This design comes from an exercise in tuning for small area, a short achievable clock period and few clock cycles per item on the open sky130 flow, not from production work. In this exercise RTL edits were held to simulation tests only and were not proved equivalent to the original. Not every run is shown, and edits may drop behaviour that the tests do not exercise.

<file path="flow/run.sh">
#!/bin/bash
# synth_recipe.tcl (not shown) runs the flow's synth.tcl, then flattens the netlist and writes it again
# the make line also repeats each setting of config.mk as NAME=value (left out here)
make -C /OpenROAD-flow-scripts/flow DESIGN_CONFIG=/design/flow/config.mk WORK_HOME=/design/flow/orfs CLKGATE_MAP_FILE= SYNTH_SCRIPT=/design/flow/synth_recipe.tcl finish
</file>
<file path="flow/config.mk">
export PLATFORM = sky130hd
export DESIGN_NAME = keccak
export DESIGN_NICKNAME = keccak
export VERILOG_FILES = /design/flow/design.v
export SDC_FILE = /design/flow/constraint.sdc
export NUM_CORES = 4
export LEC_CHECK = 0
export CAP_MARGIN = 30
export CORE_MARGIN = 2
export CORE_UTILIZATION = 25
export GPL_ROUTABILITY_DRIVEN = 1
export PLACE_DENSITY = 0.35
export SLEW_MARGIN = 40
</file>
<file path="flow/constraint.sdc">
create_clock -name core_clock -period 9.0 [get_ports {clk}]
set_input_delay 1.8000 -clock core_clock [delete_from_list [all_inputs] [get_ports {clk}]]
set_output_delay 1.8000 -clock core_clock [all_outputs]
set_load 0.01 [all_outputs]
</file>
<file path="flow/design.v">
module padder1(in, byte_num, out);
    input      [63:0] in;
    input      [2:0]  byte_num;
    output reg [63:0] out;
    always @ (*)
      case (byte_num)
        0: out =             64'h0100000000000000;
        1: out = {in[63:56], 56'h01000000000000};
        2: out = {in[63:48], 48'h010000000000};
        3: out = {in[63:40], 40'h0100000000};
        4: out = {in[63:32], 32'h01000000};
        5: out = {in[63:24], 24'h010000};
        6: out = {in[63:16], 16'h0100};
        7: out = {in[63:8],   8'h01};
      endcase
endmodule
module padder(clk, reset, in, in_ready, is_last, byte_num, buffer_full, out, out_ready, f_ack);
    input              clk, reset;
    input      [63:0]  in;
    input              in_ready, is_last;
    input      [2:0]   byte_num;
    output             buffer_full;  
    output reg [575:0] out;          
    output             out_ready;    
    input              f_ack;        
    reg                state;       
    reg                done;         
    reg        [8:0]   i;            
    wire       [63:0]  v0;           
    reg        [63:0]  v1;           
    wire               accept,       
                       update;
    assign buffer_full = i[8];
    assign out_ready = buffer_full;
    assign accept = (~ state) & in_ready & (~ buffer_full);  
    assign update = (accept | (state & (~ buffer_full))) & (~ done);  
    always @ (posedge clk)
      if (reset)
        out <= 0;
      else if (update)
        out <= {out[575-64:0], v1};
    always @ (posedge clk)
      if (reset)
        i <= 0;
      else if (f_ack | update)
        i <= {i[7:0], 1'b1} & {9{~ f_ack}};
    always @ (posedge clk)
      if (reset)
        state <= 0;
      else if (is_last)
        state <= 1;
    always @ (posedge clk)
      if (reset)
        done <= 0;
      else if (state & out_ready)
        done <= 1;
    padder1 p0 (in, byte_num, v0);
    always @ (*)
      begin
        if (state)
          begin
            v1 = 0;
            v1[7] = v1[7] | i[7];  
          end
        else if (is_last == 0)
          v1 = in;
        else
          begin
            v1 = v0;
            v1[7] = v1[7] | i[7];
          end
      end
endmodule
module rconst2in1(i, rc1, rc2);
    input  [11:0] i;
    output [63:0] rc1, rc2;
    reg    [63:0] rc1, rc2;
    always @ (i)
      begin
        rc1 = 0;
        rc1[0] = i[0] | i[2] | i[3] | i[5] | i[6] | i[7] | i[10] | i[11];
        rc1[1] = i[1] | i[2] | i[4] | i[6] | i[8] | i[9];
        rc1[3] = i[1] | i[2] | i[4] | i[5] | i[6] | i[7] | i[9];
        rc1[7] = i[1] | i[2] | i[3] | i[4] | i[6] | i[7] | i[10];
        rc1[15] = i[1] | i[2] | i[3] | i[5] | i[6] | i[7] | i[8] | i[9] | i[10];
        rc1[31] = i[3] | i[5] | i[6] | i[10] | i[11];
        rc1[63] = i[1] | i[3] | i[7] | i[8] | i[10];
      end
    always @ (i)
      begin
        rc2 = 0;
        rc2[0] = i[2] | i[3] | i[6] | i[7];
        rc2[1] = i[0] | i[5] | i[6] | i[7] | i[9];
        rc2[3] = i[3] | i[4] | i[5] | i[6] | i[9] | i[11];
        rc2[7] = i[0] | i[4] | i[6] | i[8] | i[10];
        rc2[15] = i[0] | i[1] | i[3] | i[7] | i[10] | i[11];
        rc2[31] = i[1] | i[2] | i[5] | i[9] | i[11];
        rc2[63] = i[1] | i[3] | i[6] | i[7] | i[8] | i[9] | i[10] | i[11];
      end
endmodule
module round2in1(in, round_const_1, round_const_2, out);
    input  [1599:0] in;
    input  [63:0]   round_const_1, round_const_2;
    output [1599:0] out;
    wire   [63:0]   a[4:0][4:0];
    wire   [63:0]   b[4:0];
    wire   [63:0]   c[4:0][4:0], d[4:0][4:0], e[4:0][4:0], f[4:0][4:0], g[4:0][4:0];
    wire   [63:0]   bb[4:0];
    wire   [63:0]   cc[4:0][4:0], dd[4:0][4:0], ee[4:0][4:0], ff[4:0][4:0], gg[4:0][4:0];
    genvar x, y;
    generate
      for(y=0; y<5; y=y+1)
        begin : L0
          for(x=0; x<5; x=x+1)
            begin : L1
              assign a[x][y] = in[1599 - 64*(5*y+x) : 1599 - 64*(5*y+x) - 63];
            end
        end
    endgenerate
    generate
      for(x=0; x<5; x=x+1)
        begin : L2
          assign b[x] = a[x][0] ^ a[x][1] ^ a[x][2] ^ a[x][3] ^ a[x][4];
        end
    endgenerate
    generate
      for(y=0; y<5; y=y+1)
        begin : L3
          for(x=0; x<5; x=x+1)
            begin : L4
              assign c[x][y] = a[x][y] ^ b[(x == 0 ? 4 : x - 1)] ^ {b[(x == 4 ? 0 : x + 1)][62:0], b[(x == 4 ? 0 : x + 1)][63]};
            end
        end
    endgenerate
    assign d[0][0] = c[0][0];
    assign d[1][0] = {c[1][0][62:0], c[1][0][63]};
    assign d[2][0] = {c[2][0][63-62:0], c[2][0][63:63-62+1]};
    assign d[3][0] = {c[3][0][63-28:0], c[3][0][63:63-28+1]};
    assign d[4][0] = {c[4][0][63-27:0], c[4][0][63:63-27+1]};
    assign d[0][1] = {c[0][1][63-36:0], c[0][1][63:63-36+1]};
    assign d[1][1] = {c[1][1][63-44:0], c[1][1][63:63-44+1]};
    assign d[2][1] = {c[2][1][63-6:0], c[2][1][63:63-6+1]};
    assign d[3][1] = {c[3][1][63-55:0], c[3][1][63:63-55+1]};
    assign d[4][1] = {c[4][1][63-20:0], c[4][1][63:63-20+1]};
    assign d[0][2] = {c[0][2][63-3:0], c[0][2][63:63-3+1]};
    assign d[1][2] = {c[1][2][63-10:0], c[1][2][63:63-10+1]};
    assign d[2][2] = {c[2][2][63-43:0], c[2][2][63:63-43+1]};
    assign d[3][2] = {c[3][2][63-25:0], c[3][2][63:63-25+1]};
    assign d[4][2] = {c[4][2][63-39:0], c[4][2][63:63-39+1]};
    assign d[0][3] = {c[0][3][63-41:0], c[0][3][63:63-41+1]};
    assign d[1][3] = {c[1][3][63-45:0], c[1][3][63:63-45+1]};
    assign d[2][3] = {c[2][3][63-15:0], c[2][3][63:63-15+1]};
    assign d[3][3] = {c[3][3][63-21:0], c[3][3][63:63-21+1]};
    assign d[4][3] = {c[4][3][63-8:0], c[4][3][63:63-8+1]};
    assign d[0][4] = {c[0][4][63-18:0], c[0][4][63:63-18+1]};
    assign d[1][4] = {c[1][4][63-2:0], c[1][4][63:63-2+1]};
    assign d[2][4] = {c[2][4][63-61:0], c[2][4][63:63-61+1]};
    assign d[3][4] = {c[3][4][63-56:0], c[3][4][63:63-56+1]};
    assign d[4][4] = {c[4][4][63-14:0], c[4][4][63:63-14+1]};
    assign e[0][0] = d[0][0];
    assign e[0][2] = d[1][0];
    assign e[0][4] = d[2][0];
    assign e[0][1] = d[3][0];
    assign e[0][3] = d[4][0];
    assign e[1][3] = d[0][1];
    assign e[1][0] = d[1][1];
    assign e[1][2] = d[2][1];
    assign e[1][4] = d[3][1];
    assign e[1][1] = d[4][1];
    assign e[2][1] = d[0][2];
    assign e[2][3] = d[1][2];
    assign e[2][0] = d[2][2];
    assign e[2][2] = d[3][2];
    assign e[2][4] = d[4][2];
    assign e[3][4] = d[0][3];
    assign e[3][1] = d[1][3];
    assign e[3][3] = d[2][3];
    assign e[3][0] = d[3][3];
    assign e[3][2] = d[4][3];
    assign e[4][2] = d[0][4];
    assign e[4][4] = d[1][4];
    assign e[4][1] = d[2][4];
    assign e[4][3] = d[3][4];
    assign e[4][0] = d[4][4];
    generate
      for(y=0; y<5; y=y+1)
        begin : L5
          for(x=0; x<5; x=x+1)
            begin : L6
              assign f[x][y] = e[x][y] ^ ((~ e[(x == 4 ? 0 : x + 1)][y]) & e[(x == 3 ? 0 : x == 4 ? 1 : x + 2)][y]);
            end
        end
    endgenerate
    generate
      for(x=0; x<64; x=x+1)
        begin : L60
          if(x==0 || x==1 || x==3 || x==7 || x==15 || x==31 || x==63)
            assign g[0][0][x] = f[0][0][x] ^ round_const_1[x];
          else
            assign g[0][0][x] = f[0][0][x];
        end
    endgenerate
    generate
      for(y=0; y<5; y=y+1)
        begin : L7
          for(x=0; x<5; x=x+1)
            begin : L8
              if(x!=0 || y!=0)
                assign g[x][y] = f[x][y];
            end
        end
    endgenerate
    generate
      for(x=0; x<5; x=x+1)
        begin : L12
          assign bb[x] = g[x][0] ^ g[x][1] ^ g[x][2] ^ g[x][3] ^ g[x][4];
        end
    endgenerate
    generate
      for(y=0; y<5; y=y+1)
        begin : L13
          for(x=0; x<5; x=x+1)
            begin : L14
              assign cc[x][y] = g[x][y] ^ bb[(x == 0 ? 4 : x - 1)] ^ {bb[(x == 4 ? 0 : x + 1)][62:0], bb[(x == 4 ? 0 : x + 1)][63]};
            end
        end
    endgenerate
    assign dd[0][0] = cc[0][0];
    assign dd[1][0] = {cc[1][0][62:0], cc[1][0][63]};
    assign dd[2][0] = {cc[2][0][63-62:0], cc[2][0][63:63-62+1]};
    assign dd[3][0] = {cc[3][0][63-28:0], cc[3][0][63:63-28+1]};
    assign dd[4][0] = {cc[4][0][63-27:0], cc[4][0][63:63-27+1]};
    assign dd[0][1] = {cc[0][1][63-36:0], cc[0][1][63:63-36+1]};
    assign dd[1][1] = {cc[1][1][63-44:0], cc[1][1][63:63-44+1]};
    assign dd[2][1] = {cc[2][1][63-6:0], cc[2][1][63:63-6+1]};
    assign dd[3][1] = {cc[3][1][63-55:0], cc[3][1][63:63-55+1]};
    assign dd[4][1] = {cc[4][1][63-20:0], cc[4][1][63:63-20+1]};
    assign dd[0][2] = {cc[0][2][63-3:0], cc[0][2][63:63-3+1]};
    assign dd[1][2] = {cc[1][2][63-10:0], cc[1][2][63:63-10+1]};
    assign dd[2][2] = {cc[2][2][63-43:0], cc[2][2][63:63-43+1]};
    assign dd[3][2] = {cc[3][2][63-25:0], cc[3][2][63:63-25+1]};
    assign dd[4][2] = {cc[4][2][63-39:0], cc[4][2][63:63-39+1]};
    assign dd[0][3] = {cc[0][3][63-41:0], cc[0][3][63:63-41+1]};
    assign dd[1][3] = {cc[1][3][63-45:0], cc[1][3][63:63-45+1]};
    assign dd[2][3] = {cc[2][3][63-15:0], cc[2][3][63:63-15+1]};
    assign dd[3][3] = {cc[3][3][63-21:0], cc[3][3][63:63-21+1]};
    assign dd[4][3] = {cc[4][3][63-8:0], cc[4][3][63:63-8+1]};
    assign dd[0][4] = {cc[0][4][63-18:0], cc[0][4][63:63-18+1]};
    assign dd[1][4] = {cc[1][4][63-2:0], cc[1][4][63:63-2+1]};
    assign dd[2][4] = {cc[2][4][63-61:0], cc[2][4][63:63-61+1]};
    assign dd[3][4] = {cc[3][4][63-56:0], cc[3][4][63:63-56+1]};
    assign dd[4][4] = {cc[4][4][63-14:0], cc[4][4][63:63-14+1]};
    assign ee[0][0] = dd[0][0];
    assign ee[0][2] = dd[1][0];
    assign ee[0][4] = dd[2][0];
    assign ee[0][1] = dd[3][0];
    assign ee[0][3] = dd[4][0];
    assign ee[1][3] = dd[0][1];
    assign ee[1][0] = dd[1][1];
    assign ee[1][2] = dd[2][1];
    assign ee[1][4] = dd[3][1];
    assign ee[1][1] = dd[4][1];
    assign ee[2][1] = dd[0][2];
    assign ee[2][3] = dd[1][2];
    assign ee[2][0] = dd[2][2];
    assign ee[2][2] = dd[3][2];
    assign ee[2][4] = dd[4][2];
    assign ee[3][4] = dd[0][3];
    assign ee[3][1] = dd[1][3];
    assign ee[3][3] = dd[2][3];
    assign ee[3][0] = dd[3][3];
    assign ee[3][2] = dd[4][3];
    assign ee[4][2] = dd[0][4];
    assign ee[4][4] = dd[1][4];
    assign ee[4][1] = dd[2][4];
    assign ee[4][3] = dd[3][4];
    assign ee[4][0] = dd[4][4];
    generate
      for(y=0; y<5; y=y+1)
        begin : L15
          for(x=0; x<5; x=x+1)
            begin : L16
              assign ff[x][y] = ee[x][y] ^ ((~ ee[(x == 4 ? 0 : x + 1)][y]) & ee[(x == 3 ? 0 : x == 4 ? 1 : x + 2)][y]);
            end
        end
    endgenerate
    generate
      for(x=0; x<64; x=x+1)
        begin : L160
          if(x==0 || x==1 || x==3 || x==7 || x==15 || x==31 || x==63)
            assign gg[0][0][x] = ff[0][0][x] ^ round_const_2[x];
          else
            assign gg[0][0][x] = ff[0][0][x];
        end
    endgenerate
    generate
      for(y=0; y<5; y=y+1)
        begin : L17
          for(x=0; x<5; x=x+1)
            begin : L18
              if(x!=0 || y!=0)
                assign gg[x][y] = ff[x][y];
            end
        end
    endgenerate
    generate
      for(y=0; y<5; y=y+1)
        begin : L99
          for(x=0; x<5; x=x+1)
            begin : L100
              assign out[1599 - 64*(5*y+x) : 1599 - 64*(5*y+x) - 63] = gg[x][y];
            end
        end
    endgenerate
endmodule
module f_permutation(clk, reset, in, in_ready, ack, out, out_ready);
    input               clk, reset;
    input      [575:0]  in;
    input               in_ready;
    output              ack;
    output reg [1599:0] out;
    output reg          out_ready;
    reg        [10:0]   i;  
    wire       [1599:0] round_in, round_out;
    wire       [63:0]   rc1, rc2;
    wire                update;
    wire                accept;
    reg                 calc;  
    assign accept = in_ready & (~ calc);  
    always @ (posedge clk)
      if (reset) i <= 0;
      else       i <= {i[9:0], accept};
    always @ (posedge clk)
      if (reset) calc <= 0;
      else       calc <= (calc & (~ i[10])) | accept;
    assign update = calc | accept;
    assign ack = accept;
    always @ (posedge clk)
      if (reset)
        out_ready <= 0;
      else if (accept)
        out_ready <= 0;
      else if (i[10])  
        out_ready <= 1;
    assign round_in = accept ? {in ^ out[1599:1599-575], out[1599-576:0]} : out;
    rconst2in1
      rconst_ ({i, accept}, rc1, rc2);
    round2in1
      round_ (round_in, rc1, rc2, round_out);
    always @ (posedge clk)
      if (reset)
        out <= 0;
      else if (update)
        out <= round_out;
endmodule
module keccak(clk, reset, in, in_ready, is_last, byte_num, buffer_full, out, out_ready);
    input              clk, reset;
    input      [63:0]  in;
    input              in_ready, is_last;
    input      [2:0]   byte_num;
    output             buffer_full;  
    output     [511:0] out;
    output reg         out_ready;
    reg                state;     
    wire       [575:0] padder_out,
                       padder_out_1;  
    wire               padder_out_ready;
    wire               f_ack;
    wire      [1599:0] f_out;
    wire               f_out_ready;
    wire       [511:0] out1;       
    reg        [10:0]  i;          
    genvar w, b;
    assign out1 = f_out[1599:1599-511];
    always @ (posedge clk)
      if (reset)
        i <= 0;
      else
        i <= {i[9:0], state & f_ack};
    always @ (posedge clk)
      if (reset)
        state <= 0;
      else if (is_last)
        state <= 1;
    generate
      for(w=0; w<8; w=w+1)
        begin : L0
          for(b=0; b<8; b=b+1)
            begin : L1
              assign out[(((w)*64 + (b)*8) + 7):((w)*64 + (b)*8)] = out1[(((w)*64 + (7-b)*8) + 7):((w)*64 + (7-b)*8)];
            end
        end
    endgenerate
    generate
      for(w=0; w<9; w=w+1)
        begin : L2
          for(b=0; b<8; b=b+1)
            begin : L3
              assign padder_out[(((w)*64 + (b)*8) + 7):((w)*64 + (b)*8)] = padder_out_1[(((w)*64 + (7-b)*8) + 7):((w)*64 + (7-b)*8)];
            end
        end
    endgenerate
    always @ (posedge clk)
      if (reset)
        out_ready <= 0;
      else if (i[10])
        out_ready <= 1;
    padder
      padder_ (clk, reset, in, in_ready, is_last, byte_num, buffer_full, padder_out_1, padder_out_ready, f_ack);
    f_permutation
      f_permutation_ (clk, reset, padder_out, padder_out_ready, f_ack, f_out, f_out_ready);
endmodule
</file>
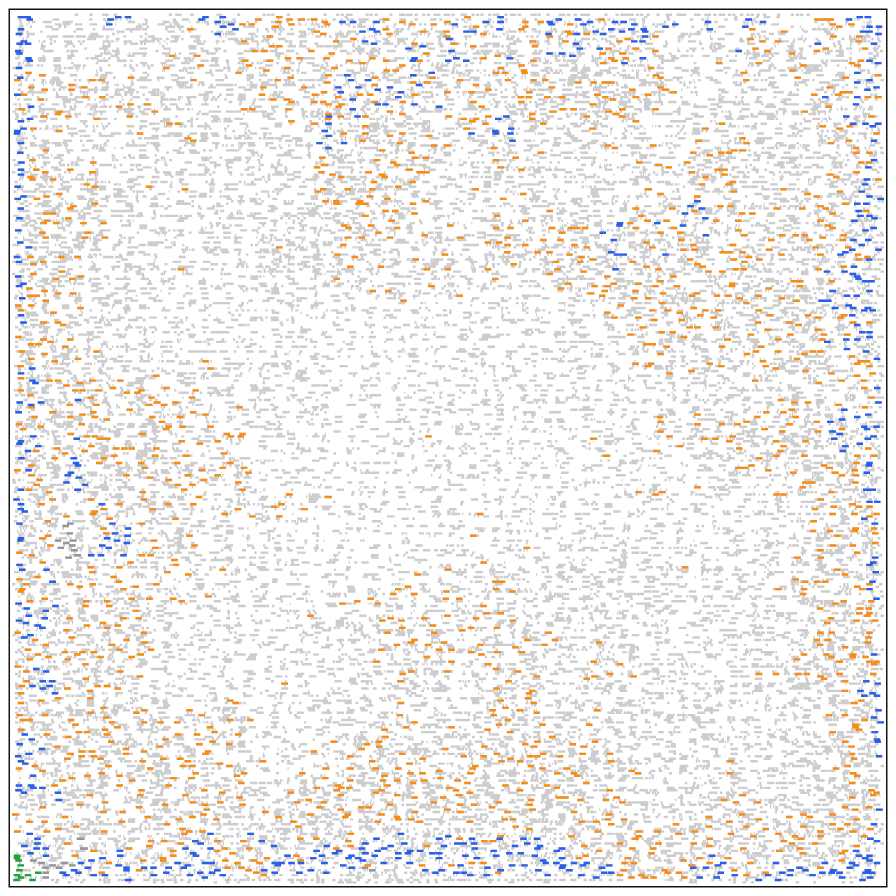
Run 1: sequential cells grouped by signal name
Other sequential cells in the stronger grey, the rest of the logic in the fainter grey.
[padder_.out] blue | flops: 576 | where: all over the die
[i] green | flops: 11 | where: lower left
[f_permutation_.out] orange | flops: 1600 | where: all over the die
not coloured: 24
final core occ: 30.3%
register area: 44300 um2

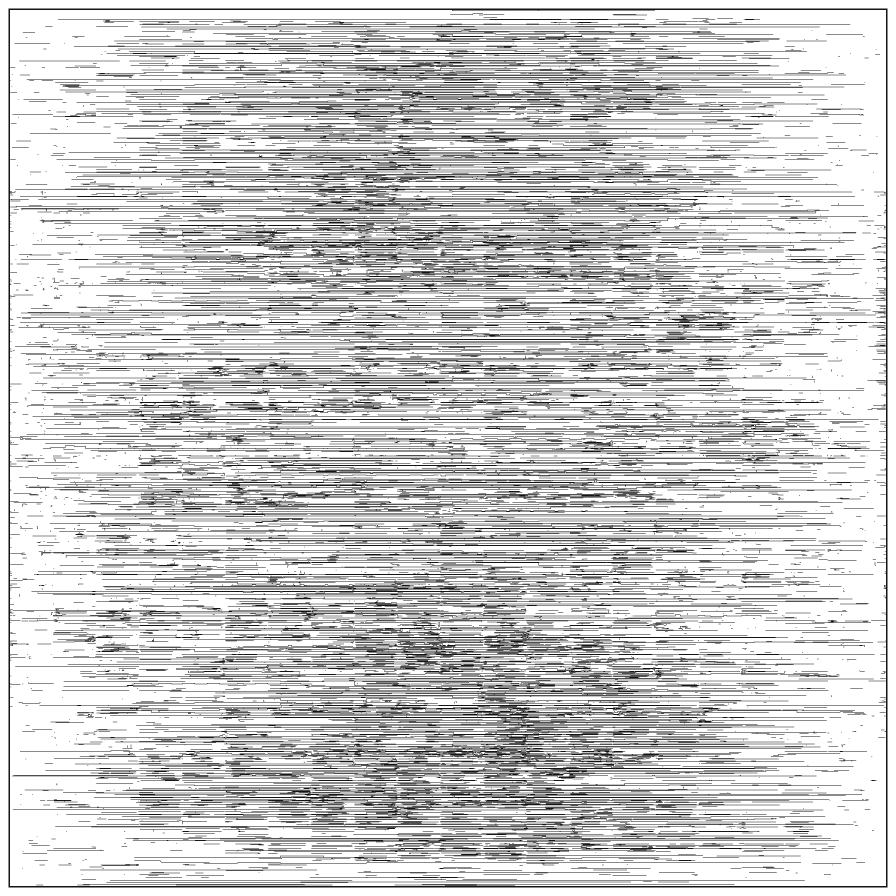
Run 1: signal wires on met3
wire length on this layer: 371 mm
longest straight run: 779 um
share of all routed wire: 13%

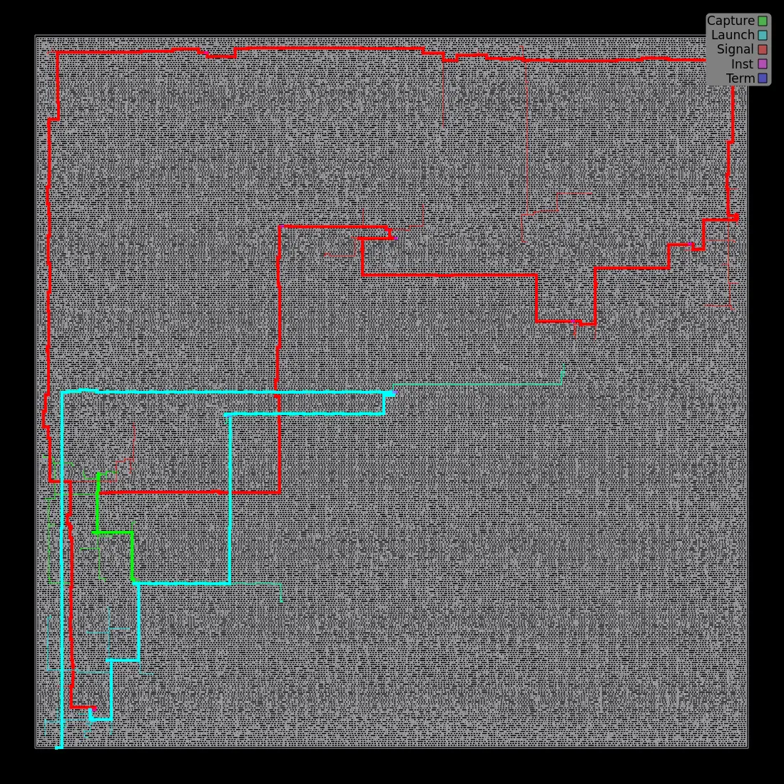
Run 1: the worst timing path
Fin Setup TNS: 0 ns
Layout Cells excl Fill: 37.8k
Setup WS post-layout: 0.858 ns
final worst path period need: 8.14 ns

[run 1: kinds of logic (layout without fill, tap and decap cells)]
logic type | after synthesis | after routing
buffers and inverters | 1593 | 3417
flip-flops | 2211 | 2211
AO/OA/AOI/OAI | 2403 | 2403
multiplexers | 4 | 4
XOR/XNOR | 9760 | 9760
AND/OR/NAND/NOR | 6823 | 6823
other | 0 | 576
[run 1: cell type report]
type	instances	area, um2
Antenna cell	576	1440
Clock buffer	483	10100
Clock inverter	135	2030
Fill cell	98400	666000
Inverter	15	63.8
Multi-Input combinational cell	19000	191000
Sequential cell	2211	44300
Tap cell	12600	15800
Timing Repair Buffer	2784	24600
[run 1: worst min-delay path, cell delays in order (launching register included)]
cell	delay, ns
dfxtp_1	0.35
nand2_1	0.07
a21oi_1	0.05
[run 1: registers in the layout (all words and copies together) (netlist names)]
signal	count
padder_.done	1
f_permutation_.out	1600
f_permutation_.i	11
padder_.i	9
padder_.state	1
i	11
f_permutation_.calc	1
padder_.out	576
out_ready	1
[run 1: metal layers]
metal | track usage (%) | vias up | routed length [um]
met5 | 1.11 | - | 2710
met4 | 56.9 | 112 | 344000
met3 | 30.0 | 4565 | 371000
met2 | 71.6 | 18200 | 1040000
met1 | 60.9 | 114000 | 997000
li1 | - | 78900 | -
[run 1: placed cells by master, fill, tap and decap left out, types with 137 or more instances in the layout]
cell	count
nand2b_1	432
a211oi_1	371
buf_12	139
xnor3_1	2614
nor2_1	1767
clkdlybuf4s50_1	580
o21ai_0	1093
clkbuf_16	355
xnor3_2	662
xnor2_1	3219
nor2b_1	527
dfxtp_1	2199
diode_2	576
nand3b_1	170
xor3_1	428
buf_4	2025
nand2_1	3600
xnor2_2	299
xor2_1	2035
a21oi_1	629
xnor2_4	137
[run 1: through the flow]
stage | cell area (um2) | setup TNS (ns)
2_1_floorplan | 240000 | 0
3_3_place_gp | 273000 | -33.14
3_5_place_dp | 276000 | 0
4_1_cts | 288000 | 0
5_1_grt | 288000 | 0
6_report | 290000 | 0
==> results.toml, run 1 <==
[synth]
netlist_area_um2 = 240000
synth_compound_area_share_pct = 5.70
synth_fa_ha_area_share_pct = 0
synthXorXnorAreaFrac_pct = 59.8
synth_most_common_cell = "nand2_1"
synth_enable_flop_cells = 0
synthCells = 22800
synth_common_cells = "nand2_1 (3601), xnor2_1 (3468), xnor3_1 (3386)"
avgSynthCellArea_um2 = 10.5

[route]
post_drt_wl_per_cell_um = 72.8
drcViolationCount = 0
routed_wl_mm = 2750
ant_nets = 0
vias = 216000

[die]
core-area_um2 = 955000
fp.dieH_um = 983
fp-row-count = 359

[sta]
grt_setup_unrepaired = "false"
fmax_mhz = 123
maxSlewHeadroom_pct = 17.8

[critical_path]
r2r-end = "f_permutation_.out[701]"
cp-start-kind = "flip-flop"
crit_path_end_kind = "flip-flop"
worstPathRequired_ns = 9.96
arrival_ns = 9.10
path_buf_inv = 3
worstPathCellList = "buf_12, buf_12, nand3b_1, xor2_1, xnor3_1, buf_4, xnor3_1, xnor2_1, xnor3_1, xnor2_2, xnor3_1, xnor2_1, o21ai_0"
ff2ff_path_depth = 13
critical-path-max-stage-delay_ns = 0.91
cpMostUsedCell = "xnor3_1"
timing.rr.start = "f_permutation_.calc"

[run]
drv_cap = 0

[clock_tree]
clk_latency_ns = 1.17
cts_buffers = 353
cts.clk_slew.worst_paths_ns = 0.06
cts.sinks = 2211
cts_resized = 0
cts_max_level = 5
cts_setup_buffers = 0
cts_hold_buf = 0
cts.path.max_buffers = 5

[cells_and_area]
drive_above_1_share_pct = 17.5
nets = 24400

[global_route]
grt_pass1_vias = 179000
grt_pass1_wl_mm = 3140
grtUsageTotal_pct = 55.0

[run_status]
status = "no timing/DRC/antenna violations"

[min_path]
whs_path_depth = 2
hp-start = "padder_.out[274]"

[place]
dpl_worst_slack_ns = 1.51
Testbench counts for the RTL of run 1, summed over its fixed seeds: cycles 13,196, messages 320.
Run 1, signal metal coverage by tile:
25 x 25 tiles, from dark blue (low) to red (high), scaled to the fullest tile. Values are wire area over tile area, all layers added.
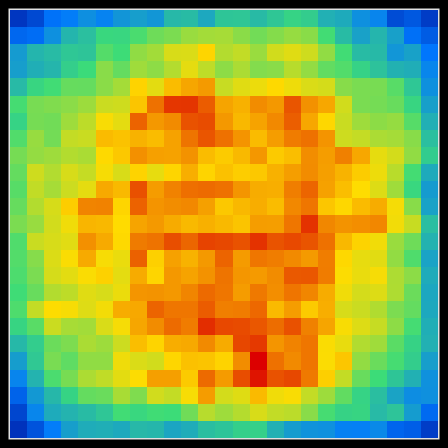

## Run 2: files that changed since run 1, shown whole
==> flow/design.v <==
module padder1(in, is_last, byte_num, out);
    input  [63:0] in;
    input         is_last;
    input  [2:0]  byte_num;
    output [63:0] out;
    genvar k;
    generate
      for (k = 0; k < 8; k = k + 1) begin : B
        wire keep = ~is_last | (byte_num > k);
        wire pad  = is_last & (byte_num == k);
        assign out[8*k +: 8] = (in[63-8*k -: 8] & {8{keep}}) | {7'b0, pad};
      end
    endgenerate
endmodule
module padder(clk, reset, in, in_ready, is_last, byte_num, buffer_full,
              out, lane_valid, ready, fin, f_busy, f_ack);
    input              clk, reset;
    input      [63:0]  in;
    input              in_ready, is_last;
    input      [2:0]   byte_num;
    output             buffer_full;
    output     [575:0] out;          
    output     [8:0]   lane_valid;   
    output reg         ready;        
    output reg         fin;        
    input              f_busy;       
    input              f_ack;        
    reg        [575:0] buf_q;
    reg        [3:0]   wc;           
    wire       [3:0]   slot;
    wire       [63:0]  lane;
    wire               accept;
    assign buffer_full = fin | (ready & f_busy);
    assign accept      = in_ready & ~buffer_full;
    assign slot        = f_ack ? 4'd0 : wc;
    assign out         = buf_q;
    genvar j;
    generate
      for (j = 0; j < 9; j = j + 1) begin : L
        assign lane_valid[j] = (wc > j);
        always @ (posedge clk)
          if (accept && slot == j)
            buf_q[64*j +: 64] <= lane;
      end
    endgenerate
    padder1 p0 (in, is_last, byte_num, lane);
    always @ (posedge clk)
      if (reset)
        wc <= 0;
      else if (accept)
        wc <= slot + 1;
      else if (f_ack)
        wc <= 0;
    always @ (posedge clk)
      if (reset)
        ready <= 0;
      else if (accept && (is_last || slot == 8))
        ready <= 1;
      else if (f_ack)
        ready <= 0;
    always @ (posedge clk)
      if (reset)
        fin <= 0;
      else if (accept && is_last)
        fin <= 1;
endmodule
module rconst2in1(i, rc);
    input      [4:0]  i;
    output     [63:0] rc;
    reg        [6:0]  r;    
    always @ (*)
      case (i)
        5'd0:  r = 7'b0000001;   
        5'd1:  r = 7'b0011010;   
        5'd2:  r = 7'b1011110;   
        5'd3:  r = 7'b1110000;   
        5'd4:  r = 7'b0011111;   
        5'd5:  r = 7'b0100001;   
        5'd6:  r = 7'b1111001;   
        5'd7:  r = 7'b1010101;   
        5'd8:  r = 7'b0001110;   
        5'd9:  r = 7'b0001100;   
        5'd10: r = 7'b0110101;   
        5'd11: r = 7'b0100110;   
        5'd12: r = 7'b0111111;   
        5'd13: r = 7'b1001111;   
        5'd14: r = 7'b1011101;   
        5'd15: r = 7'b1010011;   
        5'd16: r = 7'b1010010;   
        5'd17: r = 7'b1001000;   
        5'd18: r = 7'b0010110;   
        5'd19: r = 7'b1100110;   
        5'd20: r = 7'b1111001;   
        5'd21: r = 7'b1011000;   
        5'd22: r = 7'b0100001;   
        5'd23: r = 7'b1110100;   
        default: r = 7'b0000000;
      endcase
    assign rc = {r[6], 31'b0, r[5], 15'b0, r[4], 7'b0, r[3], 3'b0, r[2], 1'b0, r[1], r[0]};
endmodule
module round2in1(in, rc, out);
    input  [1599:0] in;
    input  [63:0]   rc;
    output [1599:0] out;
    wire   [63:0]   c[0:4];
    wire   [63:0]   d[0:4];
    wire   [63:0]   b[0:24];
    function integer rotc(input integer l);
        case (l)
           0: rotc =  0;  1: rotc =  1;  2: rotc = 62;  3: rotc = 28;  4: rotc = 27;
           5: rotc = 36;  6: rotc = 44;  7: rotc =  6;  8: rotc = 55;  9: rotc = 20;
          10: rotc =  3; 11: rotc = 10; 12: rotc = 43; 13: rotc = 25; 14: rotc = 39;
          15: rotc = 41; 16: rotc = 45; 17: rotc = 15; 18: rotc = 21; 19: rotc =  8;
          20: rotc = 18; 21: rotc =  2; 22: rotc = 61; 23: rotc = 56; 24: rotc = 14;
          default: rotc = 0;
        endcase
    endfunction
    genvar x, y;
    generate
      for (x = 0; x < 5; x = x + 1) begin : TC
        assign c[x] = in[64*x +: 64] ^ in[64*(x+5) +: 64] ^ in[64*(x+10) +: 64]
                    ^ in[64*(x+15) +: 64] ^ in[64*(x+20) +: 64];
      end
      for (x = 0; x < 5; x = x + 1) begin : TD
        assign d[x] = c[(x+4)%5] ^ {c[(x+1)%5][62:0], c[(x+1)%5][63]};
      end
      for (y = 0; y < 5; y = y + 1) begin : TY
        for (x = 0; x < 5; x = x + 1) begin : TX
          wire [63:0] t = in[64*(5*y+x) +: 64] ^ d[x];
          if (rotc(5*y+x) == 0) begin : R0
            assign b[y + 5*((2*x+3*y)%5)] = t;
          end else begin : RN
            assign b[y + 5*((2*x+3*y)%5)] = {t[63-rotc(5*y+x):0], t[63:64-rotc(5*y+x)]};
          end
        end
      end
      for (y = 0; y < 5; y = y + 1) begin : CY
        for (x = 0; x < 5; x = x + 1) begin : CX
          if (x == 0 && y == 0) begin : IO
            assign out[0 +: 64] = b[0] ^ (~b[1] & b[2]) ^ rc;
          end else begin : CH
            assign out[64*(5*y+x) +: 64] = b[5*y+x] ^ (~b[5*y+(x+1)%5] & b[5*y+(x+2)%5]);
          end
        end
      end
    endgenerate
endmodule
module f_permutation(clk, reset, in, lane_valid, in_ready, in_final, ack, busy, out, out_ready);
    input               clk, reset;
    input      [575:0]  in;
    input      [8:0]    lane_valid;
    input               in_ready;    
    input               in_final;    
    output              ack;         
    output reg          busy;        
    output reg [1599:0] out;
    output reg          out_ready;
    reg        [4:0]    i;           
    reg                 last;        
    wire       [1599:0] round_in, round_out;
    wire       [575:0]  blk;
    wire       [63:0]   rc;
    wire                run, hold;
    assign ack  = in_ready & ~busy;
    assign run  = (ack | busy) & ~reset;
    assign hold = ~(ack | busy) & ~reset;
    genvar j;
    generate
      for (j = 0; j < 9; j = j + 1) begin : M
        if (j == 8) begin : P
          assign blk[64*j +: 64] = (in[64*j +: 64] & {64{ack & lane_valid[j]}})
                                 ^ {ack & in_final, 63'b0};
        end else begin : D
          assign blk[64*j +: 64] = in[64*j +: 64] & {64{ack & lane_valid[j]}};
        end
      end
    endgenerate
    assign round_in = {out[1599:576], out[575:0] ^ blk};
    rconst2in1 rconst_ (i, rc);
    round2in1 round_ (round_in, rc, round_out);
    always @ (posedge clk)
      out <= (round_out & {1600{run}}) | (out & {1600{hold}});
    always @ (posedge clk)
      if (reset)
        i <= 0;
      else if (ack)
        i <= 1;
      else if (busy)
        i <= (i == 23) ? 5'd0 : i + 1;
    always @ (posedge clk)
      if (reset)
        busy <= 0;
      else if (ack)
        busy <= 1;
      else if (i == 23)
        busy <= 0;
    always @ (posedge clk)
      if (reset)
        last <= 0;
      else if (ack)
        last <= in_final;
    always @ (posedge clk)
      if (reset)
        out_ready <= 0;
      else if (busy && i == 23 && last)
        out_ready <= 1;
endmodule
module keccak(clk, reset, in, in_ready, is_last, byte_num, buffer_full, out, out_ready);
    input              clk, reset;
    input      [63:0]  in;
    input              in_ready, is_last;
    input      [2:0]   byte_num;
    output             buffer_full;
    output     [511:0] out;
    output             out_ready;
    wire       [575:0] blk;
    wire       [8:0]   lane_valid;
    wire               blk_ready, blk_final, f_ack, f_busy;
    wire      [1599:0] state;
    padder
      padder_ (clk, reset, in, in_ready, is_last, byte_num, buffer_full,
               blk, lane_valid, blk_ready, blk_final, f_busy, f_ack);
    f_permutation
      f_permutation_ (clk, reset, blk, lane_valid, blk_ready, blk_final, f_ack, f_busy,
                      state, out_ready);
    genvar w, b;
    generate
      for (w = 0; w < 8; w = w + 1) begin : L0
        for (b = 0; b < 8; b = b + 1) begin : L1
          assign out[511 - 64*w - 8*b -: 8] = state[64*w + 8*b +: 8];
        end
      end
    endgenerate
endmodule
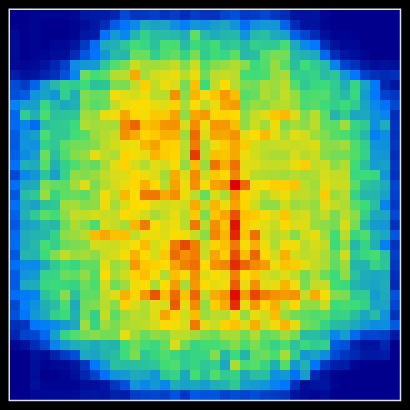
Run 2: signal metal coverage by tile
Drawn at 0.5 px/um. 39 x 39 tiles, from dark blue (low) to red (high), scaled to the fullest tile. Values are wire area over tile area, all layers added.
densest ninth of the die: centre
nearly empty tiles: 7.7%
tiles over half the peak: 53%
fullest tile: 0.72
mean over tiles: 0.34
final wirelength: 1200 mm
via count: 117k
GRT Util Overall: 38.5%
Avg WL per Cell: 51.7 um

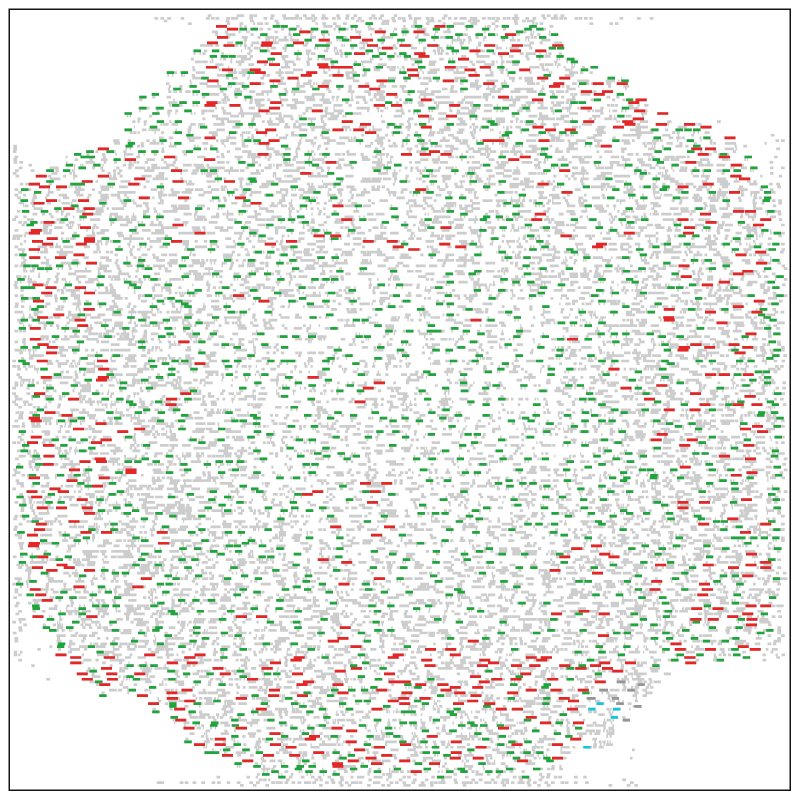
Run 2: sequential cells grouped by signal name
Drawn at 1 px/um. Other sequential cells in the stronger grey, the rest of the logic in the fainter grey.
[f_permutation_.i] cyan | flops: 5 | where: lower right
[padder_.buf_q] red | flops: 576 | where: all over the die
[f_permutation_.out] green | flops: 1600 | where: all over the die
register area: 49600 um2
fraction of area in registers: 26.9%
final core occ: 30.8%

==> run 2 against run 1 <==
  * Final area fell by 36%
  * Routed wire length fell by 56%
  * Still clean on timing, DRC and antenna
  * Synthesized area fell by 37%
  * Count of clock-buffer cells in the layout fell by 7
  * Global-route usage fell by 17 points
  * Critical endpoint is now f_permutation_.out[407]
  * Critical path depth fell by 3
  * Maximum frequency rose by 45%
  * Worst hold slack improved by 0.073 ns
  * Sequential cell count fell by 21
==> results.toml, run 2 <==
[run_status]
status = "no timing/DRC/antenna violations"

[cells_and_area]
fill_cells = 61700
reg_top3 = "f_permutation_.out (1600), padder_.buf_q (576), f_permutation_.i (5)"
nets = 15000

[clock_tree]
cts.clk_slew.worst_paths_ns = 0.06
cts_buffers = 314
cts_resized = 0
cts.path.max_buffers = 4
cts_max_level = 5
cts_setup_buffers = 0
clk_latency_ns = 1.06

[sta]
fin_crit_ns = 5.60
maxSlewHeadroom_pct = 24.5
fmax_mhz = 179
grt_setup_unrepaired = "false"
setup_tns_ns = 0

[synth]
synth_most_common_cell = "xnor2_1"
synth_enable_flop_cells = 576
synthCells = 14300
synth_compound_area_share_pct = 5.83
avgSynthCellArea_um2 = 10.5
synth_common_cells = "xnor2_1 (2675), nand2_1 (2084), dfxtp_1 (1614)"

[global_route]
grt_pass1_vias = 106000
grt_pass1_wl_mm = 1440

[critical_path]
worstPathRequired_ns = 9.91
critical-path-max-stage-delay_ns = 0.85
worstPathCellList = "and2b_4, buf_4, buf_12, nand3_1, xor2_2, xnor3_1, xnor2_1, nand2_1, xnor2_1, o21ai_0"
cpMostUsedCell = "xnor2_1"
crit_path_end_kind = "flip-flop"

[die]
fp-row-count = 284
core-area_um2 = 599000
fp.dieH_um = 779

[route]
ant_nets = 0
drcViolationCount = 0

[place]
placed_area_um2 = 174000

[min_path]
whs_path_depth = 2
Testbench counts for the RTL of run 2, summed over its fixed seeds: cycles 22,651, messages 320.
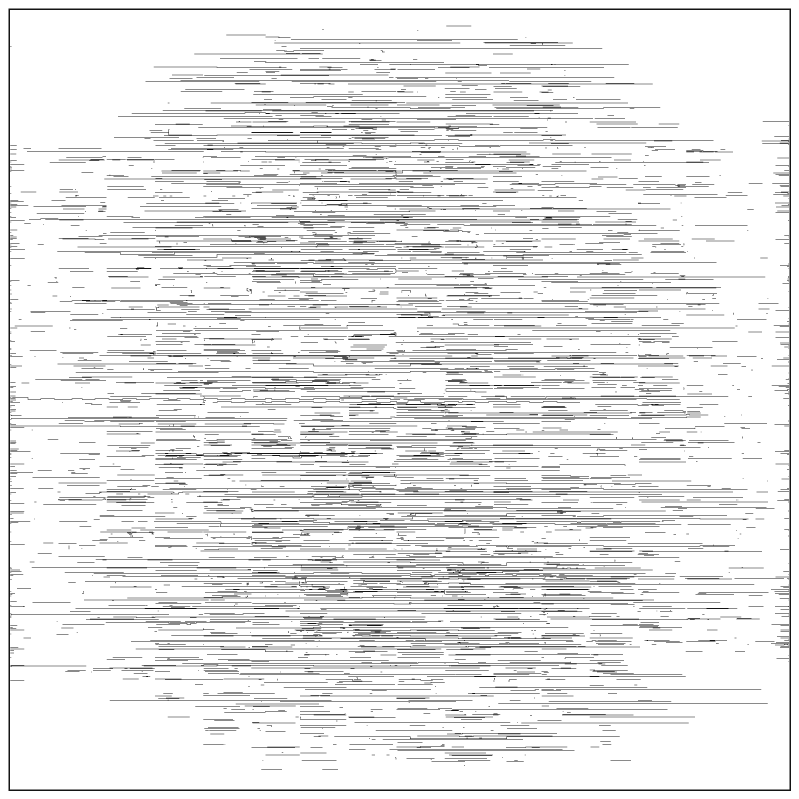
Run 2: signal wires on met3
Drawn at 1 px/um.
main direction: horizontal
wire length on this layer: 114 mm
nets with wire on the layer: 2054
met3 usage in global routing: 12.1%

[run 2: changes by cell type in the layout (fill, tap and decap cells not counted), moves of 418 or more]
| cell | change |
|---|---|
| xnor3_2 | -482 |
| diode_2 | -467 |
| xnor2_1 | -853 |
| xnor3_1 | -1901 |
| edfxtp_1 | +576 |
| nand2_1 | -1517 |
| dfxtp_1 | -592 |
| a21oi_1 | -614 |
| xor2_1 | -1024 |
| buf_4 | -1382 |
| nor2_1 | -1224 |
| o21ai_1 | +418 |
[run 2: per-layer routing]
metal	part of all wire, %	track usage (%)	vias to the layer above	wire length (um)
met5	0.051	0	-	609
met4	8.7	27.2	90	105000
met3	9.5	12.1	1573	114000
met2	42	56.0	6345	499000
met1	40	48.2	61800	484000
li1	-	-	47500	-
[run 2: cell type report]
cell class | instances | area, um2 | share of cell area (%)
Antenna cell | 109 | 273 | 0.148
Clock buffer | 476 | 9180 | 4.98
Clock inverter | 99 | 1270 | 0.689
Inverter | 10 | 37.5 | 0.0204
Multi-Input combinational cell | 11100 | 102000 | 55.1
Sequential cell | 2190 | 49600 | 26.9
Tap cell | 8008 | 10000 | 5.43
Timing Repair Buffer | 1311 | 12400 | 6.70
[run 2: cell families after synthesis]
group,count (synthesis)
muxes,6
adders and majority gates,10
xor gates and xnor gates,5504
buffers and inverters,1030
and+or+nand+nor,3844
DFF,2190
AOI/OAI and AO/OA,1707
[run 2: final timing paths]
path	startpoint	slack [ns]	to
min	f_permutation_.last	0.47	f_permutation_.last
max reg2reg	f_permutation_.busy	3.40	f_permutation_.out[407]
max	f_permutation_.busy	3.40	f_permutation_.out[407]
min reg2reg	f_permutation_.last	0.47	f_permutation_.last
[run 2: worst max-delay path, delay by kind of cell (launching register included)]
family / cells / cell delay [ns]
DFF: 1 / 0.44
buffers and inverters: 2 / 0.89
AOI/OAI and AO/OA: 1 / 0.15
xor gates and xnor gates: 4 / 2.72
and+or+nand+nor: 3 / 1.13
Run 2, the worst timing path:
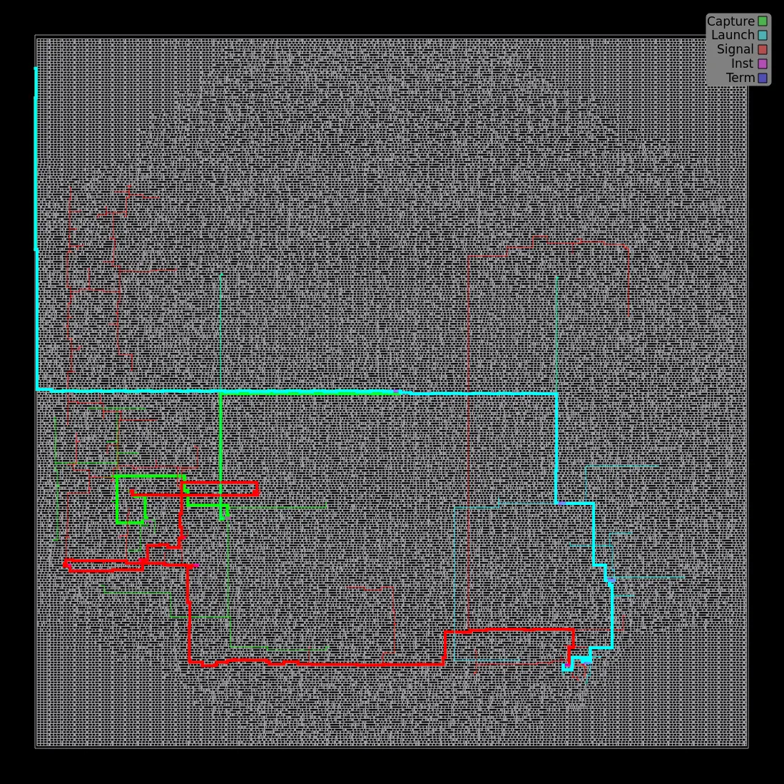

==> run 3, diff against run 2 <==
--- a/flow/design.v
+++ b/flow/design.v
@@ -15,3 +15,3 @@
 module padder(clk, reset, in, in_ready, is_last, byte_num, buffer_full,
-              out, lane_valid, ready, fin, f_busy, f_ack);
+              out, lane_valid, ready_n, fin, f_busy, f_ack);
     input              clk, reset;
@@ -23,3 +23,3 @@
     output     [8:0]   lane_valid;   
-    output reg         ready;        
+    output             ready_n;      
     output reg         fin;        
@@ -27,2 +27,3 @@
     input              f_ack;        
+    reg                ready;        
     reg        [575:0] buf_q;
@@ -53,9 +54,5 @@
         wc <= 0;
-    always @ (posedge clk)
-      if (reset)
-        ready <= 0;
-      else if (accept && (is_last || slot == 8))
-        ready <= 1;
-      else if (f_ack)
-        ready <= 0;
+    assign ready_n = ~reset & ((accept & (is_last | (slot == 8))) | (ready & ~f_ack));
+    always @ (posedge clk)
+      ready <= ready_n;
     always @ (posedge clk)
@@ -100,6 +97,8 @@
 endmodule
-module round2in1(in, rc, out);
+module round2in1(in, m, rc, out);
     input  [1599:0] in;
+    input  [575:0]  m;
     input  [63:0]   rc;
     output [1599:0] out;
+    wire   [63:0]   pm[0:4];    
     wire   [63:0]   c[0:4];
@@ -120,4 +119,9 @@
       for (x = 0; x < 5; x = x + 1) begin : TC
-        assign c[x] = in[64*x +: 64] ^ in[64*(x+5) +: 64] ^ in[64*(x+10) +: 64]
-                    ^ in[64*(x+15) +: 64] ^ in[64*(x+20) +: 64];
+        if (x < 4) begin : M2
+          assign pm[x] = m[64*x +: 64] ^ m[64*(x+5) +: 64];
+        end else begin : M1
+          assign pm[x] = m[64*x +: 64];
+        end
+        assign c[x] = ((in[64*x +: 64] ^ in[64*(x+5) +: 64]) ^ (in[64*(x+10) +: 64]
+                    ^ in[64*(x+15) +: 64])) ^ (in[64*(x+20) +: 64] ^ pm[x]);
       end
@@ -128,3 +132,9 @@
         for (x = 0; x < 5; x = x + 1) begin : TX
-          wire [63:0] t = in[64*(5*y+x) +: 64] ^ d[x];
+          wire [63:0] a;
+          if (5*y+x < 9) begin : AM
+            assign a = in[64*(5*y+x) +: 64] ^ m[64*(5*y+x) +: 64];
+          end else begin : AN
+            assign a = in[64*(5*y+x) +: 64];
+          end
+          wire [63:0] t = a ^ d[x];
           if (rotc(5*y+x) == 0) begin : R0
@@ -153,3 +163,3 @@
     input               in_final;    
-    output              ack;         
+    output reg          ack;         
     output reg          busy;        
@@ -159,9 +169,9 @@
     reg                 last;        
-    wire       [1599:0] round_in, round_out;
+    reg                 run, hold;   
+    wire       [1599:0] round_out;
     wire       [575:0]  blk;
     wire       [63:0]   rc;
-    wire                run, hold;
-    assign ack  = in_ready & ~busy;
-    assign run  = (ack | busy) & ~reset;
-    assign hold = ~(ack | busy) & ~reset;
+    wire                busy_n, ack_n;
+    assign busy_n = ack | (busy & (i != 23));
+    assign ack_n  = in_ready & ~busy_n;
     genvar j;
@@ -177,7 +187,16 @@
     endgenerate
-    assign round_in = {out[1599:576], out[575:0] ^ blk};
     rconst2in1 rconst_ (i, rc);
-    round2in1 round_ (round_in, rc, round_out);
+    round2in1 round_ (out, blk, rc, round_out);
     always @ (posedge clk)
       out <= (round_out & {1600{run}}) | (out & {1600{hold}});
+    always @ (posedge clk)
+      begin
+        run  <= ~reset & (ack_n | busy_n);
+        hold <= ~reset & ~(ack_n | busy_n);
+      end
+    always @ (posedge clk)
+      if (reset)
+        ack <= 0;
+      else
+        ack <= ack_n;
     always @ (posedge clk)
@@ -192,6 +211,4 @@
         busy <= 0;
-      else if (ack)
-        busy <= 1;
-      else if (i == 23)
-        busy <= 0;
+      else
+        busy <= busy_n;
     always @ (posedge clk)
--- a/flow/config.mk
+++ b/flow/config.mk
@@ -7,7 +7,10 @@
 export LEC_CHECK = 0
+export ABC_CLOCK_PERIOD_IN_PS = 4000
 export CAP_MARGIN = 30
 export CORE_MARGIN = 2
-export CORE_UTILIZATION = 25
+export CORE_UTILIZATION = 30
 export GPL_ROUTABILITY_DRIVEN = 1
-export PLACE_DENSITY = 0.35
+export GPL_TIMING_DRIVEN = 1
+export PLACE_DENSITY = 0.45
+export SETUP_SLACK_MARGIN = 5
 export SLEW_MARGIN = 40
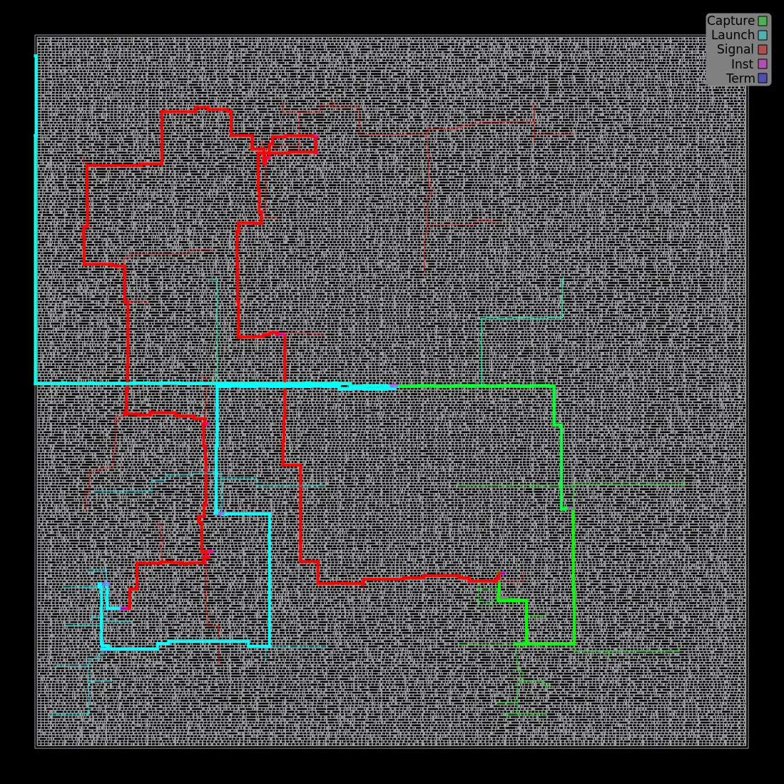
Run 3: the worst timing path
Layout Cells excl Fill: 22.7k
final core occ: 39.8%
final worst path period need: 4.26 ns

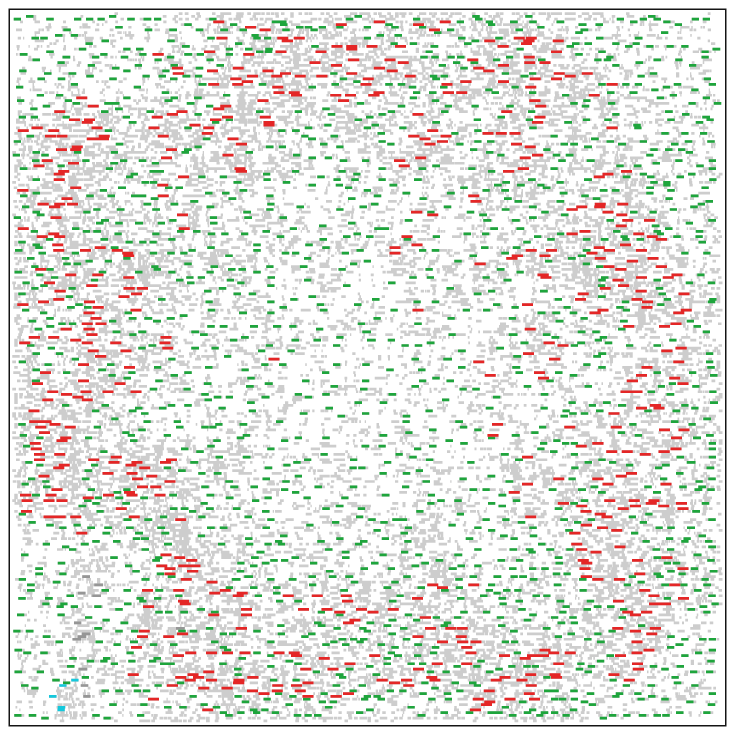
Run 3: sequential cells grouped by signal name
Drawn at 1 px/um. Other sequential cells in the stronger grey, the rest of the logic in the fainter grey.
[padder_.buf_q] red | flops: 576 | where: all over the die
[f_permutation_.i] cyan | flops: 5 | where: lower left
[f_permutation_.out] green | flops: 1600 | where: all over the die
not coloured: 12

==> run 3 against run 2 <==
  * Global-route usage is 16 points higher
  * Critical path depth up 1
  * Setup slack improved by 1.3 ns
  * Clock skew shrank 0.019 ns
  * Synthesized area up 0.88%
  * Count of clock-buffer cells in the layout shrank 12
  * Critical endpoint is now f_permutation_.out[975]
==> results.toml, run 3 <==
[route]
ant_nets = 0
post_drt_wl_per_cell_um = 63.5

[cells_and_area]
postLayoutCellArea_um2 = 201000
top_register = "f_permutation_.out"
layout_commonest_cell = "nand2_1"
nets = 15700
reg_top3 = "f_permutation_.out (1600), padder_.buf_q (576), f_permutation_.i (5)"
fill_cells = 48900
mostFrequentLayoutCells = "nand2_1 (1626), xnor2_1 (1321), dfxtp_1 (1312), buf_4 (1086), xor2_1 (753)"
seq_area_um2 = 50100
largest_register_ffs = 1600

[clock_tree]
cts_hold_buf = 0
cts.sinks = 2193
cts.clk_slew.worst_paths_ns = 0.06
cts_max_level = 5

[sta]
fmax_mhz = 235
maxSlewHeadroom_pct = 28.3
grt_setup_unrepaired = "true"

[synth]
avgSynthCellArea_um2 = 10.6
synth_common_cells = "xnor2_1 (2248), nand2_1 (1640), dfxtp_1 (1617)"
synth_most_common_cell = "xnor2_1"
netlist_area_um2 = 152000
synth_enable_flop_cells = 576

[critical_path]
arrival_ns = 5.17
path_buf_inv = 4
worstPathCellList = "buf_4, o21a_4, buf_12, buf_12, o211ai_1, xnor2_2, xnor2_2, buf_4, xnor2_4, o21ai_0, a32o_1"
cp.depth = 11
critical-path-max-stage-delay_ns = 0.71
worstPathRequired_ns = 9.91
cp-start-kind = "flip-flop"

[global_route]
grt_pass1_vias = 125000
grtUsageTotal_pct = 54.6

[place]
placed_area_um2 = 178000

[min_path]
whs_path_depth = 2

[die]
fp.dieH_um = 715
core-area_um2 = 504000
fp-row-count = 261

[run_status]
status = "no timing/DRC/antenna violations"

[run]
drv_cap = 0
Testbench counts for the RTL of run 3, summed over its fixed seeds: cycles 22,651, messages 320.
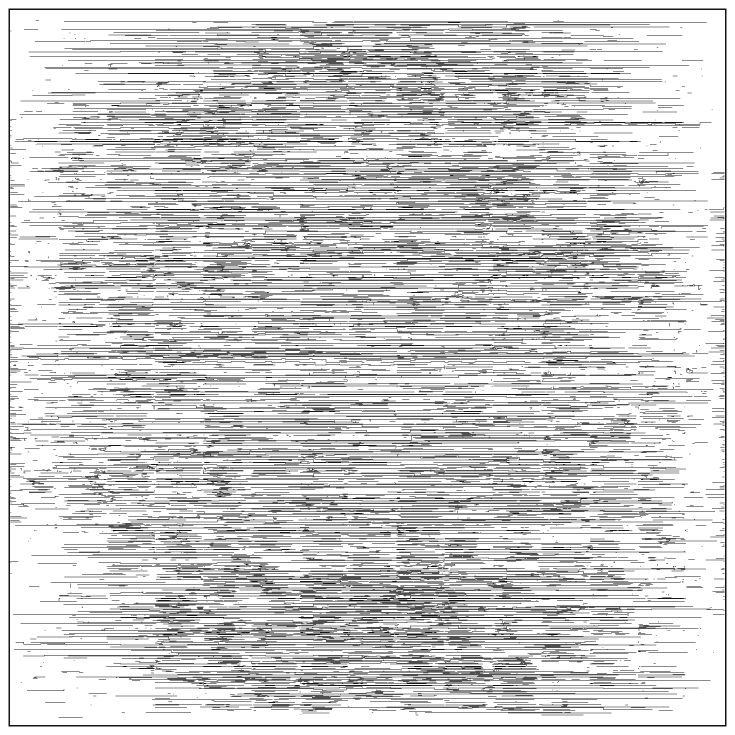
Run 3: signal wires on met3
Drawn at 1 px/um.
main direction: horizontal
nets with wire on the layer: 3534
wire length on this layer: 215 mm
longest straight run: 608 um
final wirelength: 1440 mm
via count: 148k

==> run 3: changes by cell type after synthesis, moves of 324 or more <==
cell / before / now
a211o_1: 1 / 396
a21oi_1: 15 / 343
a32o_1: 0 / 324
and3_1: 138 / 496
nand2_1: 2084 / 1640
nor2_1: 547 / 88
o211ai_1: 61 / 457
o21ai_0: 1145 / 391
o21ai_1: 465 / 0
xnor2_1: 2675 / 2248
xor2_1: 1314 / 963
==> run 3: cell type report <==
type                    instances  area share [%]
clock buffers                 464            4.55
clock inverters               103           0.500
inverters                      16          0.0337
multi-input cells           11000            54.7
well taps                    6706            4.18
repair buffers               2086            10.8
flip-flops and latches       2193            25.0
diodes                        164           0.205
==> run 3: cell families (layout without fill, tap and decap cells) <==
kind of cell | count (synthesis) | count (layout) | synth area share, %
flip-flops | 2193 | 2193 | 32.8
XOR/XNOR | 4394 | 4394 | 35.8
buffers and inverters | 1134 | 2669 | 4.28
adder cells (fa/ha/maj) | 10 | 10 | 0.0825
AND/OR/NAND/NOR | 3641 | 3641 | 12.0
multiplexers | 5 | 5 | 0.0413
AO/OA/AOI/OAI | 2928 | 2928 | 15.0
other | 0 | 164 | 0
==> run 3: repair_timing <==
action,in CTS,in global routing
setup buffers,308,97
gates resized for setup,868,252
gates cloned,15,1
pin swaps,174,81
endpoints found under the setup margin,1893,471
==> run 3: metrics by stage <==
step                cells  worst slack (ns)
finish              22700              4.74
global route        22500              4.93
CTS                 22400              4.93
detailed placement  21600              3.40
global placement    21500              2.55
floorplan           14300              4.12
==> run 3: path summary, 6_finish.rpt <==
kind,slack (ns),startpoint,end
setup reg to reg,4.74,padder_.wc[1],f_permutation_.out[975]
setup / recovery,4.74,padder_.wc[1],f_permutation_.out[975]
hold / removal,0.46,f_permutation_.last,f_permutation_.last
hold reg to reg,0.46,f_permutation_.last,f_permutation_.last
==> run 3: layer usage <==
metal	global-route usage [%]	wire, um	up-vias
li1	-	-	55100
met2	69.4	526000	12900
met1	64.0	515000	76900
met5	0.358	607	-
met4	55.6	185000	58
met3	27.0	215000	3085
Run 3, signal metal coverage by tile:
Drawn at 0.5 px/um. 36 x 36 tiles, from dark blue (low) to red (high), scaled to the fullest tile. Values are wire area over tile area, all layers added.
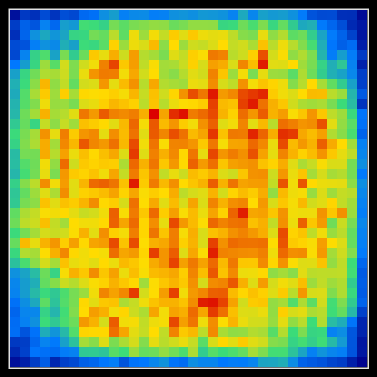

==> run 4, diff against run 3 <==
--- a/flow/config.mk
+++ b/flow/config.mk
@@ -10,6 +10,6 @@
 export CORE_MARGIN = 2
-export CORE_UTILIZATION = 30
+export CORE_UTILIZATION = 25
 export GPL_ROUTABILITY_DRIVEN = 1
 export GPL_TIMING_DRIVEN = 1
-export PLACE_DENSITY = 0.45
+export PLACE_DENSITY = 0.35
 export SETUP_SLACK_MARGIN = 5
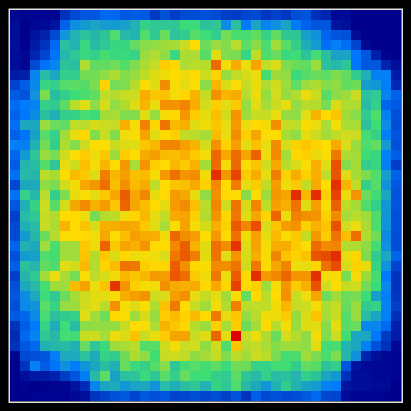
Run 4: signal metal coverage by tile
Drawn at 0.5 px/um. 39 x 39 tiles, from dark blue (low) to red (high), scaled to the fullest tile. Values are wire area over tile area, all layers added.
nearly empty tiles: 4.3%
mean over tiles: 0.43
fullest tile: 0.79
tiles over half the peak: 65%

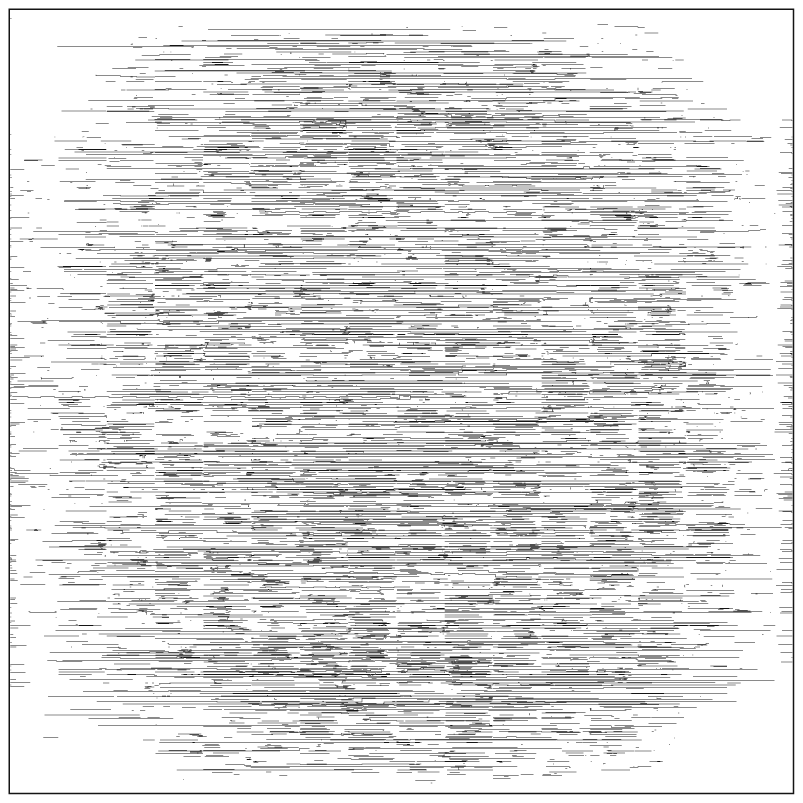
Run 4: signal wires on met3
Drawn at 1 px/um.
longest straight run: 528 um
wire length on this layer: 178 mm

==> run 4 against run 3 <==
  * Largest cell class unchanged
  * Worst hold slack improved by 0.00068 ns
  * Count of clock-buffer cells in the layout rose by 5
  * First-iteration DRC count fell by 7.7%
  * Die area rose by 20%
  * Register-to-register slack improved by 0.05 ns
  * Routed wire length rose by 2.1%
  * Critical path depth fell by 1
  * Final cell count rose by 6.0%
  * Still clean
  * Final area rose by 0.60%
  * Sequential cell count did not move
  * Sequential share of layout area fell by 0.098 points
==> results.toml, run 4 <==
[critical_path]
crit_path_end_kind = "flip-flop"
arrival_ns = 5.13
ff2ff_path_depth = 10
cpMostUsedCell = "buf_4"
cp-start-kind = "flip-flop"

[place]
dpl_worst_slack_ns = 3.84
placedCellCount = 22900

[die]
fp.dieH_um = 783
fp-row-count = 286
core-area_um2 = 605000

[cells_and_area]
top_register = "f_permutation_.out"
final_util_pct = 33.3
mostFrequentLayoutCells = "nand2_1 (1630), xnor2_1 (1366), dfxtp_1 (1256), buf_4 (1117), xor2_1 (780)"

[clock_tree]
cts.sinks = 2193
cts_max_level = 5
cts_buffers = 321

[route]
drcViolationCount = 0
routed_wl_mm = 1470

[synth]
netlist_area_um2 = 152000
synth_common_cells = "xnor2_1 (2248), nand2_1 (1640), dfxtp_1 (1617)"

[sta]
fmax_mhz = 237
fin_crit_ns = 4.21
maxSlewHeadroom_pct = 26.8

[run]
drv_cap = 0

[run_status]
status = "no timing/DRC/antenna violations"
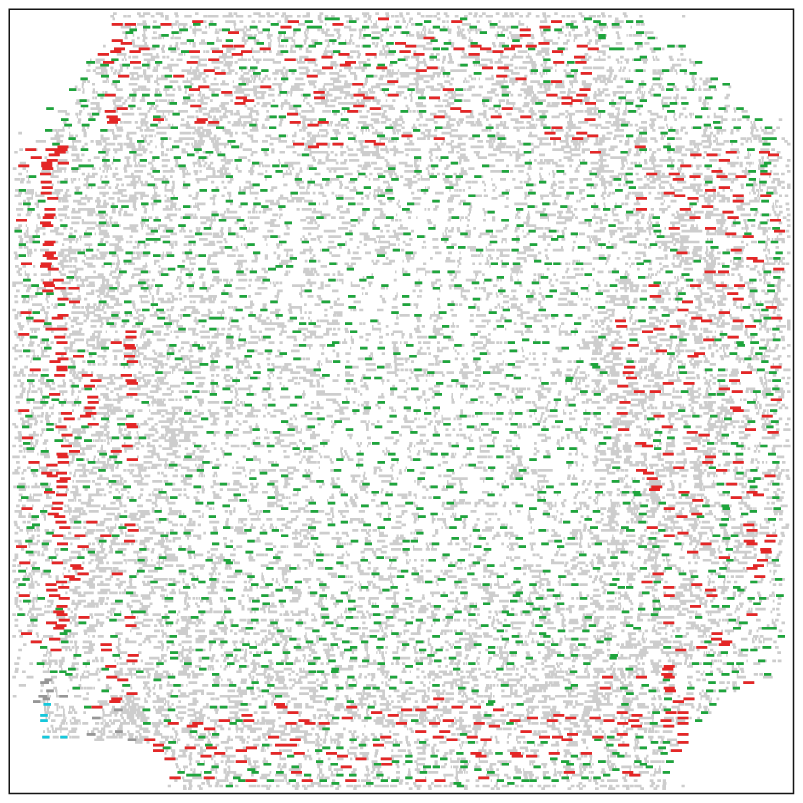
Run 4: sequential cells grouped by signal name
Drawn at 1 px/um. Other sequential cells in the stronger grey, the rest of the logic in the fainter grey.
[padder_.buf_q] red | flops: 576 | where: all over the die
[f_permutation_.i] cyan | flops: 5 | where: lower left
[f_permutation_.out] green | flops: 1600 | where: all over the die
not coloured: 12
fraction of area in registers: 24.9%
register area: 50200 um2

run 4: cells by family after synthesis:
| logic type | after synthesis | share of synthesized area (%) |
|---|---|---|
| fa+ha+maj | 10 | 0.0825 |
| buf+inv | 1134 | 4.28 |
| compound gates | 2928 | 15.0 |
| xor+xnor | 4394 | 35.8 |
| mux | 5 | 0.0413 |
| flops | 2193 | 32.8 |
| simple gates | 3641 | 12.0 |
run 4: final timing paths:
path                                           from                 endpoint  slack (ns)
worst max-delay path                  padder_.wc[1]  f_permutation_.out[248]        4.79
worst min-delay path            f_permutation_.last      f_permutation_.last        0.46
worst max register to register        padder_.wc[1]  f_permutation_.out[248]        4.79
worst min register to register  f_permutation_.last      f_permutation_.last        0.46
run 4: layout make-up:
cell class                 count  area [um2]  share of cell area [%]
multi-input combinational  11000      109000                    54.1
sequential                  2193       50200                    24.9
timing repair buffer        2100       21600                    10.7
tap                         8064       10100                    5.00
clock buffer                 469        9230                    4.57
clock inverter               112        1120                   0.556
antenna                      144         360                   0.179
inverter                      16        67.6                  0.0335
run 4: worst max-delay path, delay by kind of cell (launching register included):
family / cells / cell delay (ns)
AOI/OAI and AO/OA: 2 / 0.45
DFF: 1 / 0.41
and+or+nand+nor: 2 / 0.49
xor gates and xnor gates: 3 / 1.78
buffers and inverters: 3 / 0.62
run 4: timing repair:
action                                 4_1_cts  5_1_grt
gates resized for setup                    927      251
gates cloned                                23        1
endpoints found under the hold margin        0        0
setup endpoints to repair                 1863      410
buffers inserted                           309      117
hold buffers                                 0        0
pin swaps                                  148       67
run 4: layer usage:
layer	global-route usage, %	part of all wire, %
met5	0	0.027
met1	58.8	39
met3	16.1	12
met2	60.9	38
met4	41.6	11
Run 4, the worst timing path:
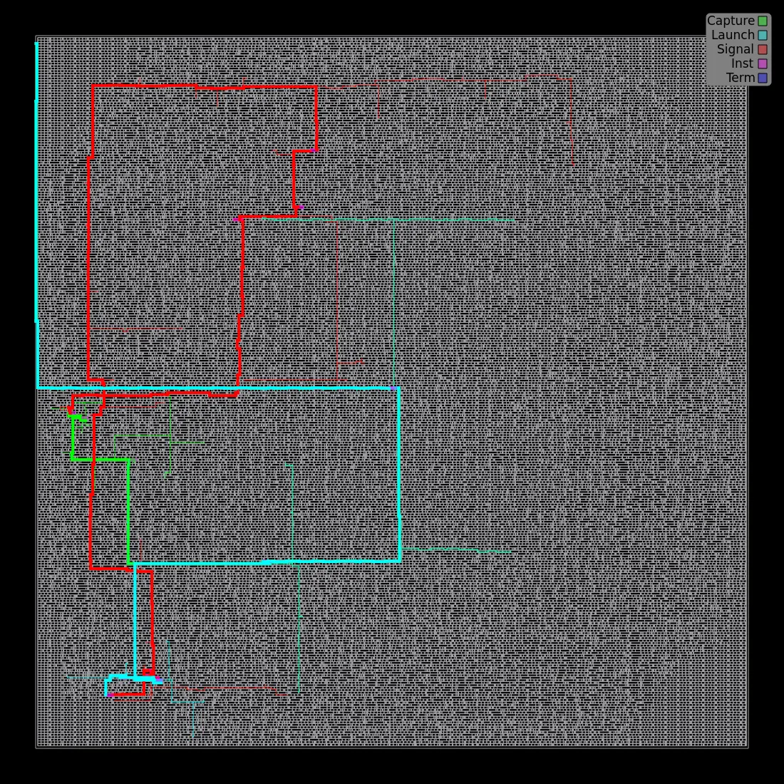

==> run 5, diff against run 4 <==
--- a/flow/design.v
+++ b/flow/design.v
@@ -15,3 +15,3 @@
 module padder(clk, reset, in, in_ready, is_last, byte_num, buffer_full,
-              out, lane_valid, ready_n, fin, f_busy, f_ack);
+              out, lane_valid_n, ready_n, fin_n, f_busy, f_ack);
     input              clk, reset;
@@ -22,5 +22,5 @@
     output     [575:0] out;          
-    output     [8:0]   lane_valid;   
+    output     [8:0]   lane_valid_n;  
     output             ready_n;      
-    output reg         fin;        
+    output             fin_n;        
     input              f_busy;       
@@ -28,2 +28,4 @@
     reg                ready;        
+    reg                fin;          
+    wire       [3:0]   wc_n;
     reg        [575:0] buf_q;
@@ -40,3 +42,3 @@
       for (j = 0; j < 9; j = j + 1) begin : L
-        assign lane_valid[j] = (wc > j);
+        assign lane_valid_n[j] = (wc_n > j);
         always @ (posedge clk)
@@ -47,9 +49,5 @@
     padder1 p0 (in, is_last, byte_num, lane);
-    always @ (posedge clk)
-      if (reset)
-        wc <= 0;
-      else if (accept)
-        wc <= slot + 1;
-      else if (f_ack)
-        wc <= 0;
+    assign wc_n = reset ? 4'd0 : accept ? slot + 4'd1 : f_ack ? 4'd0 : wc;
+    always @ (posedge clk)
+      wc <= wc_n;
     assign ready_n = ~reset & ((accept & (is_last | (slot == 8))) | (ready & ~f_ack));
@@ -57,7 +55,5 @@
       ready <= ready_n;
-    always @ (posedge clk)
-      if (reset)
-        fin <= 0;
-      else if (accept && is_last)
-        fin <= 1;
+    assign fin_n = ~reset & (fin | (accept & is_last));
+    always @ (posedge clk)
+      fin <= fin_n;
 endmodule
@@ -157,8 +153,8 @@
 endmodule
-module f_permutation(clk, reset, in, lane_valid, in_ready, in_final, ack, busy, out, out_ready);
+module f_permutation(clk, reset, in, lane_valid_n, in_ready, in_final_n, ack, busy, out, out_ready);
     input               clk, reset;
     input      [575:0]  in;
-    input      [8:0]    lane_valid;
+    input      [8:0]    lane_valid_n;  
     input               in_ready;    
-    input               in_final;    
+    input               in_final_n;  
     output reg          ack;         
@@ -170,2 +166,5 @@
     reg                 run, hold;   
+    reg        [8:0]    am;          
+    reg                 pad;         
+    reg                 fin;         
     wire       [1599:0] round_out;
@@ -180,6 +179,5 @@
         if (j == 8) begin : P
-          assign blk[64*j +: 64] = (in[64*j +: 64] & {64{ack & lane_valid[j]}})
-                                 ^ {ack & in_final, 63'b0};
+          assign blk[64*j +: 64] = (in[64*j +: 64] & {64{am[j]}}) ^ {pad, 63'b0};
         end else begin : D
-          assign blk[64*j +: 64] = in[64*j +: 64] & {64{ack & lane_valid[j]}};
+          assign blk[64*j +: 64] = in[64*j +: 64] & {64{am[j]}};
         end
@@ -195,2 +193,8 @@
         hold <= ~reset & ~(ack_n | busy_n);
+      end
+    always @ (posedge clk)
+      begin
+        am  <= lane_valid_n & {9{~reset & ack_n}};
+        pad <= ~reset & ack_n & in_final_n;
+        fin <= in_final_n;
       end
@@ -217,3 +221,3 @@
       else if (ack)
-        last <= in_final;
+        last <= fin;
     always @ (posedge clk)
@@ -233,3 +237,3 @@
     wire       [575:0] blk;
-    wire       [8:0]   lane_valid;
+    wire       [8:0]   lane_valid_n;
     wire               blk_ready, blk_final, f_ack, f_busy;
@@ -238,5 +242,5 @@
       padder_ (clk, reset, in, in_ready, is_last, byte_num, buffer_full,
-               blk, lane_valid, blk_ready, blk_final, f_busy, f_ack);
+               blk, lane_valid_n, blk_ready, blk_final, f_busy, f_ack);
     f_permutation
-      f_permutation_ (clk, reset, blk, lane_valid, blk_ready, blk_final, f_ack, f_busy,
+      f_permutation_ (clk, reset, blk, lane_valid_n, blk_ready, blk_final, f_ack, f_busy,
                       state, out_ready);
==> flow/flow/run.sh (new file) <==
#!/bin/bash
# The standard layout, with two changes: the port buffers are buf_4 cells
# rather than the default pick, and timing repair may change a cell's
# footprint (so it can resize the port buffers too).
set -euo pipefail
bash standard.sh synth > synth.log 2>&1
sed -e 's#"\${@:-finish}"#MATCH_CELL_FOOTPRINT=0 "BUFFER_PORTS_ARGS=-buffer_cell sky130_fd_sc_hd__buf_4" "${@:-finish}"#' \
    standard.sh > layout.sh
grep -q 'MATCH_CELL_FOOTPRINT=0' layout.sh
bash layout.sh finish > layout.log 2>&1
test -s out/final.def
==> flow/standard.sh (new file) <==
#!/bin/bash
# synth_recipe.tcl (not shown) runs the flow's synth.tcl, then flattens the netlist and writes it again
# the make line also repeats each setting of config.mk as NAME=value (left out here)
make -C /OpenROAD-flow-scripts/flow DESIGN_CONFIG=/design/flow/config.mk WORK_HOME=/design/flow/orfs CLKGATE_MAP_FILE= SYNTH_SCRIPT=/design/flow/synth_recipe.tcl "${@:-finish}"
removed: flow/run.sh
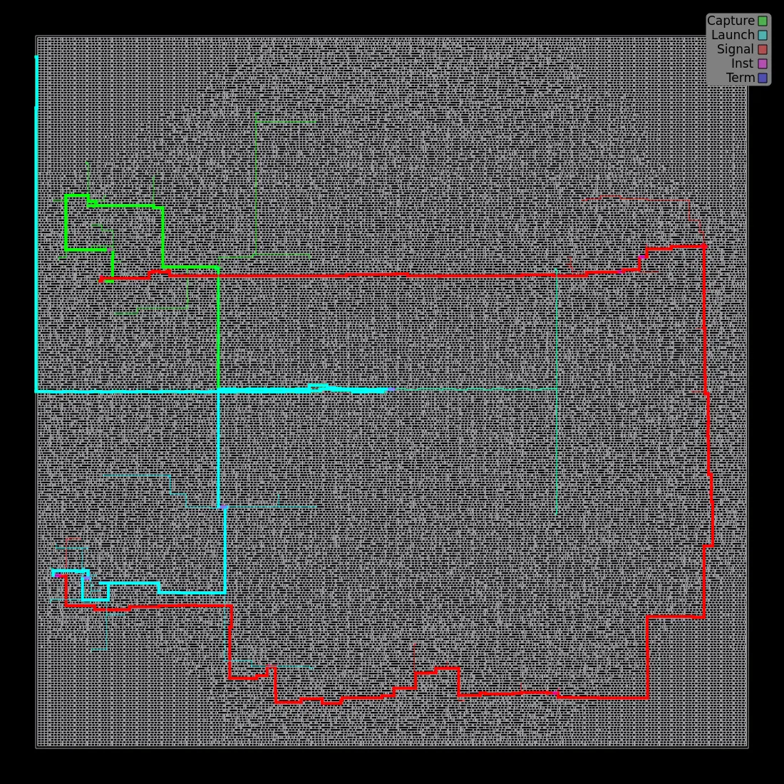
Run 5: the worst timing path
final core occ: 28.9%
Setup WS post-layout: 4.86 ns
final worst path period need: 4.14 ns
Layout Cells excl Fill: 22.6k

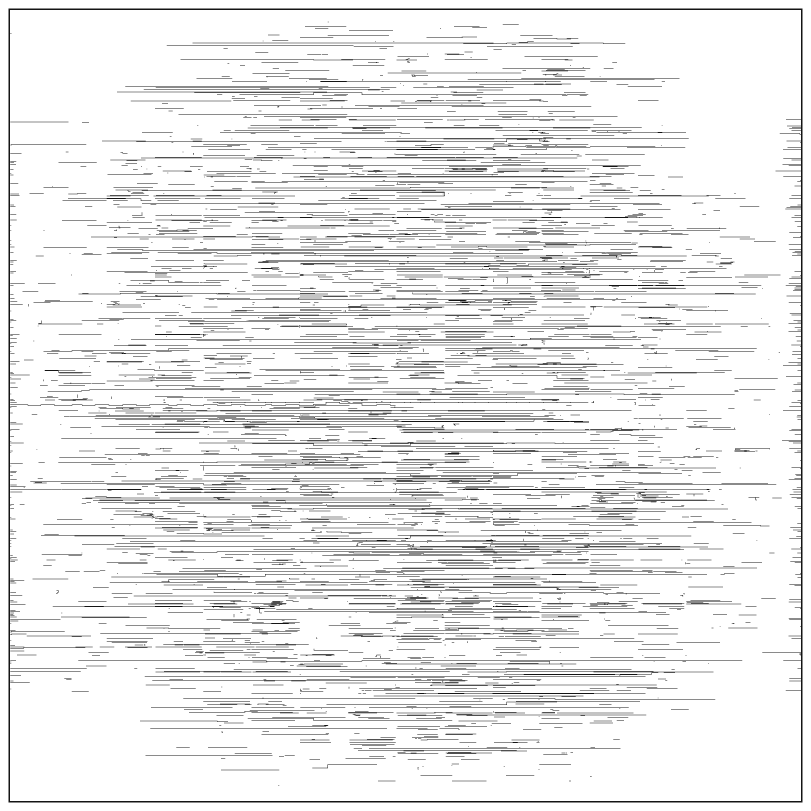
Run 5: signal wires on met3
Drawn at 1 px/um.
wire length on this layer: 102 mm
longest straight run: 510 um
share of all routed wire: 8.8%
main direction: horizontal
met3 usage in global routing: 9.24%
final wirelength: 1170 mm
via count: 112k

==> run 5 against run 4 <==
  * Global-route usage down 10 points
  * Die area up 2.1%
  * Final cell count down 6.1%
  * Sequential cell count up 10
  * Synthesized area up 2.1%
  * Utilization down 4.4 points
  * Register-to-register slack better by 0.07 ns
  * Sequential share of layout area up 3.1 points
  * Critical path type unchanged
  * Critical endpoint is now f_permutation_.out[640]
  * Largest cell class unchanged
==> results.toml, run 5 <==
[run_status]
status = "no timing/DRC/antenna violations"

[synth]
synth_common_cells = "nand2_1 (2740), xnor3_1 (1807), dfxtp_1 (1627)"
avgSynthCellArea_um2 = 11.1
yosysSeqAreaShare_pct = 32.2
ys_warn_count = 4
ys.flop_type = "dfxtp_1"
synth_top_area_cell = "xnor3_1"
synth_most_common_cell = "nand2_1"
netlist_area_um2 = 155000
synthCells = 14000
synth_enable_flop_cells = 576

[die]
ioPinCount = 585
fp-row-count = 289
core-area_um2 = 618000

[critical_path]
cpMostUsedCell = "nand2_1"
path_buf_inv = 2
critical-path-max-stage-delay_ns = 0.79
worstPathCellList = "buf_4, buf_12, nand2_1, xor2_2, xor3_1, xnor3_2, nand2_1, xnor2_1, o21ai_1"
cp_top_family = "XOR/XNOR gates"
crit_path_end_kind = "flip-flop"
arrival_ns = 5.01
cp-start-kind = "flip-flop"

[clock_tree]
cts.clk_slew.worst_paths_ns = 0.06
cts.sinks = 2203
cts.path.max_buffers = 4
clk_latency_ns = 1.06
cts_max_level = 5

[cells_and_area]
nets = 14200
largest_register_ffs = 1600
layout_commonest_cell = "nand2_1"
postLayoutCellArea_um2 = 179000
reg_top3 = "f_permutation_.out (1600), padder_.buf_q (576), f_permutation_.am (9)"
drive_above_1_share_pct = 17.6
mostFrequentLayoutCells = "nand2_1 (2740), dfxtp_1 (1615), xnor2_1 (1374), xor2_1 (1291), xnor3_1 (1286)"

[route]
ant_nets = 0
wl_met3_mm = 102
routed.top_layer = "met5"
drcViolationCount = 0
dr_wl_met2_mm = 492

[place]
placed_area_um2 = 167000
placedCellCount = 22000

[run]
drv_cap = 0

[sta]
fmax_mhz = 241
setup_tns_ns = 0
maxSlewHeadroom_pct = 23.5
grt_setup_unrepaired = "true"

[global_route]
grt_pass1_vias = 102000
grtUsageMet2_pct = 53.6
grt_pass1_wl_mm = 1400
grtUsageMet1_pct = 46.7
Testbench counts for the RTL of run 5, summed over its fixed seeds: cycles 22,651, messages 320.
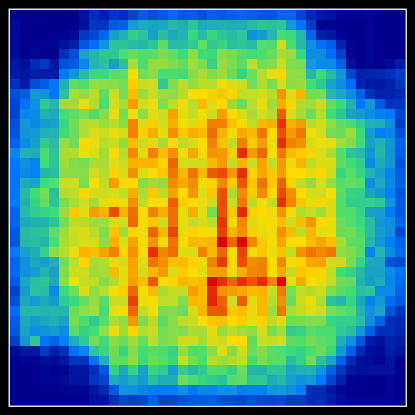
Run 5: signal metal coverage by tile
Drawn at 0.5 px/um. 40 x 40 tiles, from dark blue (low) to red (high), scaled to the fullest tile. Values are wire area over tile area, all layers added.
mean over tiles: 0.32
fullest tile: 0.64
tiles over half the peak: 55%
nearly empty tiles: 7.4%
densest ninth of the die: centre
GRT Util Overall: 36.1%
Avg WL per Cell: 51.5 um

-- run 5: metrics by stage --
stage | hold slack, ns | setup slack, ns
2_1_floorplan | 0.445 | 4.51
3_3_place_gp | 0.456 | 4.10
3_5_place_dp | 0.458 | 4.36
4_1_cts | 0.467 | 4.86
5_1_grt | 0.503 | 4.95
6_report | 0.465 | 4.86
-- run 5: final cells by class --
cell class                 instances  area (um2)  area share, %
antenna                           58         145         0.0813
tap                             8148       10200           5.71
multi-input combinational      10500       99100           55.5
sequential                      2203       49900           28.0
clock inverter                   125        1600          0.898
inverter                          14        60.1         0.0336
clock buffer                     439        8830           4.94
timing repair buffer            1074        8730           4.89
-- run 5: worst register-to-register path: stages, from the launching register on --
cell     delay (ns)
dfxtp_4        0.51
buf_4          0.40
buf_12         0.28
nand2_1        0.24
xor2_2         0.33
xor3_1         0.75
xnor3_2        0.80
nand2_1        0.22
xnor2_1        0.37
o21ai_1        0.10
-- run 5: timing repair --
action                                 CTS  global route
pin swaps                                1             0
resized for setup                      205            31
setup endpoints to repair              738            58
gates cloned                             0             0
hold buffers                             0             0
buffers inserted                         8             0
endpoints found under the hold margin    0             0
-- run 5: final timing paths --
path                            slack (ns)                     from                       to  depth (start not counted)
worst max-delay path                  4.86     f_permutation_.am[7]  f_permutation_.out[640]                          9
worst min register to register        0.46  f_permutation_.out[517]  f_permutation_.out[517]                          2
worst min-delay path                  0.46  f_permutation_.out[517]  f_permutation_.out[517]                          2
worst max register to register        4.86     f_permutation_.am[7]  f_permutation_.out[640]                          9
-- run 5: cell families after synthesis --
kind of cell             count (synthesis)  share of synthesized area [%]
AO/OA/AOI/OAI                         1661                           5.44
XOR/XNOR                              4957                           46.8
adder cells (fa/ha/maj)                  6                         0.0485
buffers and inverters                 1249                           5.16
flip-flops                            2203                           32.2
multiplexers                             5                         0.0331
AND/OR/NAND/NOR                       3919                           10.4
Run 5, sequential cells grouped by signal name:
Drawn at 1 px/um. Other sequential cells in the stronger grey, the rest of the logic in the fainter grey.
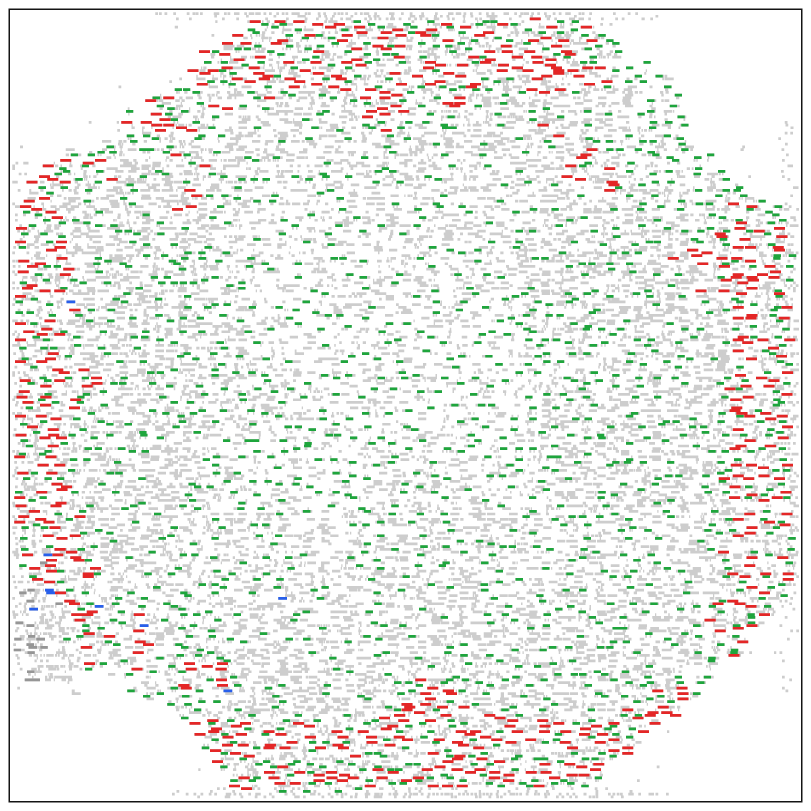

## Run 6: files that changed since run 5, shown whole
==> flow/design.v <==
module padder1(in, is_last, byte_num, out);
    input  [63:0] in;
    input         is_last;
    input  [2:0]  byte_num;
    output [63:0] out;
    genvar k;
    generate
      for (k = 0; k < 8; k = k + 1) begin : B
        wire keep = ~is_last | (byte_num > k);
        wire pad  = is_last & (byte_num == k);
        assign out[8*k +: 8] = (in[63-8*k -: 8] & {8{keep}}) | {7'b0, pad};
      end
    endgenerate
endmodule
module padder(clk, reset, in, in_ready, is_last, byte_num, buffer_full,
              lane, sel, pad_now, buf_q, gv, gp, rnd, run, hold, out_ready);
    input              clk, reset;
    input      [63:0]  in;
    input              in_ready, is_last;
    input      [2:0]   byte_num;
    output reg         buffer_full;
    output     [63:0]  lane;         
    output     [8:0]   sel;          
    output             pad_now;      
    output reg [575:0] buf_q;        
    output reg [8:0]   gv;           
    output reg         gp;           
    output reg [4:0]   rnd;          
    output reg         run;          
    output reg         hold;         
    output reg         out_ready;
    reg                busy;         
    reg        [3:0]   wc;           
    reg                ready;        
    reg                fin;          
    reg                lastperm;     
    reg        [8:0]   v;            
    reg                p;            
    wire               r23, accept, direct, buffered, complete, start;
    wire               busy_n, ready_n, fin_n, p_n, r23_n;
    wire       [4:0]   rnd_n;
    wire       [3:0]   wc_n;
    wire       [8:0]   v_n;
    padder1 p0 (in, is_last, byte_num, lane);
    assign r23      = busy & (rnd == 5'd23);
    assign accept   = in_ready & ~buffer_full;
    assign direct   = accept & ~busy;
    assign buffered = accept & busy;
    assign complete = accept & (is_last | (wc == 4'd8));
    assign start    = (~busy & complete) | (r23 & ready);
    assign pad_now  = direct & is_last;
    assign busy_n   = ~reset & (start | (busy & ~r23));
    assign rnd_n    = (~reset & busy & ~r23) ? rnd + 5'd1 : 5'd0;
    assign r23_n    = busy_n & (rnd_n == 5'd23);
    assign wc_n     = (reset | start) ? 4'd0 : accept ? wc + 4'd1 : wc;
    assign ready_n  = ~reset & ~start & (ready | (buffered & complete));
    assign fin_n    = ~reset & (fin | (accept & is_last));
    assign p_n      = ~reset & ~r23 & (p | (buffered & is_last));
    genvar j;
    generate
      for (j = 0; j < 9; j = j + 1) begin : L
        assign sel[j] = direct & (wc == j);
        assign v_n[j] = ~reset & ~r23 & (v[j] | (buffered & (wc == j)));
        always @ (posedge clk)
          if (buffered && wc == j)
            buf_q[64*j +: 64] <= lane;
      end
    endgenerate
    always @ (posedge clk)
      begin
        busy        <= busy_n;
        rnd         <= rnd_n;
        wc          <= wc_n;
        ready       <= ready_n;
        fin         <= fin_n;
        v           <= v_n;
        p           <= p_n;
        gv          <= v_n & {9{r23_n}};
        gp          <= p_n & r23_n;
        run         <= busy_n;
        hold        <= ~reset & ~busy_n;
        buffer_full <= fin_n | ready_n | r23_n;
      end
    always @ (posedge clk)
      if (reset)
        lastperm <= 0;
      else if (start)
        lastperm <= fin_n;
    always @ (posedge clk)
      if (reset)
        out_ready <= 0;
      else if (r23 && lastperm)
        out_ready <= 1;
endmodule
module rconst2in1(i, rc);
    input      [4:0]  i;
    output     [63:0] rc;
    reg        [6:0]  r;    
    always @ (*)
      case (i)
        5'd0:  r = 7'b0000001;   
        5'd1:  r = 7'b0011010;   
        5'd2:  r = 7'b1011110;   
        5'd3:  r = 7'b1110000;   
        5'd4:  r = 7'b0011111;   
        5'd5:  r = 7'b0100001;   
        5'd6:  r = 7'b1111001;   
        5'd7:  r = 7'b1010101;   
        5'd8:  r = 7'b0001110;   
        5'd9:  r = 7'b0001100;   
        5'd10: r = 7'b0110101;   
        5'd11: r = 7'b0100110;   
        5'd12: r = 7'b0111111;   
        5'd13: r = 7'b1001111;   
        5'd14: r = 7'b1011101;   
        5'd15: r = 7'b1010011;   
        5'd16: r = 7'b1010010;   
        5'd17: r = 7'b1001000;   
        5'd18: r = 7'b0010110;   
        5'd19: r = 7'b1100110;   
        5'd20: r = 7'b1111001;   
        5'd21: r = 7'b1011000;   
        5'd22: r = 7'b0100001;   
        5'd23: r = 7'b1110100;   
        default: r = 7'b0000000;
      endcase
    assign rc = {r[6], 31'b0, r[5], 15'b0, r[4], 7'b0, r[3], 3'b0, r[2], 1'b0, r[1], r[0]};
endmodule
module round2in1(in, rc, out);
    input  [1599:0] in;
    input  [63:0]   rc;
    output [1599:0] out;
    wire   [63:0]   c[0:4];
    wire   [63:0]   d[0:4];
    wire   [63:0]   b[0:24];
    function integer rotc(input integer l);
        case (l)
           0: rotc =  0;  1: rotc =  1;  2: rotc = 62;  3: rotc = 28;  4: rotc = 27;
           5: rotc = 36;  6: rotc = 44;  7: rotc =  6;  8: rotc = 55;  9: rotc = 20;
          10: rotc =  3; 11: rotc = 10; 12: rotc = 43; 13: rotc = 25; 14: rotc = 39;
          15: rotc = 41; 16: rotc = 45; 17: rotc = 15; 18: rotc = 21; 19: rotc =  8;
          20: rotc = 18; 21: rotc =  2; 22: rotc = 61; 23: rotc = 56; 24: rotc = 14;
          default: rotc = 0;
        endcase
    endfunction
    genvar x, y;
    generate
      for (x = 0; x < 5; x = x + 1) begin : TC
        assign c[x] = in[64*x +: 64] ^ in[64*(x+5) +: 64] ^ in[64*(x+10) +: 64]
                    ^ in[64*(x+15) +: 64] ^ in[64*(x+20) +: 64];
      end
      for (x = 0; x < 5; x = x + 1) begin : TD
        assign d[x] = c[(x+4)%5] ^ {c[(x+1)%5][62:0], c[(x+1)%5][63]};
      end
      for (y = 0; y < 5; y = y + 1) begin : TY
        for (x = 0; x < 5; x = x + 1) begin : TX
          wire [63:0] t = in[64*(5*y+x) +: 64] ^ d[x];
          if (rotc(5*y+x) == 0) begin : R0
            assign b[y + 5*((2*x+3*y)%5)] = t;
          end else begin : RN
            assign b[y + 5*((2*x+3*y)%5)] = {t[63-rotc(5*y+x):0], t[63:64-rotc(5*y+x)]};
          end
        end
      end
      for (y = 0; y < 5; y = y + 1) begin : CY
        for (x = 0; x < 5; x = x + 1) begin : CX
          if (x == 0 && y == 0) begin : IO
            assign out[0 +: 64] = b[0] ^ (~b[1] & b[2]) ^ rc;
          end else begin : CH
            assign out[64*(5*y+x) +: 64] = b[5*y+x] ^ (~b[5*y+(x+1)%5] & b[5*y+(x+2)%5]);
          end
        end
      end
    endgenerate
endmodule
module f_permutation(clk, lane, sel, pad_now, buf_q, gv, gp, rnd, run, hold, out);
    input               clk;
    input      [63:0]   lane;
    input      [8:0]    sel;
    input               pad_now;
    input      [575:0]  buf_q;
    input      [8:0]    gv;
    input               gp;
    input      [4:0]    rnd;
    input               run, hold;
    output reg [1599:0] out;
    wire       [1599:0] round_out;
    wire       [63:0]   rc;
    wire       [575:0]  mb, md;      
    genvar j;
    generate
      for (j = 0; j < 9; j = j + 1) begin : M
        if (j == 8) begin : P
          assign mb[64*j +: 64] = (buf_q[64*j +: 64] & {64{gv[j]}}) ^ {gp, 63'b0};
          assign md[64*j +: 64] = (lane & {64{sel[j]}}) ^ {pad_now, 63'b0};
        end else begin : D
          assign mb[64*j +: 64] = buf_q[64*j +: 64] & {64{gv[j]}};
          assign md[64*j +: 64] = lane & {64{sel[j]}};
        end
      end
    endgenerate
    rconst2in1 rconst_ (rnd, rc);
    round2in1 round_ (out, rc, round_out);
    always @ (posedge clk)
      out <= run ? (round_out ^ {1024'b0, mb})
                 : ((out & {1600{hold}}) ^ {1024'b0, md});
endmodule
module keccak(clk, reset, in, in_ready, is_last, byte_num, buffer_full, out, out_ready);
    input              clk, reset;
    input      [63:0]  in;
    input              in_ready, is_last;
    input      [2:0]   byte_num;
    output             buffer_full;
    output     [511:0] out;
    output             out_ready;
    wire       [63:0]  lane;
    wire       [8:0]   sel, gv;
    wire               pad_now, gp, run, hold;
    wire       [575:0] buf_q;
    wire       [4:0]   rnd;
    wire      [1599:0] state;
    padder
      padder_ (clk, reset, in, in_ready, is_last, byte_num, buffer_full,
               lane, sel, pad_now, buf_q, gv, gp, rnd, run, hold, out_ready);
    f_permutation
      f_permutation_ (clk, lane, sel, pad_now, buf_q, gv, gp, rnd, run, hold, state);
    genvar w, b;
    generate
      for (w = 0; w < 8; w = w + 1) begin : L0
        for (b = 0; b < 8; b = b + 1) begin : L1
          assign out[511 - 64*w - 8*b -: 8] = state[64*w + 8*b +: 8];
        end
      end
    endgenerate
endmodule
==> flow/config.mk <==
export PLATFORM = sky130hd
export DESIGN_NAME = keccak
export DESIGN_NICKNAME = keccak
export VERILOG_FILES = /design/flow/design.v
export SDC_FILE = /design/flow/constraint.sdc
export NUM_CORES = 4
export LEC_CHECK = 0
export ABC_CLOCK_PERIOD_IN_PS = 4000
export CAP_MARGIN = 30
export CORE_MARGIN = 2
export CORE_UTILIZATION = 25
export CTS_CLUSTER_DIAMETER = 100
export CTS_CLUSTER_SIZE = 30
export GPL_ROUTABILITY_DRIVEN = 1
export GPL_TIMING_DRIVEN = 1
export PLACE_DENSITY = 0.35
export SETUP_SLACK_MARGIN = 5
export SLEW_MARGIN = 40
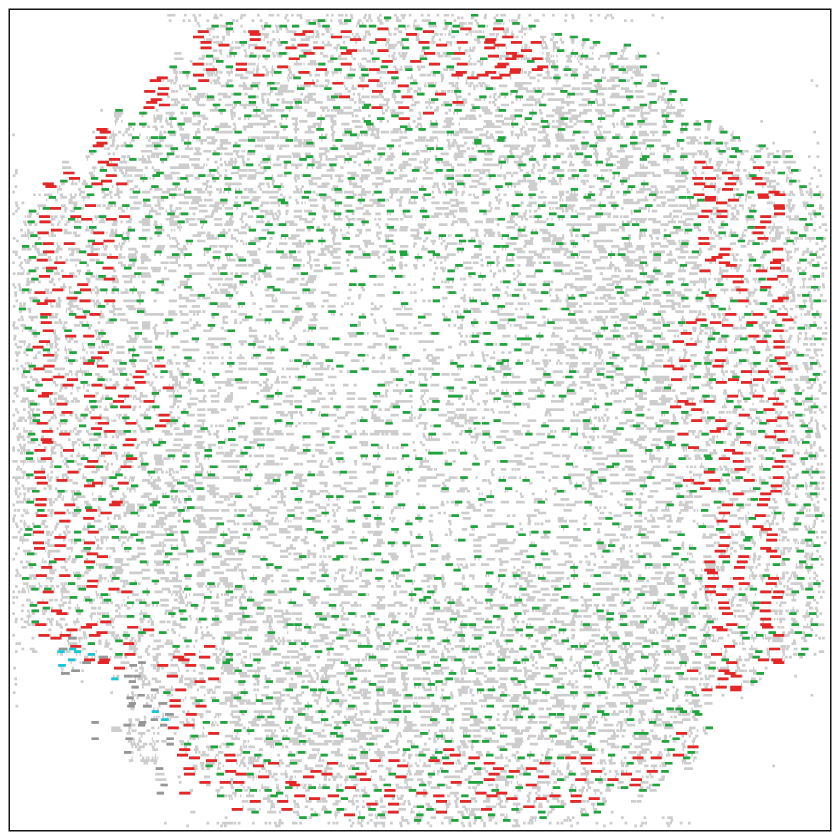
Run 6: sequential cells grouped by signal name
Drawn at 1 px/um. Other sequential cells in the stronger grey, the rest of the logic in the fainter grey.
[padder_.buf_q] red | flops: 576 | where: all over the die
[padder_.v] cyan | flops: 9 | where: lower left
[f_permutation_.out] green | flops: 1600 | where: all over the die
final core occ: 28.5%
register area: 50200 um2
fraction of area in registers: 26.6%

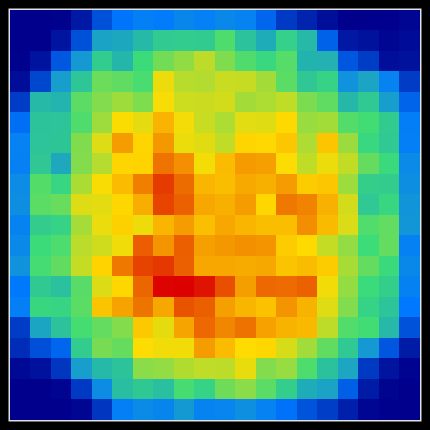
Run 6: signal metal coverage by tile
Drawn at 0.5 px/um. 20 x 20 tiles, from dark blue (low) to red (high), scaled to the fullest tile. Values are wire area over tile area, all layers added.
mean over tiles: 0.30
tiles over half the peak: 56%
fullest tile: 0.58
final wirelength: 1210 mm
via count: 117k
GRT Util Overall: 34.9%
Avg WL per Cell: 49.8 um

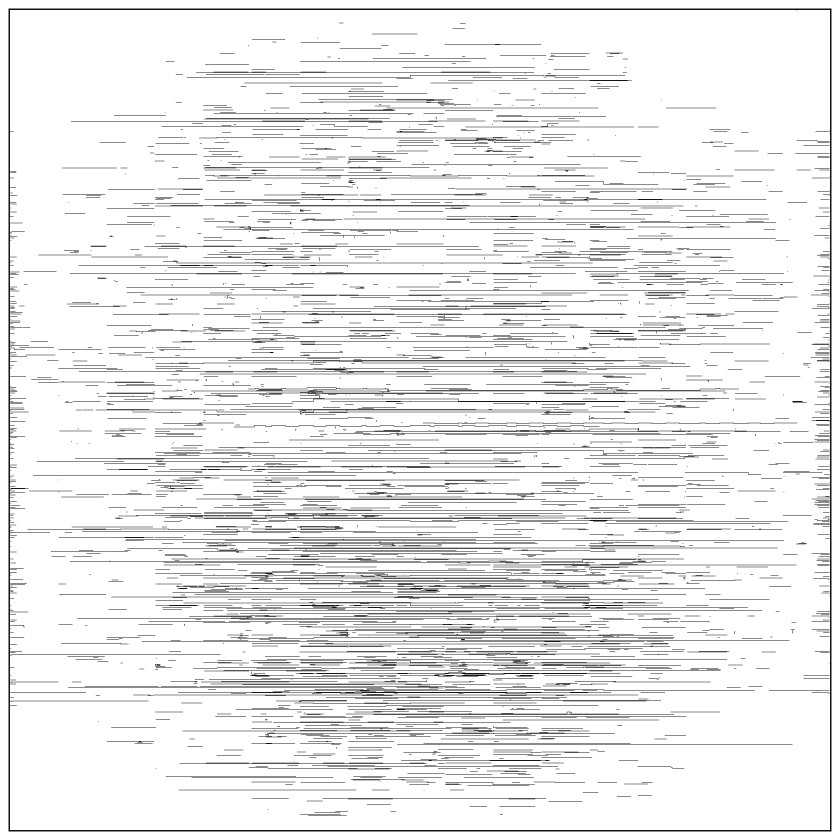
Run 6: signal wires on met3
Drawn at 1 px/um.
share of all routed wire: 8.8%
nets with wire on the layer: 1999
longest straight run: 561 um

==> run 6 against run 5 <==
  * Still clean on timing, DRC and antenna
  * Setup slack improved by 0.16 ns
  * Global-route usage fell by 1.3 points
  * Via count grew 4.8%
  * Worst hold slack improved by 0.0024 ns
  * First-iteration DRC count shrank 1.5%
  * Utilization is 0.37 points lower
  * Clock skew rose by 0.0022 ns
  * Count of clock-buffer cells in the layout is 254 lower
  * Register-to-register slack better by 0.37 ns
  * Sequential share of layout area down 1.4 points
  * Critical endpoint is now out[311]
==> results.toml, run 6 <==
[run_status]
status = "no timing/DRC/antenna violations"

[critical_path]
worstPathCellList = "buf_4"
worstPathRequired_ns = 7.20
cpMaxStageDelayCell = "dfxtp_1"
reg2reg_slack_ns = 5.23
arrival_ns = 2.19
cp-start-kind = "flip-flop"
critical-path-max-stage-delay_ns = 0.90
crit_path_end_kind = "output pin"

[synth]
netlist_area_um2 = 166000
synth_most_common_cell = "nand2_1"
yosysSeqAreaShare_pct = 30.2
avgSynthCellArea_um2 = 11.2
synthCells = 14800
ys_warn_count = 4
synth_seq_cells = 2219
synth_top_area_cell = "xnor3_1"
ys.flop_type = "dfxtp_1"
synth_common_cells = "nand2_1 (2641), xnor2_1 (2340), xnor3_1 (1889)"
synth_enable_flop_cells = 576

[cells_and_area]
largest_register_ffs = 1600
reg_top3 = "f_permutation_.out (1600), padder_.buf_q (576)"
nets = 15200
mostFrequentLayoutCells = "nand2_1 (2633), xnor2_1 (2321), dfxtp_1 (1632), xnor3_1 (1528), buf_4 (1100)"
multi_input_area_um2 = 112000
layout_commonest_cell = "nand2_1"
fill_cells = 68800
drive_above_1_share_pct = 14.8
top_register = "f_permutation_.out"

[die]
fp-row-count = 299
dieArea_um2 = 672000
ioPinCount = 585
fp.dieH_um = 820

[route]
drcViolationCount = 0
ant_nets = 0

[sta]
fmax_mhz = 251
setup_tns_ns = 0
maxSlewHeadroom_pct = 27.3
timing.hold.ws_ns = 0.467
fin_crit_ns = 3.99

[run]
drv_cap = 0

[clock_tree]
cts_max_level = 4
cts.sinks = 2219
cts_buffers = 172
cts.clk_slew.worst_paths_ns = 0.12
cts.path.max_buffers = 4

[global_route]
grt_pass1_wl_mm = 1450
grt_pass1_vias = 105000

[place]
port_buffers = 584
Testbench counts for the RTL of run 6, summed over its fixed seeds: cycles 22,651, messages 320.
## run 6: what timing repair did
| action | CTS | global route |
|---|---|---|
| hold buffers | 0 | 0 |
| gates cloned | 2 | 0 |
| pin swaps | 0 | 1 |
| buffers inserted | 2 | 4 |
| endpoints found under the setup margin | 79 | 12 |
| resized for setup | 5 | 1 |
## run 6: final timing paths
kind / from / end / depth (start not counted)
max: f_permutation_.out[207] / out[311] / 1
max reg2reg: f_permutation_.out[152] / f_permutation_.out[628] / 6
min: padder_.v[6] / padder_.v[6] / 2
min reg2reg: padder_.v[6] / padder_.v[6] / 2
## run 6: final cells by class
cell class | count | area share, %
clock inverters | 134 | 1.04
repair buffers | 1150 | 4.84
diodes | 94 | 0.124
inverters | 29 | 0.0616
clock buffers | 185 | 2.35
multi-input cells | 11500 | 59.1
flip-flops and latches | 2219 | 26.6
well taps | 8879 | 5.88
## run 6: stage by stage
step / instance area, um2 / worst slack (ns) / instances
floorplan: 166000 / 4.56 / 14800
global placement: 181000 / 3.49 / 23800
detailed placement: 182000 / 3.57 / 23800
CTS: 188000 / 5.01 / 24100
global route: 189000 / 5.03 / 24100
finish: 189000 / 5.01 / 24200
## run 6: cells by family after synthesis
logic type	share of synthesized area, %
muxes	3.42
buffers and inverters	3.59
xor gates and xnor gates	46.7
DFF	30.2
and+or+nand+nor	12.7
adders and majority gates	0.0902
AOI/OAI and AO/OA	3.30
## run 6: metal layers
metal	wire length (um)	up-vias	global-route usage, %
met1	531000	61700	47.7
li1	-	48900	-
met2	491000	5546	49.3
met4	79200	60	19.4
met5	413	-	0
met3	106000	853	9.80
Run 6, the worst timing path:
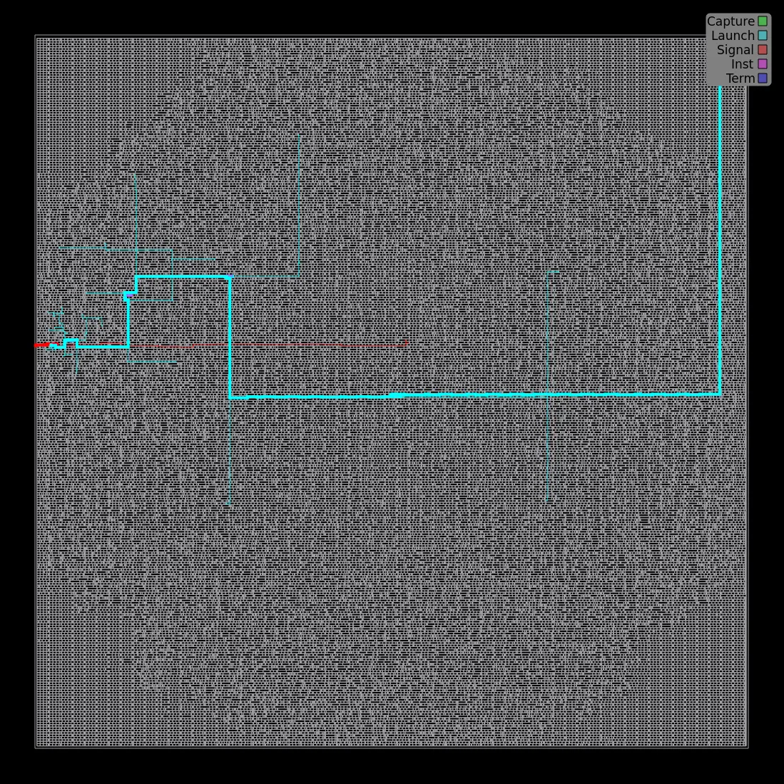

==> run 7, diff against run 6 <==
==> flow/flow/run.sh (replaced) <==
#!/bin/bash
# The standard flow (standard.sh make command and settings) with
# three changes: the 3-input XOR/XNOR cells are not used (two 2-input ones
# are smaller and as fast), the port buffers are buf_4 cells rather than the
# default pick, and timing repair may change a cell's footprint.
set -euo pipefail
PDU=$(sed -n '/export DONT_USE_CELLS += /,/^#/p' "$FLOW_HOME/platforms/sky130hd/config.mk" | grep -o 'sky130_fd_sc_hd__[A-Za-z0-9_]*' | tr '\n' ' ')
X3="sky130_fd_sc_hd__xnor3_1 sky130_fd_sc_hd__xnor3_2 sky130_fd_sc_hd__xnor3_4 sky130_fd_sc_hd__xor3_1 sky130_fd_sc_hd__xor3_2 sky130_fd_sc_hd__xor3_4"
sed -e "s#\"\\\${@:-finish}\"#'DONT_USE_CELLS=$PDU $X3' MATCH_CELL_FOOTPRINT=0 'BUFFER_PORTS_ARGS=-buffer_cell sky130_fd_sc_hd__buf_4' \"\${@:-finish}\"#" \
    standard.sh > layout.sh
grep -q 'MATCH_CELL_FOOTPRINT=0' layout.sh
bash layout.sh finish > layout.log 2>&1
test -s out/final.def
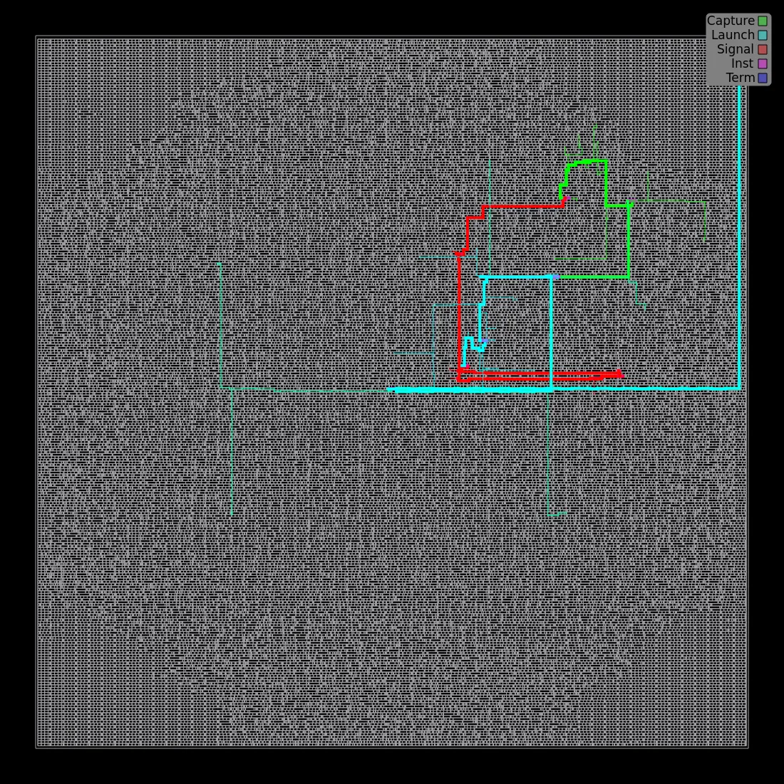
Run 7: the worst timing path
final worst path period need: 4.11 ns
final core occ: 30.8%
Layout Cells excl Fill: 22.7k

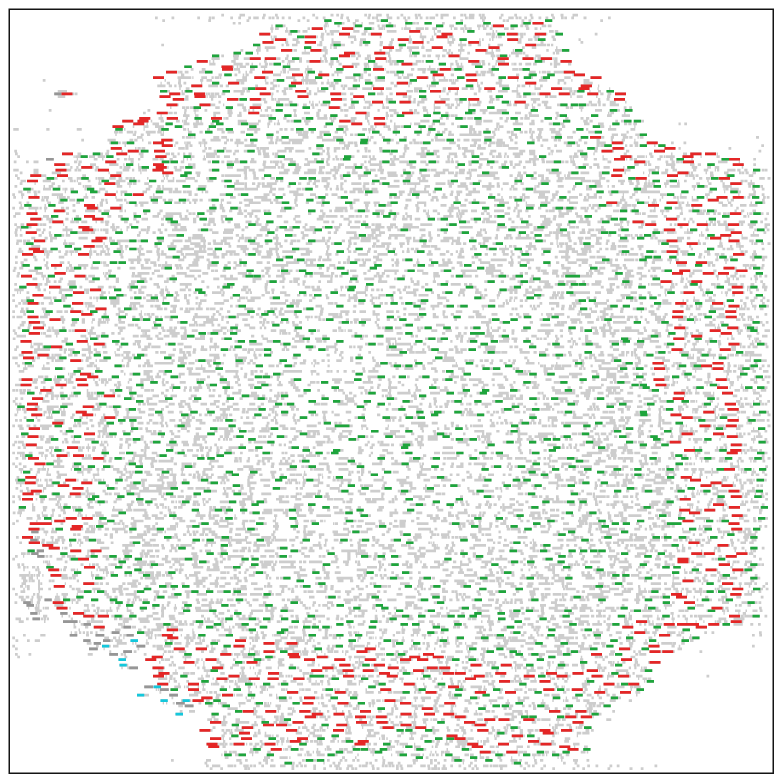
Run 7: sequential cells grouped by signal name
Drawn at 1 px/um. Other sequential cells in the stronger grey, the rest of the logic in the fainter grey.
[padder_.buf_q] red | flops: 576 | where: all over the die
[padder_.v] cyan | flops: 9 | where: lower left
[f_permutation_.out] green | flops: 1600 | where: all over the die
fraction of area in registers: 28.5%
register area: 50200 um2

==> run 7 against run 6 <==
  * Still clean
  * Register-to-register slack worse by 0.34 ns
  * First-iteration DRC count is 11% lower
  * Synthesized cell count is 2.5% lower
  * Setup slack worse by 0.12 ns
  * Count of clock-buffer cells in the layout is 2 lower
  * Worst hold slack worse by 0.0055 ns
  * Routed wire length is 10% lower
  * Global-route usage is 1.3 points higher
  * Critical path type is now reg2reg
  * Largest cell class unchanged
==> results.toml, run 7 <==
[run]
drv_cap = 0

[min_path]
min_to = "padder_.v[4]"
hp-start = "padder_.v[4]"

[synth]
synth_most_common_cell = "xnor2_1"
synthMuxAreaShare_pct = 4.06
synthCells = 14500
synth_enable_flop_cells = 576
synth_common_cells = "xnor2_1 (3684), nand2_1 (1827), xor2_1 (1772)"
synth_seq_cells = 2219
synthSimpleGateAreaFrac_pct = 11.5
netlist_area_um2 = 144000

[cells_and_area]
top_register = "f_permutation_.out"
fill_cells = 59100
reg_top3 = "f_permutation_.out (1600), padder_.buf_q (576)"
layout_commonest_cell = "xnor2_1"
drive_above_1_share_pct = 20.5
mostFrequentLayoutCells = "xnor2_1 (3529), nand2_1 (1819), dfxtp_1 (1629), buf_4 (1265), xor2_1 (1074)"

[clock_tree]
clk_latency_ns = 1.07
cts.clk_slew.worst_paths_ns = 0.10
cts_buffers = 163
cts_max_level = 4

[critical_path]
r2r-end = "f_permutation_.out[1115]"
cp-start-kind = "flip-flop"
timing.rr.start = "f_permutation_.out[803]"
reg2reg_slack_ns = 4.89
arrival_ns = 5.09
crit_path_end_kind = "flip-flop"

[place]
dpl_worst_slack_ns = 3.64
placedCellCount = 22300
placed_area_um2 = 170000
port_buffers = 584

[global_route]
grt_pass1_vias = 102000
grtUsageTotal_pct = 36.2

[die]
dieArea_um2 = 582000
ioPinCount = 585
fp-row-count = 278

[sta]
grt_setup_unrepaired = "false"

[run_status]
status = "no timing/DRC/antenna violations"
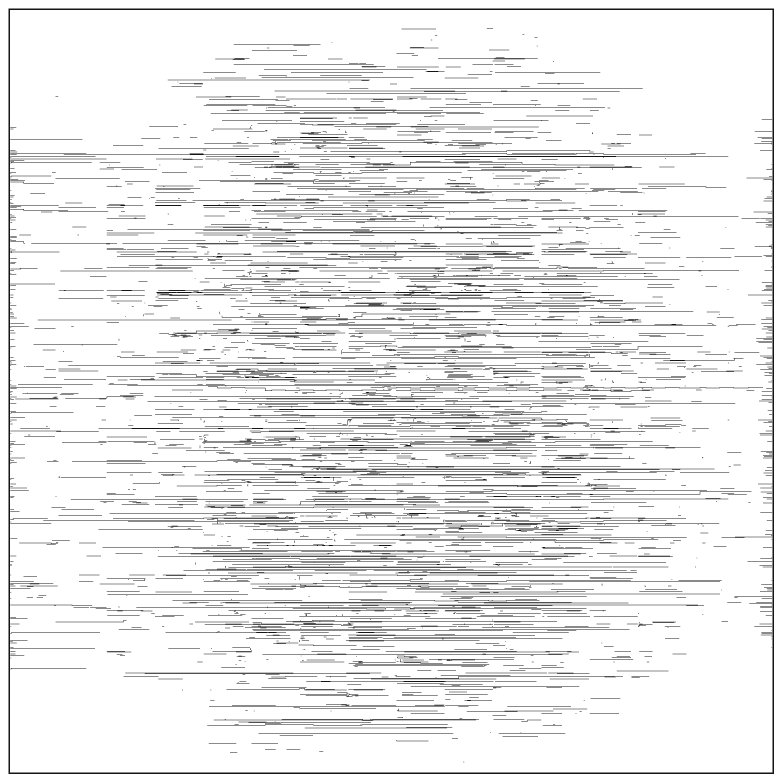
Run 7: signal wires on met3
Drawn at 1 px/um.
share of all routed wire: 8.7%
longest straight run: 402 um
main direction: horizontal
nets with wire on the layer: 1865
wire length on this layer: 94.3 mm
via count: 111k
met3 usage in global routing: 10.3%
final wirelength: 1080 mm

## run 7: how the worst max path moves through the flow
stage	to	slack [ns]	cells after the start
6_report	f_permutation_.out[1115]	4.89	8
5_1_grt	f_permutation_.out[1008]	5.04	8
4_1_cts	out[256]	5.02	2
3_5_place_dp	f_permutation_.out[323]	3.64	10
3_3_place_gp	f_permutation_.out[317]	3.07	10
2_1_floorplan	padder_.buffer_full	4.52	6
## run 7: final cells by class
type	instances	area [um2]	area share, %
inverters	27	101	0.0574
clock inverters	117	1610	0.913
multi-input cells	11200	99600	56.4
diodes	90	225	0.128
flip-flops and latches	2219	50200	28.5
well taps	7560	9460	5.36
repair buffers	1336	11000	6.23
clock buffers	183	4290	2.43
## run 7: kinds of logic (layout without fill, tap and decap cells)
kind of cell / after synthesis / after routing
AOI/OAI and AO/OA: 1061 / 1061
xor gates and xnor gates: 5966 / 5966
adders and majority gates: 12 / 12
buffers and inverters: 1068 / 1663
DFF: 2219 / 2219
muxes: 584 / 584
other: 0 / 90
and+or+nand+nor: 3540 / 3544
## run 7: timing repair
| item | in CTS | in global routing |
|---|---|---|
| setup endpoints to repair | 97 | 2 |
| gates resized for setup | 2 | 2 |
| cloned | 4 | 0 |
| setup buffers | 3 | 0 |
| pin swaps | 3 | 0 |
## run 7: worst max-delay path, cell delays in order (launching register included)
cell and delay (ns):
dfxtp_1 0.38, xnor2_1 0.76, xnor2_1 0.24, xnor2_2 0.43, xor2_4 0.56, xor2_1 0.60
nand2b_1 0.14, xnor2_1 0.67, a22o_1 0.22
## run 7: through the flow
stage                     utilization, %  hold WS, ns
after floorplan                        -        0.427
after global placement              28.5        0.437
after detailed placement            29.6        0.443
after CTS                           30.7        0.469
after global routing                30.8        0.500
final                               30.8        0.462
## run 7: routing by layer
layer	global-route usage [%]	share of wire [%]	wire, um	vias to the layer above
met5	0	0.053	570	-
met4	23.8	8.1	87800	74
met3	10.3	8.7	94300	1269
met2	52.1	41	446000	5189
met1	46.9	42	456000	58100
li1	-	-	-	46400
Run 7, signal metal coverage by tile:
Drawn at 0.5 px/um. 38 x 38 tiles, from dark blue (low) to red (high), scaled to the fullest tile. Values are wire area over tile area, all layers added.
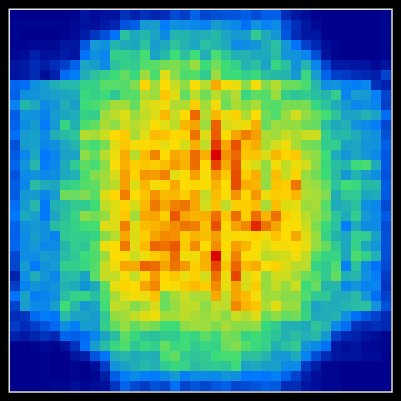

==> run 8, diff against run 7 <==
--- a/flow/config.mk
+++ b/flow/config.mk
@@ -11,4 +11,2 @@
 export CORE_UTILIZATION = 25
-export CTS_CLUSTER_DIAMETER = 100
-export CTS_CLUSTER_SIZE = 30
 export GPL_ROUTABILITY_DRIVEN = 1
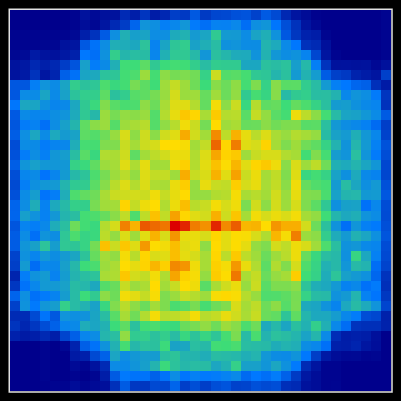
Run 8: signal metal coverage by tile
Drawn at 0.5 px/um. 38 x 38 tiles, from dark blue (low) to red (high), scaled to the fullest tile. Values are wire area over tile area, all layers added.
nearly empty tiles: 8.8%
tiles over half the peak: 39%
mean over tiles: 0.32

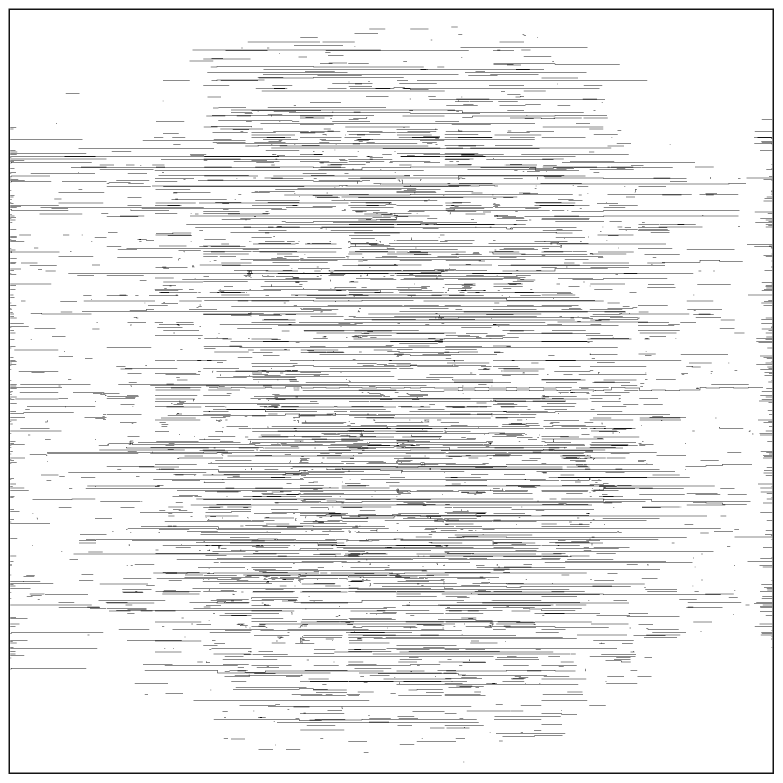
Run 8: signal wires on met3
Drawn at 1 px/um.
main direction: horizontal
nets with wire on the layer: 1830
wire length on this layer: 98.6 mm
via count: 112k
met3 usage in global routing: 10.5%
final wirelength: 1090 mm

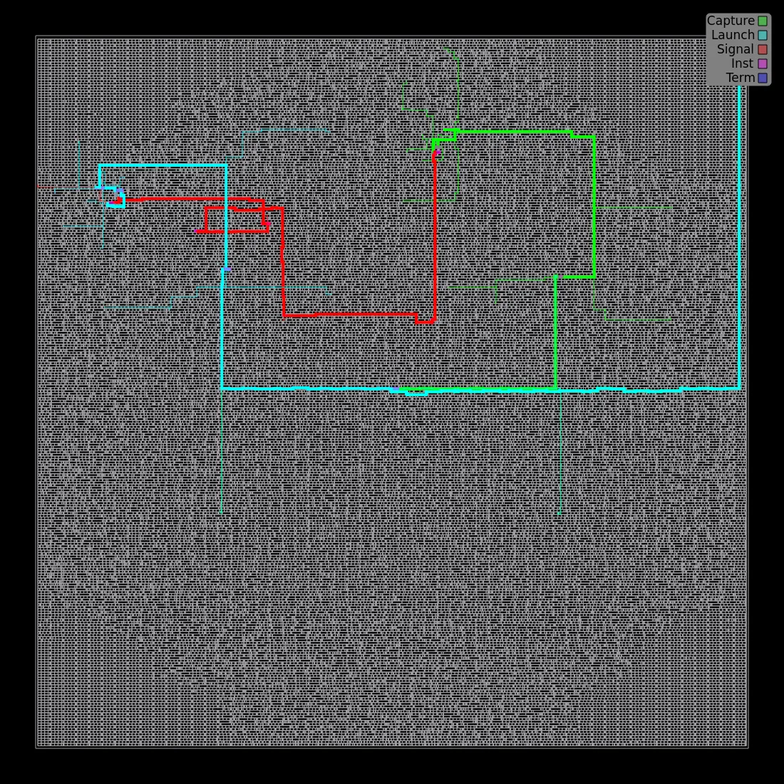
Run 8: the worst timing path
Layout Cells excl Fill: 23.0k
final worst path period need: 4.07 ns
final core occ: 31.6%
Setup WS post-layout: 4.93 ns

==> run 8 against run 7 <==
  * Still clean on timing, DRC and antenna
  * Register-to-register slack better by 0.04 ns
  * First-iteration DRC count down 0.84%
  * Utilization up 0.76 points
  * Routed wire length up 0.37%
  * Synthesized area unchanged
  * Sequential share of layout area down 0.68 points
  * Die area unchanged
  * Setup slack better by 0.036 ns
==> results.toml, run 8 <==
[global_route]
grtUsageMet2_pct = 52.2
grtUsageMet1_pct = 46.9

[synth]
synth_most_common_cell = "xnor2_1"
avgSynthCellArea_um2 = 9.96
synth_top_area_cell = "dfxtp_1"
synthCells = 14500
synth_common_cells = "xnor2_1 (3684), nand2_1 (1827), xor2_1 (1772)"
ys_warn_count = 4

[die]
fp.dieH_um = 763
dieArea_um2 = 582000
fp-row-count = 278

[place]
port_buffers = 584
placedCellCount = 22300
dpl_worst_slack_ns = 3.64
placed_area_um2 = 170000

[route]
wl_met3_mm = 98.6
ant_nets = 0
dr_wl_met2_mm = 447
post_drt_wl_per_cell_um = 47.4
met1_length_mm = 453

[sta]
fmax_mhz = 246
maxSlewHeadroom_pct = 29.6
grt_setup_unrepaired = "false"
setup_tns_ns = 0

[critical_path]
r2r-end = "f_permutation_.out[982]"
cp-start-kind = "flip-flop"
timing.rr.start = "f_permutation_.out[332]"
worstPathRequired_ns = 10.02
reg2reg_slack_ns = 4.93

[clock_tree]
cts_hold_buf = 0
cts_max_level = 5
cts_buffers = 319

[cells_and_area]
top_register = "f_permutation_.out"
reg_top3 = "f_permutation_.out (1600), padder_.buf_q (576)"
mostFrequentLayoutCells = "xnor2_1 (3529), nand2_1 (1819), dfxtp_1 (1628), buf_4 (1266), xor2_1 (1074)"

[run_status]
status = "no timing/DRC/antenna violations"

[run]
drv_cap = 0
-- run 8: cell count changes in the layout (fill, tap and decap cells not counted), moves of 3 or more --
cell and delta:
clkinv_8 -13, inv_12 -10, inv_6 -16, clkbuf_8 +40
clkinv_16 +3, clkinv_2 +44, clkinv_1 +21, inv_8 -15
clkbuf_1 +83, inv_16 -3, clkinv_4 -8, clkbuf_16 +160
-- run 8: layout make-up --
cell class / instances / area (um2) / area share [%]
multi-input cells: 11200 / 99600 / 55.1
flip-flops and latches: 2219 / 50200 / 27.8
clock inverters: 115 / 1110 / 0.611
clock buffers: 466 / 9150 / 5.06
well taps: 7560 / 9460 / 5.23
diodes: 90 / 225 / 0.125
inverters: 27 / 101 / 0.0560
repair buffers: 1336 / 11000 / 6.08
-- run 8: repair_timing --
| item | in CTS | in global routing |
|---|---|---|
| setup buffers | 3 | 0 |
| gates resized for setup | 4 | 0 |
| setup endpoints to repair | 98 | 0 |
-- run 8: worst max path at each step --
stage                                  startpoint                      end  slack [ns]  cells past startpoint
after global routing      f_permutation_.out[939]  f_permutation_.out[975]        5.03                      9
after detailed placement                 in_ready  f_permutation_.out[323]        3.64                     10
after global placement                   in_ready  f_permutation_.out[317]        3.07                     10
final                     f_permutation_.out[332]  f_permutation_.out[982]        4.93                      9
after floorplan                          in_ready      padder_.buffer_full        4.52                      6
after CTS                 f_permutation_.out[939]  f_permutation_.out[975]        5.03                      9
-- run 8: critical path: stages (launching register included) --
cell and delay [ns]:
dfxtp_1 0.42, xnor2_1 0.76, xnor2_1 0.21, xnor2_2 0.42, xor2_2 0.15, buf_4 0.24
xor2_1 0.77, nand2b_1 0.15, xnor2_1 0.68, a22o_1 0.22
-- run 8: logic make-up after synthesis --
| logic type | Yosys count | share of synthesized area [%] |
|---|---|---|
| DFF | 2219 | 34.9 |
| AOI/OAI and AO/OA | 1061 | 6.36 |
| adders and majority gates | 12 | 0.104 |
| muxes | 584 | 4.06 |
| buffers and inverters | 1068 | 4.12 |
| xor gates and xnor gates | 5966 | 39.0 |
| and+or+nand+nor | 3540 | 11.5 |

-- separate check: timing with driven ports --
Ports are ideal in the flow. The routed layouts listed here were re-timed in OpenROAD. Step 1 sets driving cells, clkbuf_16 on the clock port and buf_2 on the other inputs (assumed; they add their load-dependent delay and slew). Step 2 times the ports against the registers' clock, not the clock port: input delays grow and output delays shrink by t, the midpoint of the rising clock arrivals with the driver on. Three values: no drivers, after step 1, after step 2; two values: the first two.
run	t (ns)	slack for setup (ns)	hold slack, ns	slew at the worst register clock pin (ns)
run 1	1.298	0.858 / 0.858 / 0.858	0.394 / 0.394 / 0.394	0.08 / 0.08
run 2	1.155	3.403 / 3.403 / 3.403	0.467 / 0.467 / 0.467	0.07 / 0.07
run 3	1.165	4.740 / 4.740 / 4.079	0.463 / 0.463 / 0.463	0.07 / 0.07
run 4	1.176	4.789 / 4.789 / 4.018	0.464 / 0.464 / 0.464	0.07 / 0.07
run 5	1.155	4.857 / 4.857 / 4.634	0.465 / 0.465 / 0.465	0.07 / 0.07
run 6	1.159	5.013 / 4.863 / 4.095	0.467 / 0.467 / 0.467	0.12 / 0.12
run 7	1.138	4.891 / 4.891 / 4.011	0.462 / 0.462 / 0.462	0.12 / 0.12
run 8	1.168	4.927 / 4.927 / 3.998	0.455 / 0.455 / 0.455	0.07 / 0.07
After both steps setup and hold are still met in every run listed. For run 8, which loses most, drivers alone change the setup slack by 0.000 ns; drivers and shift together by -0.929 ns.
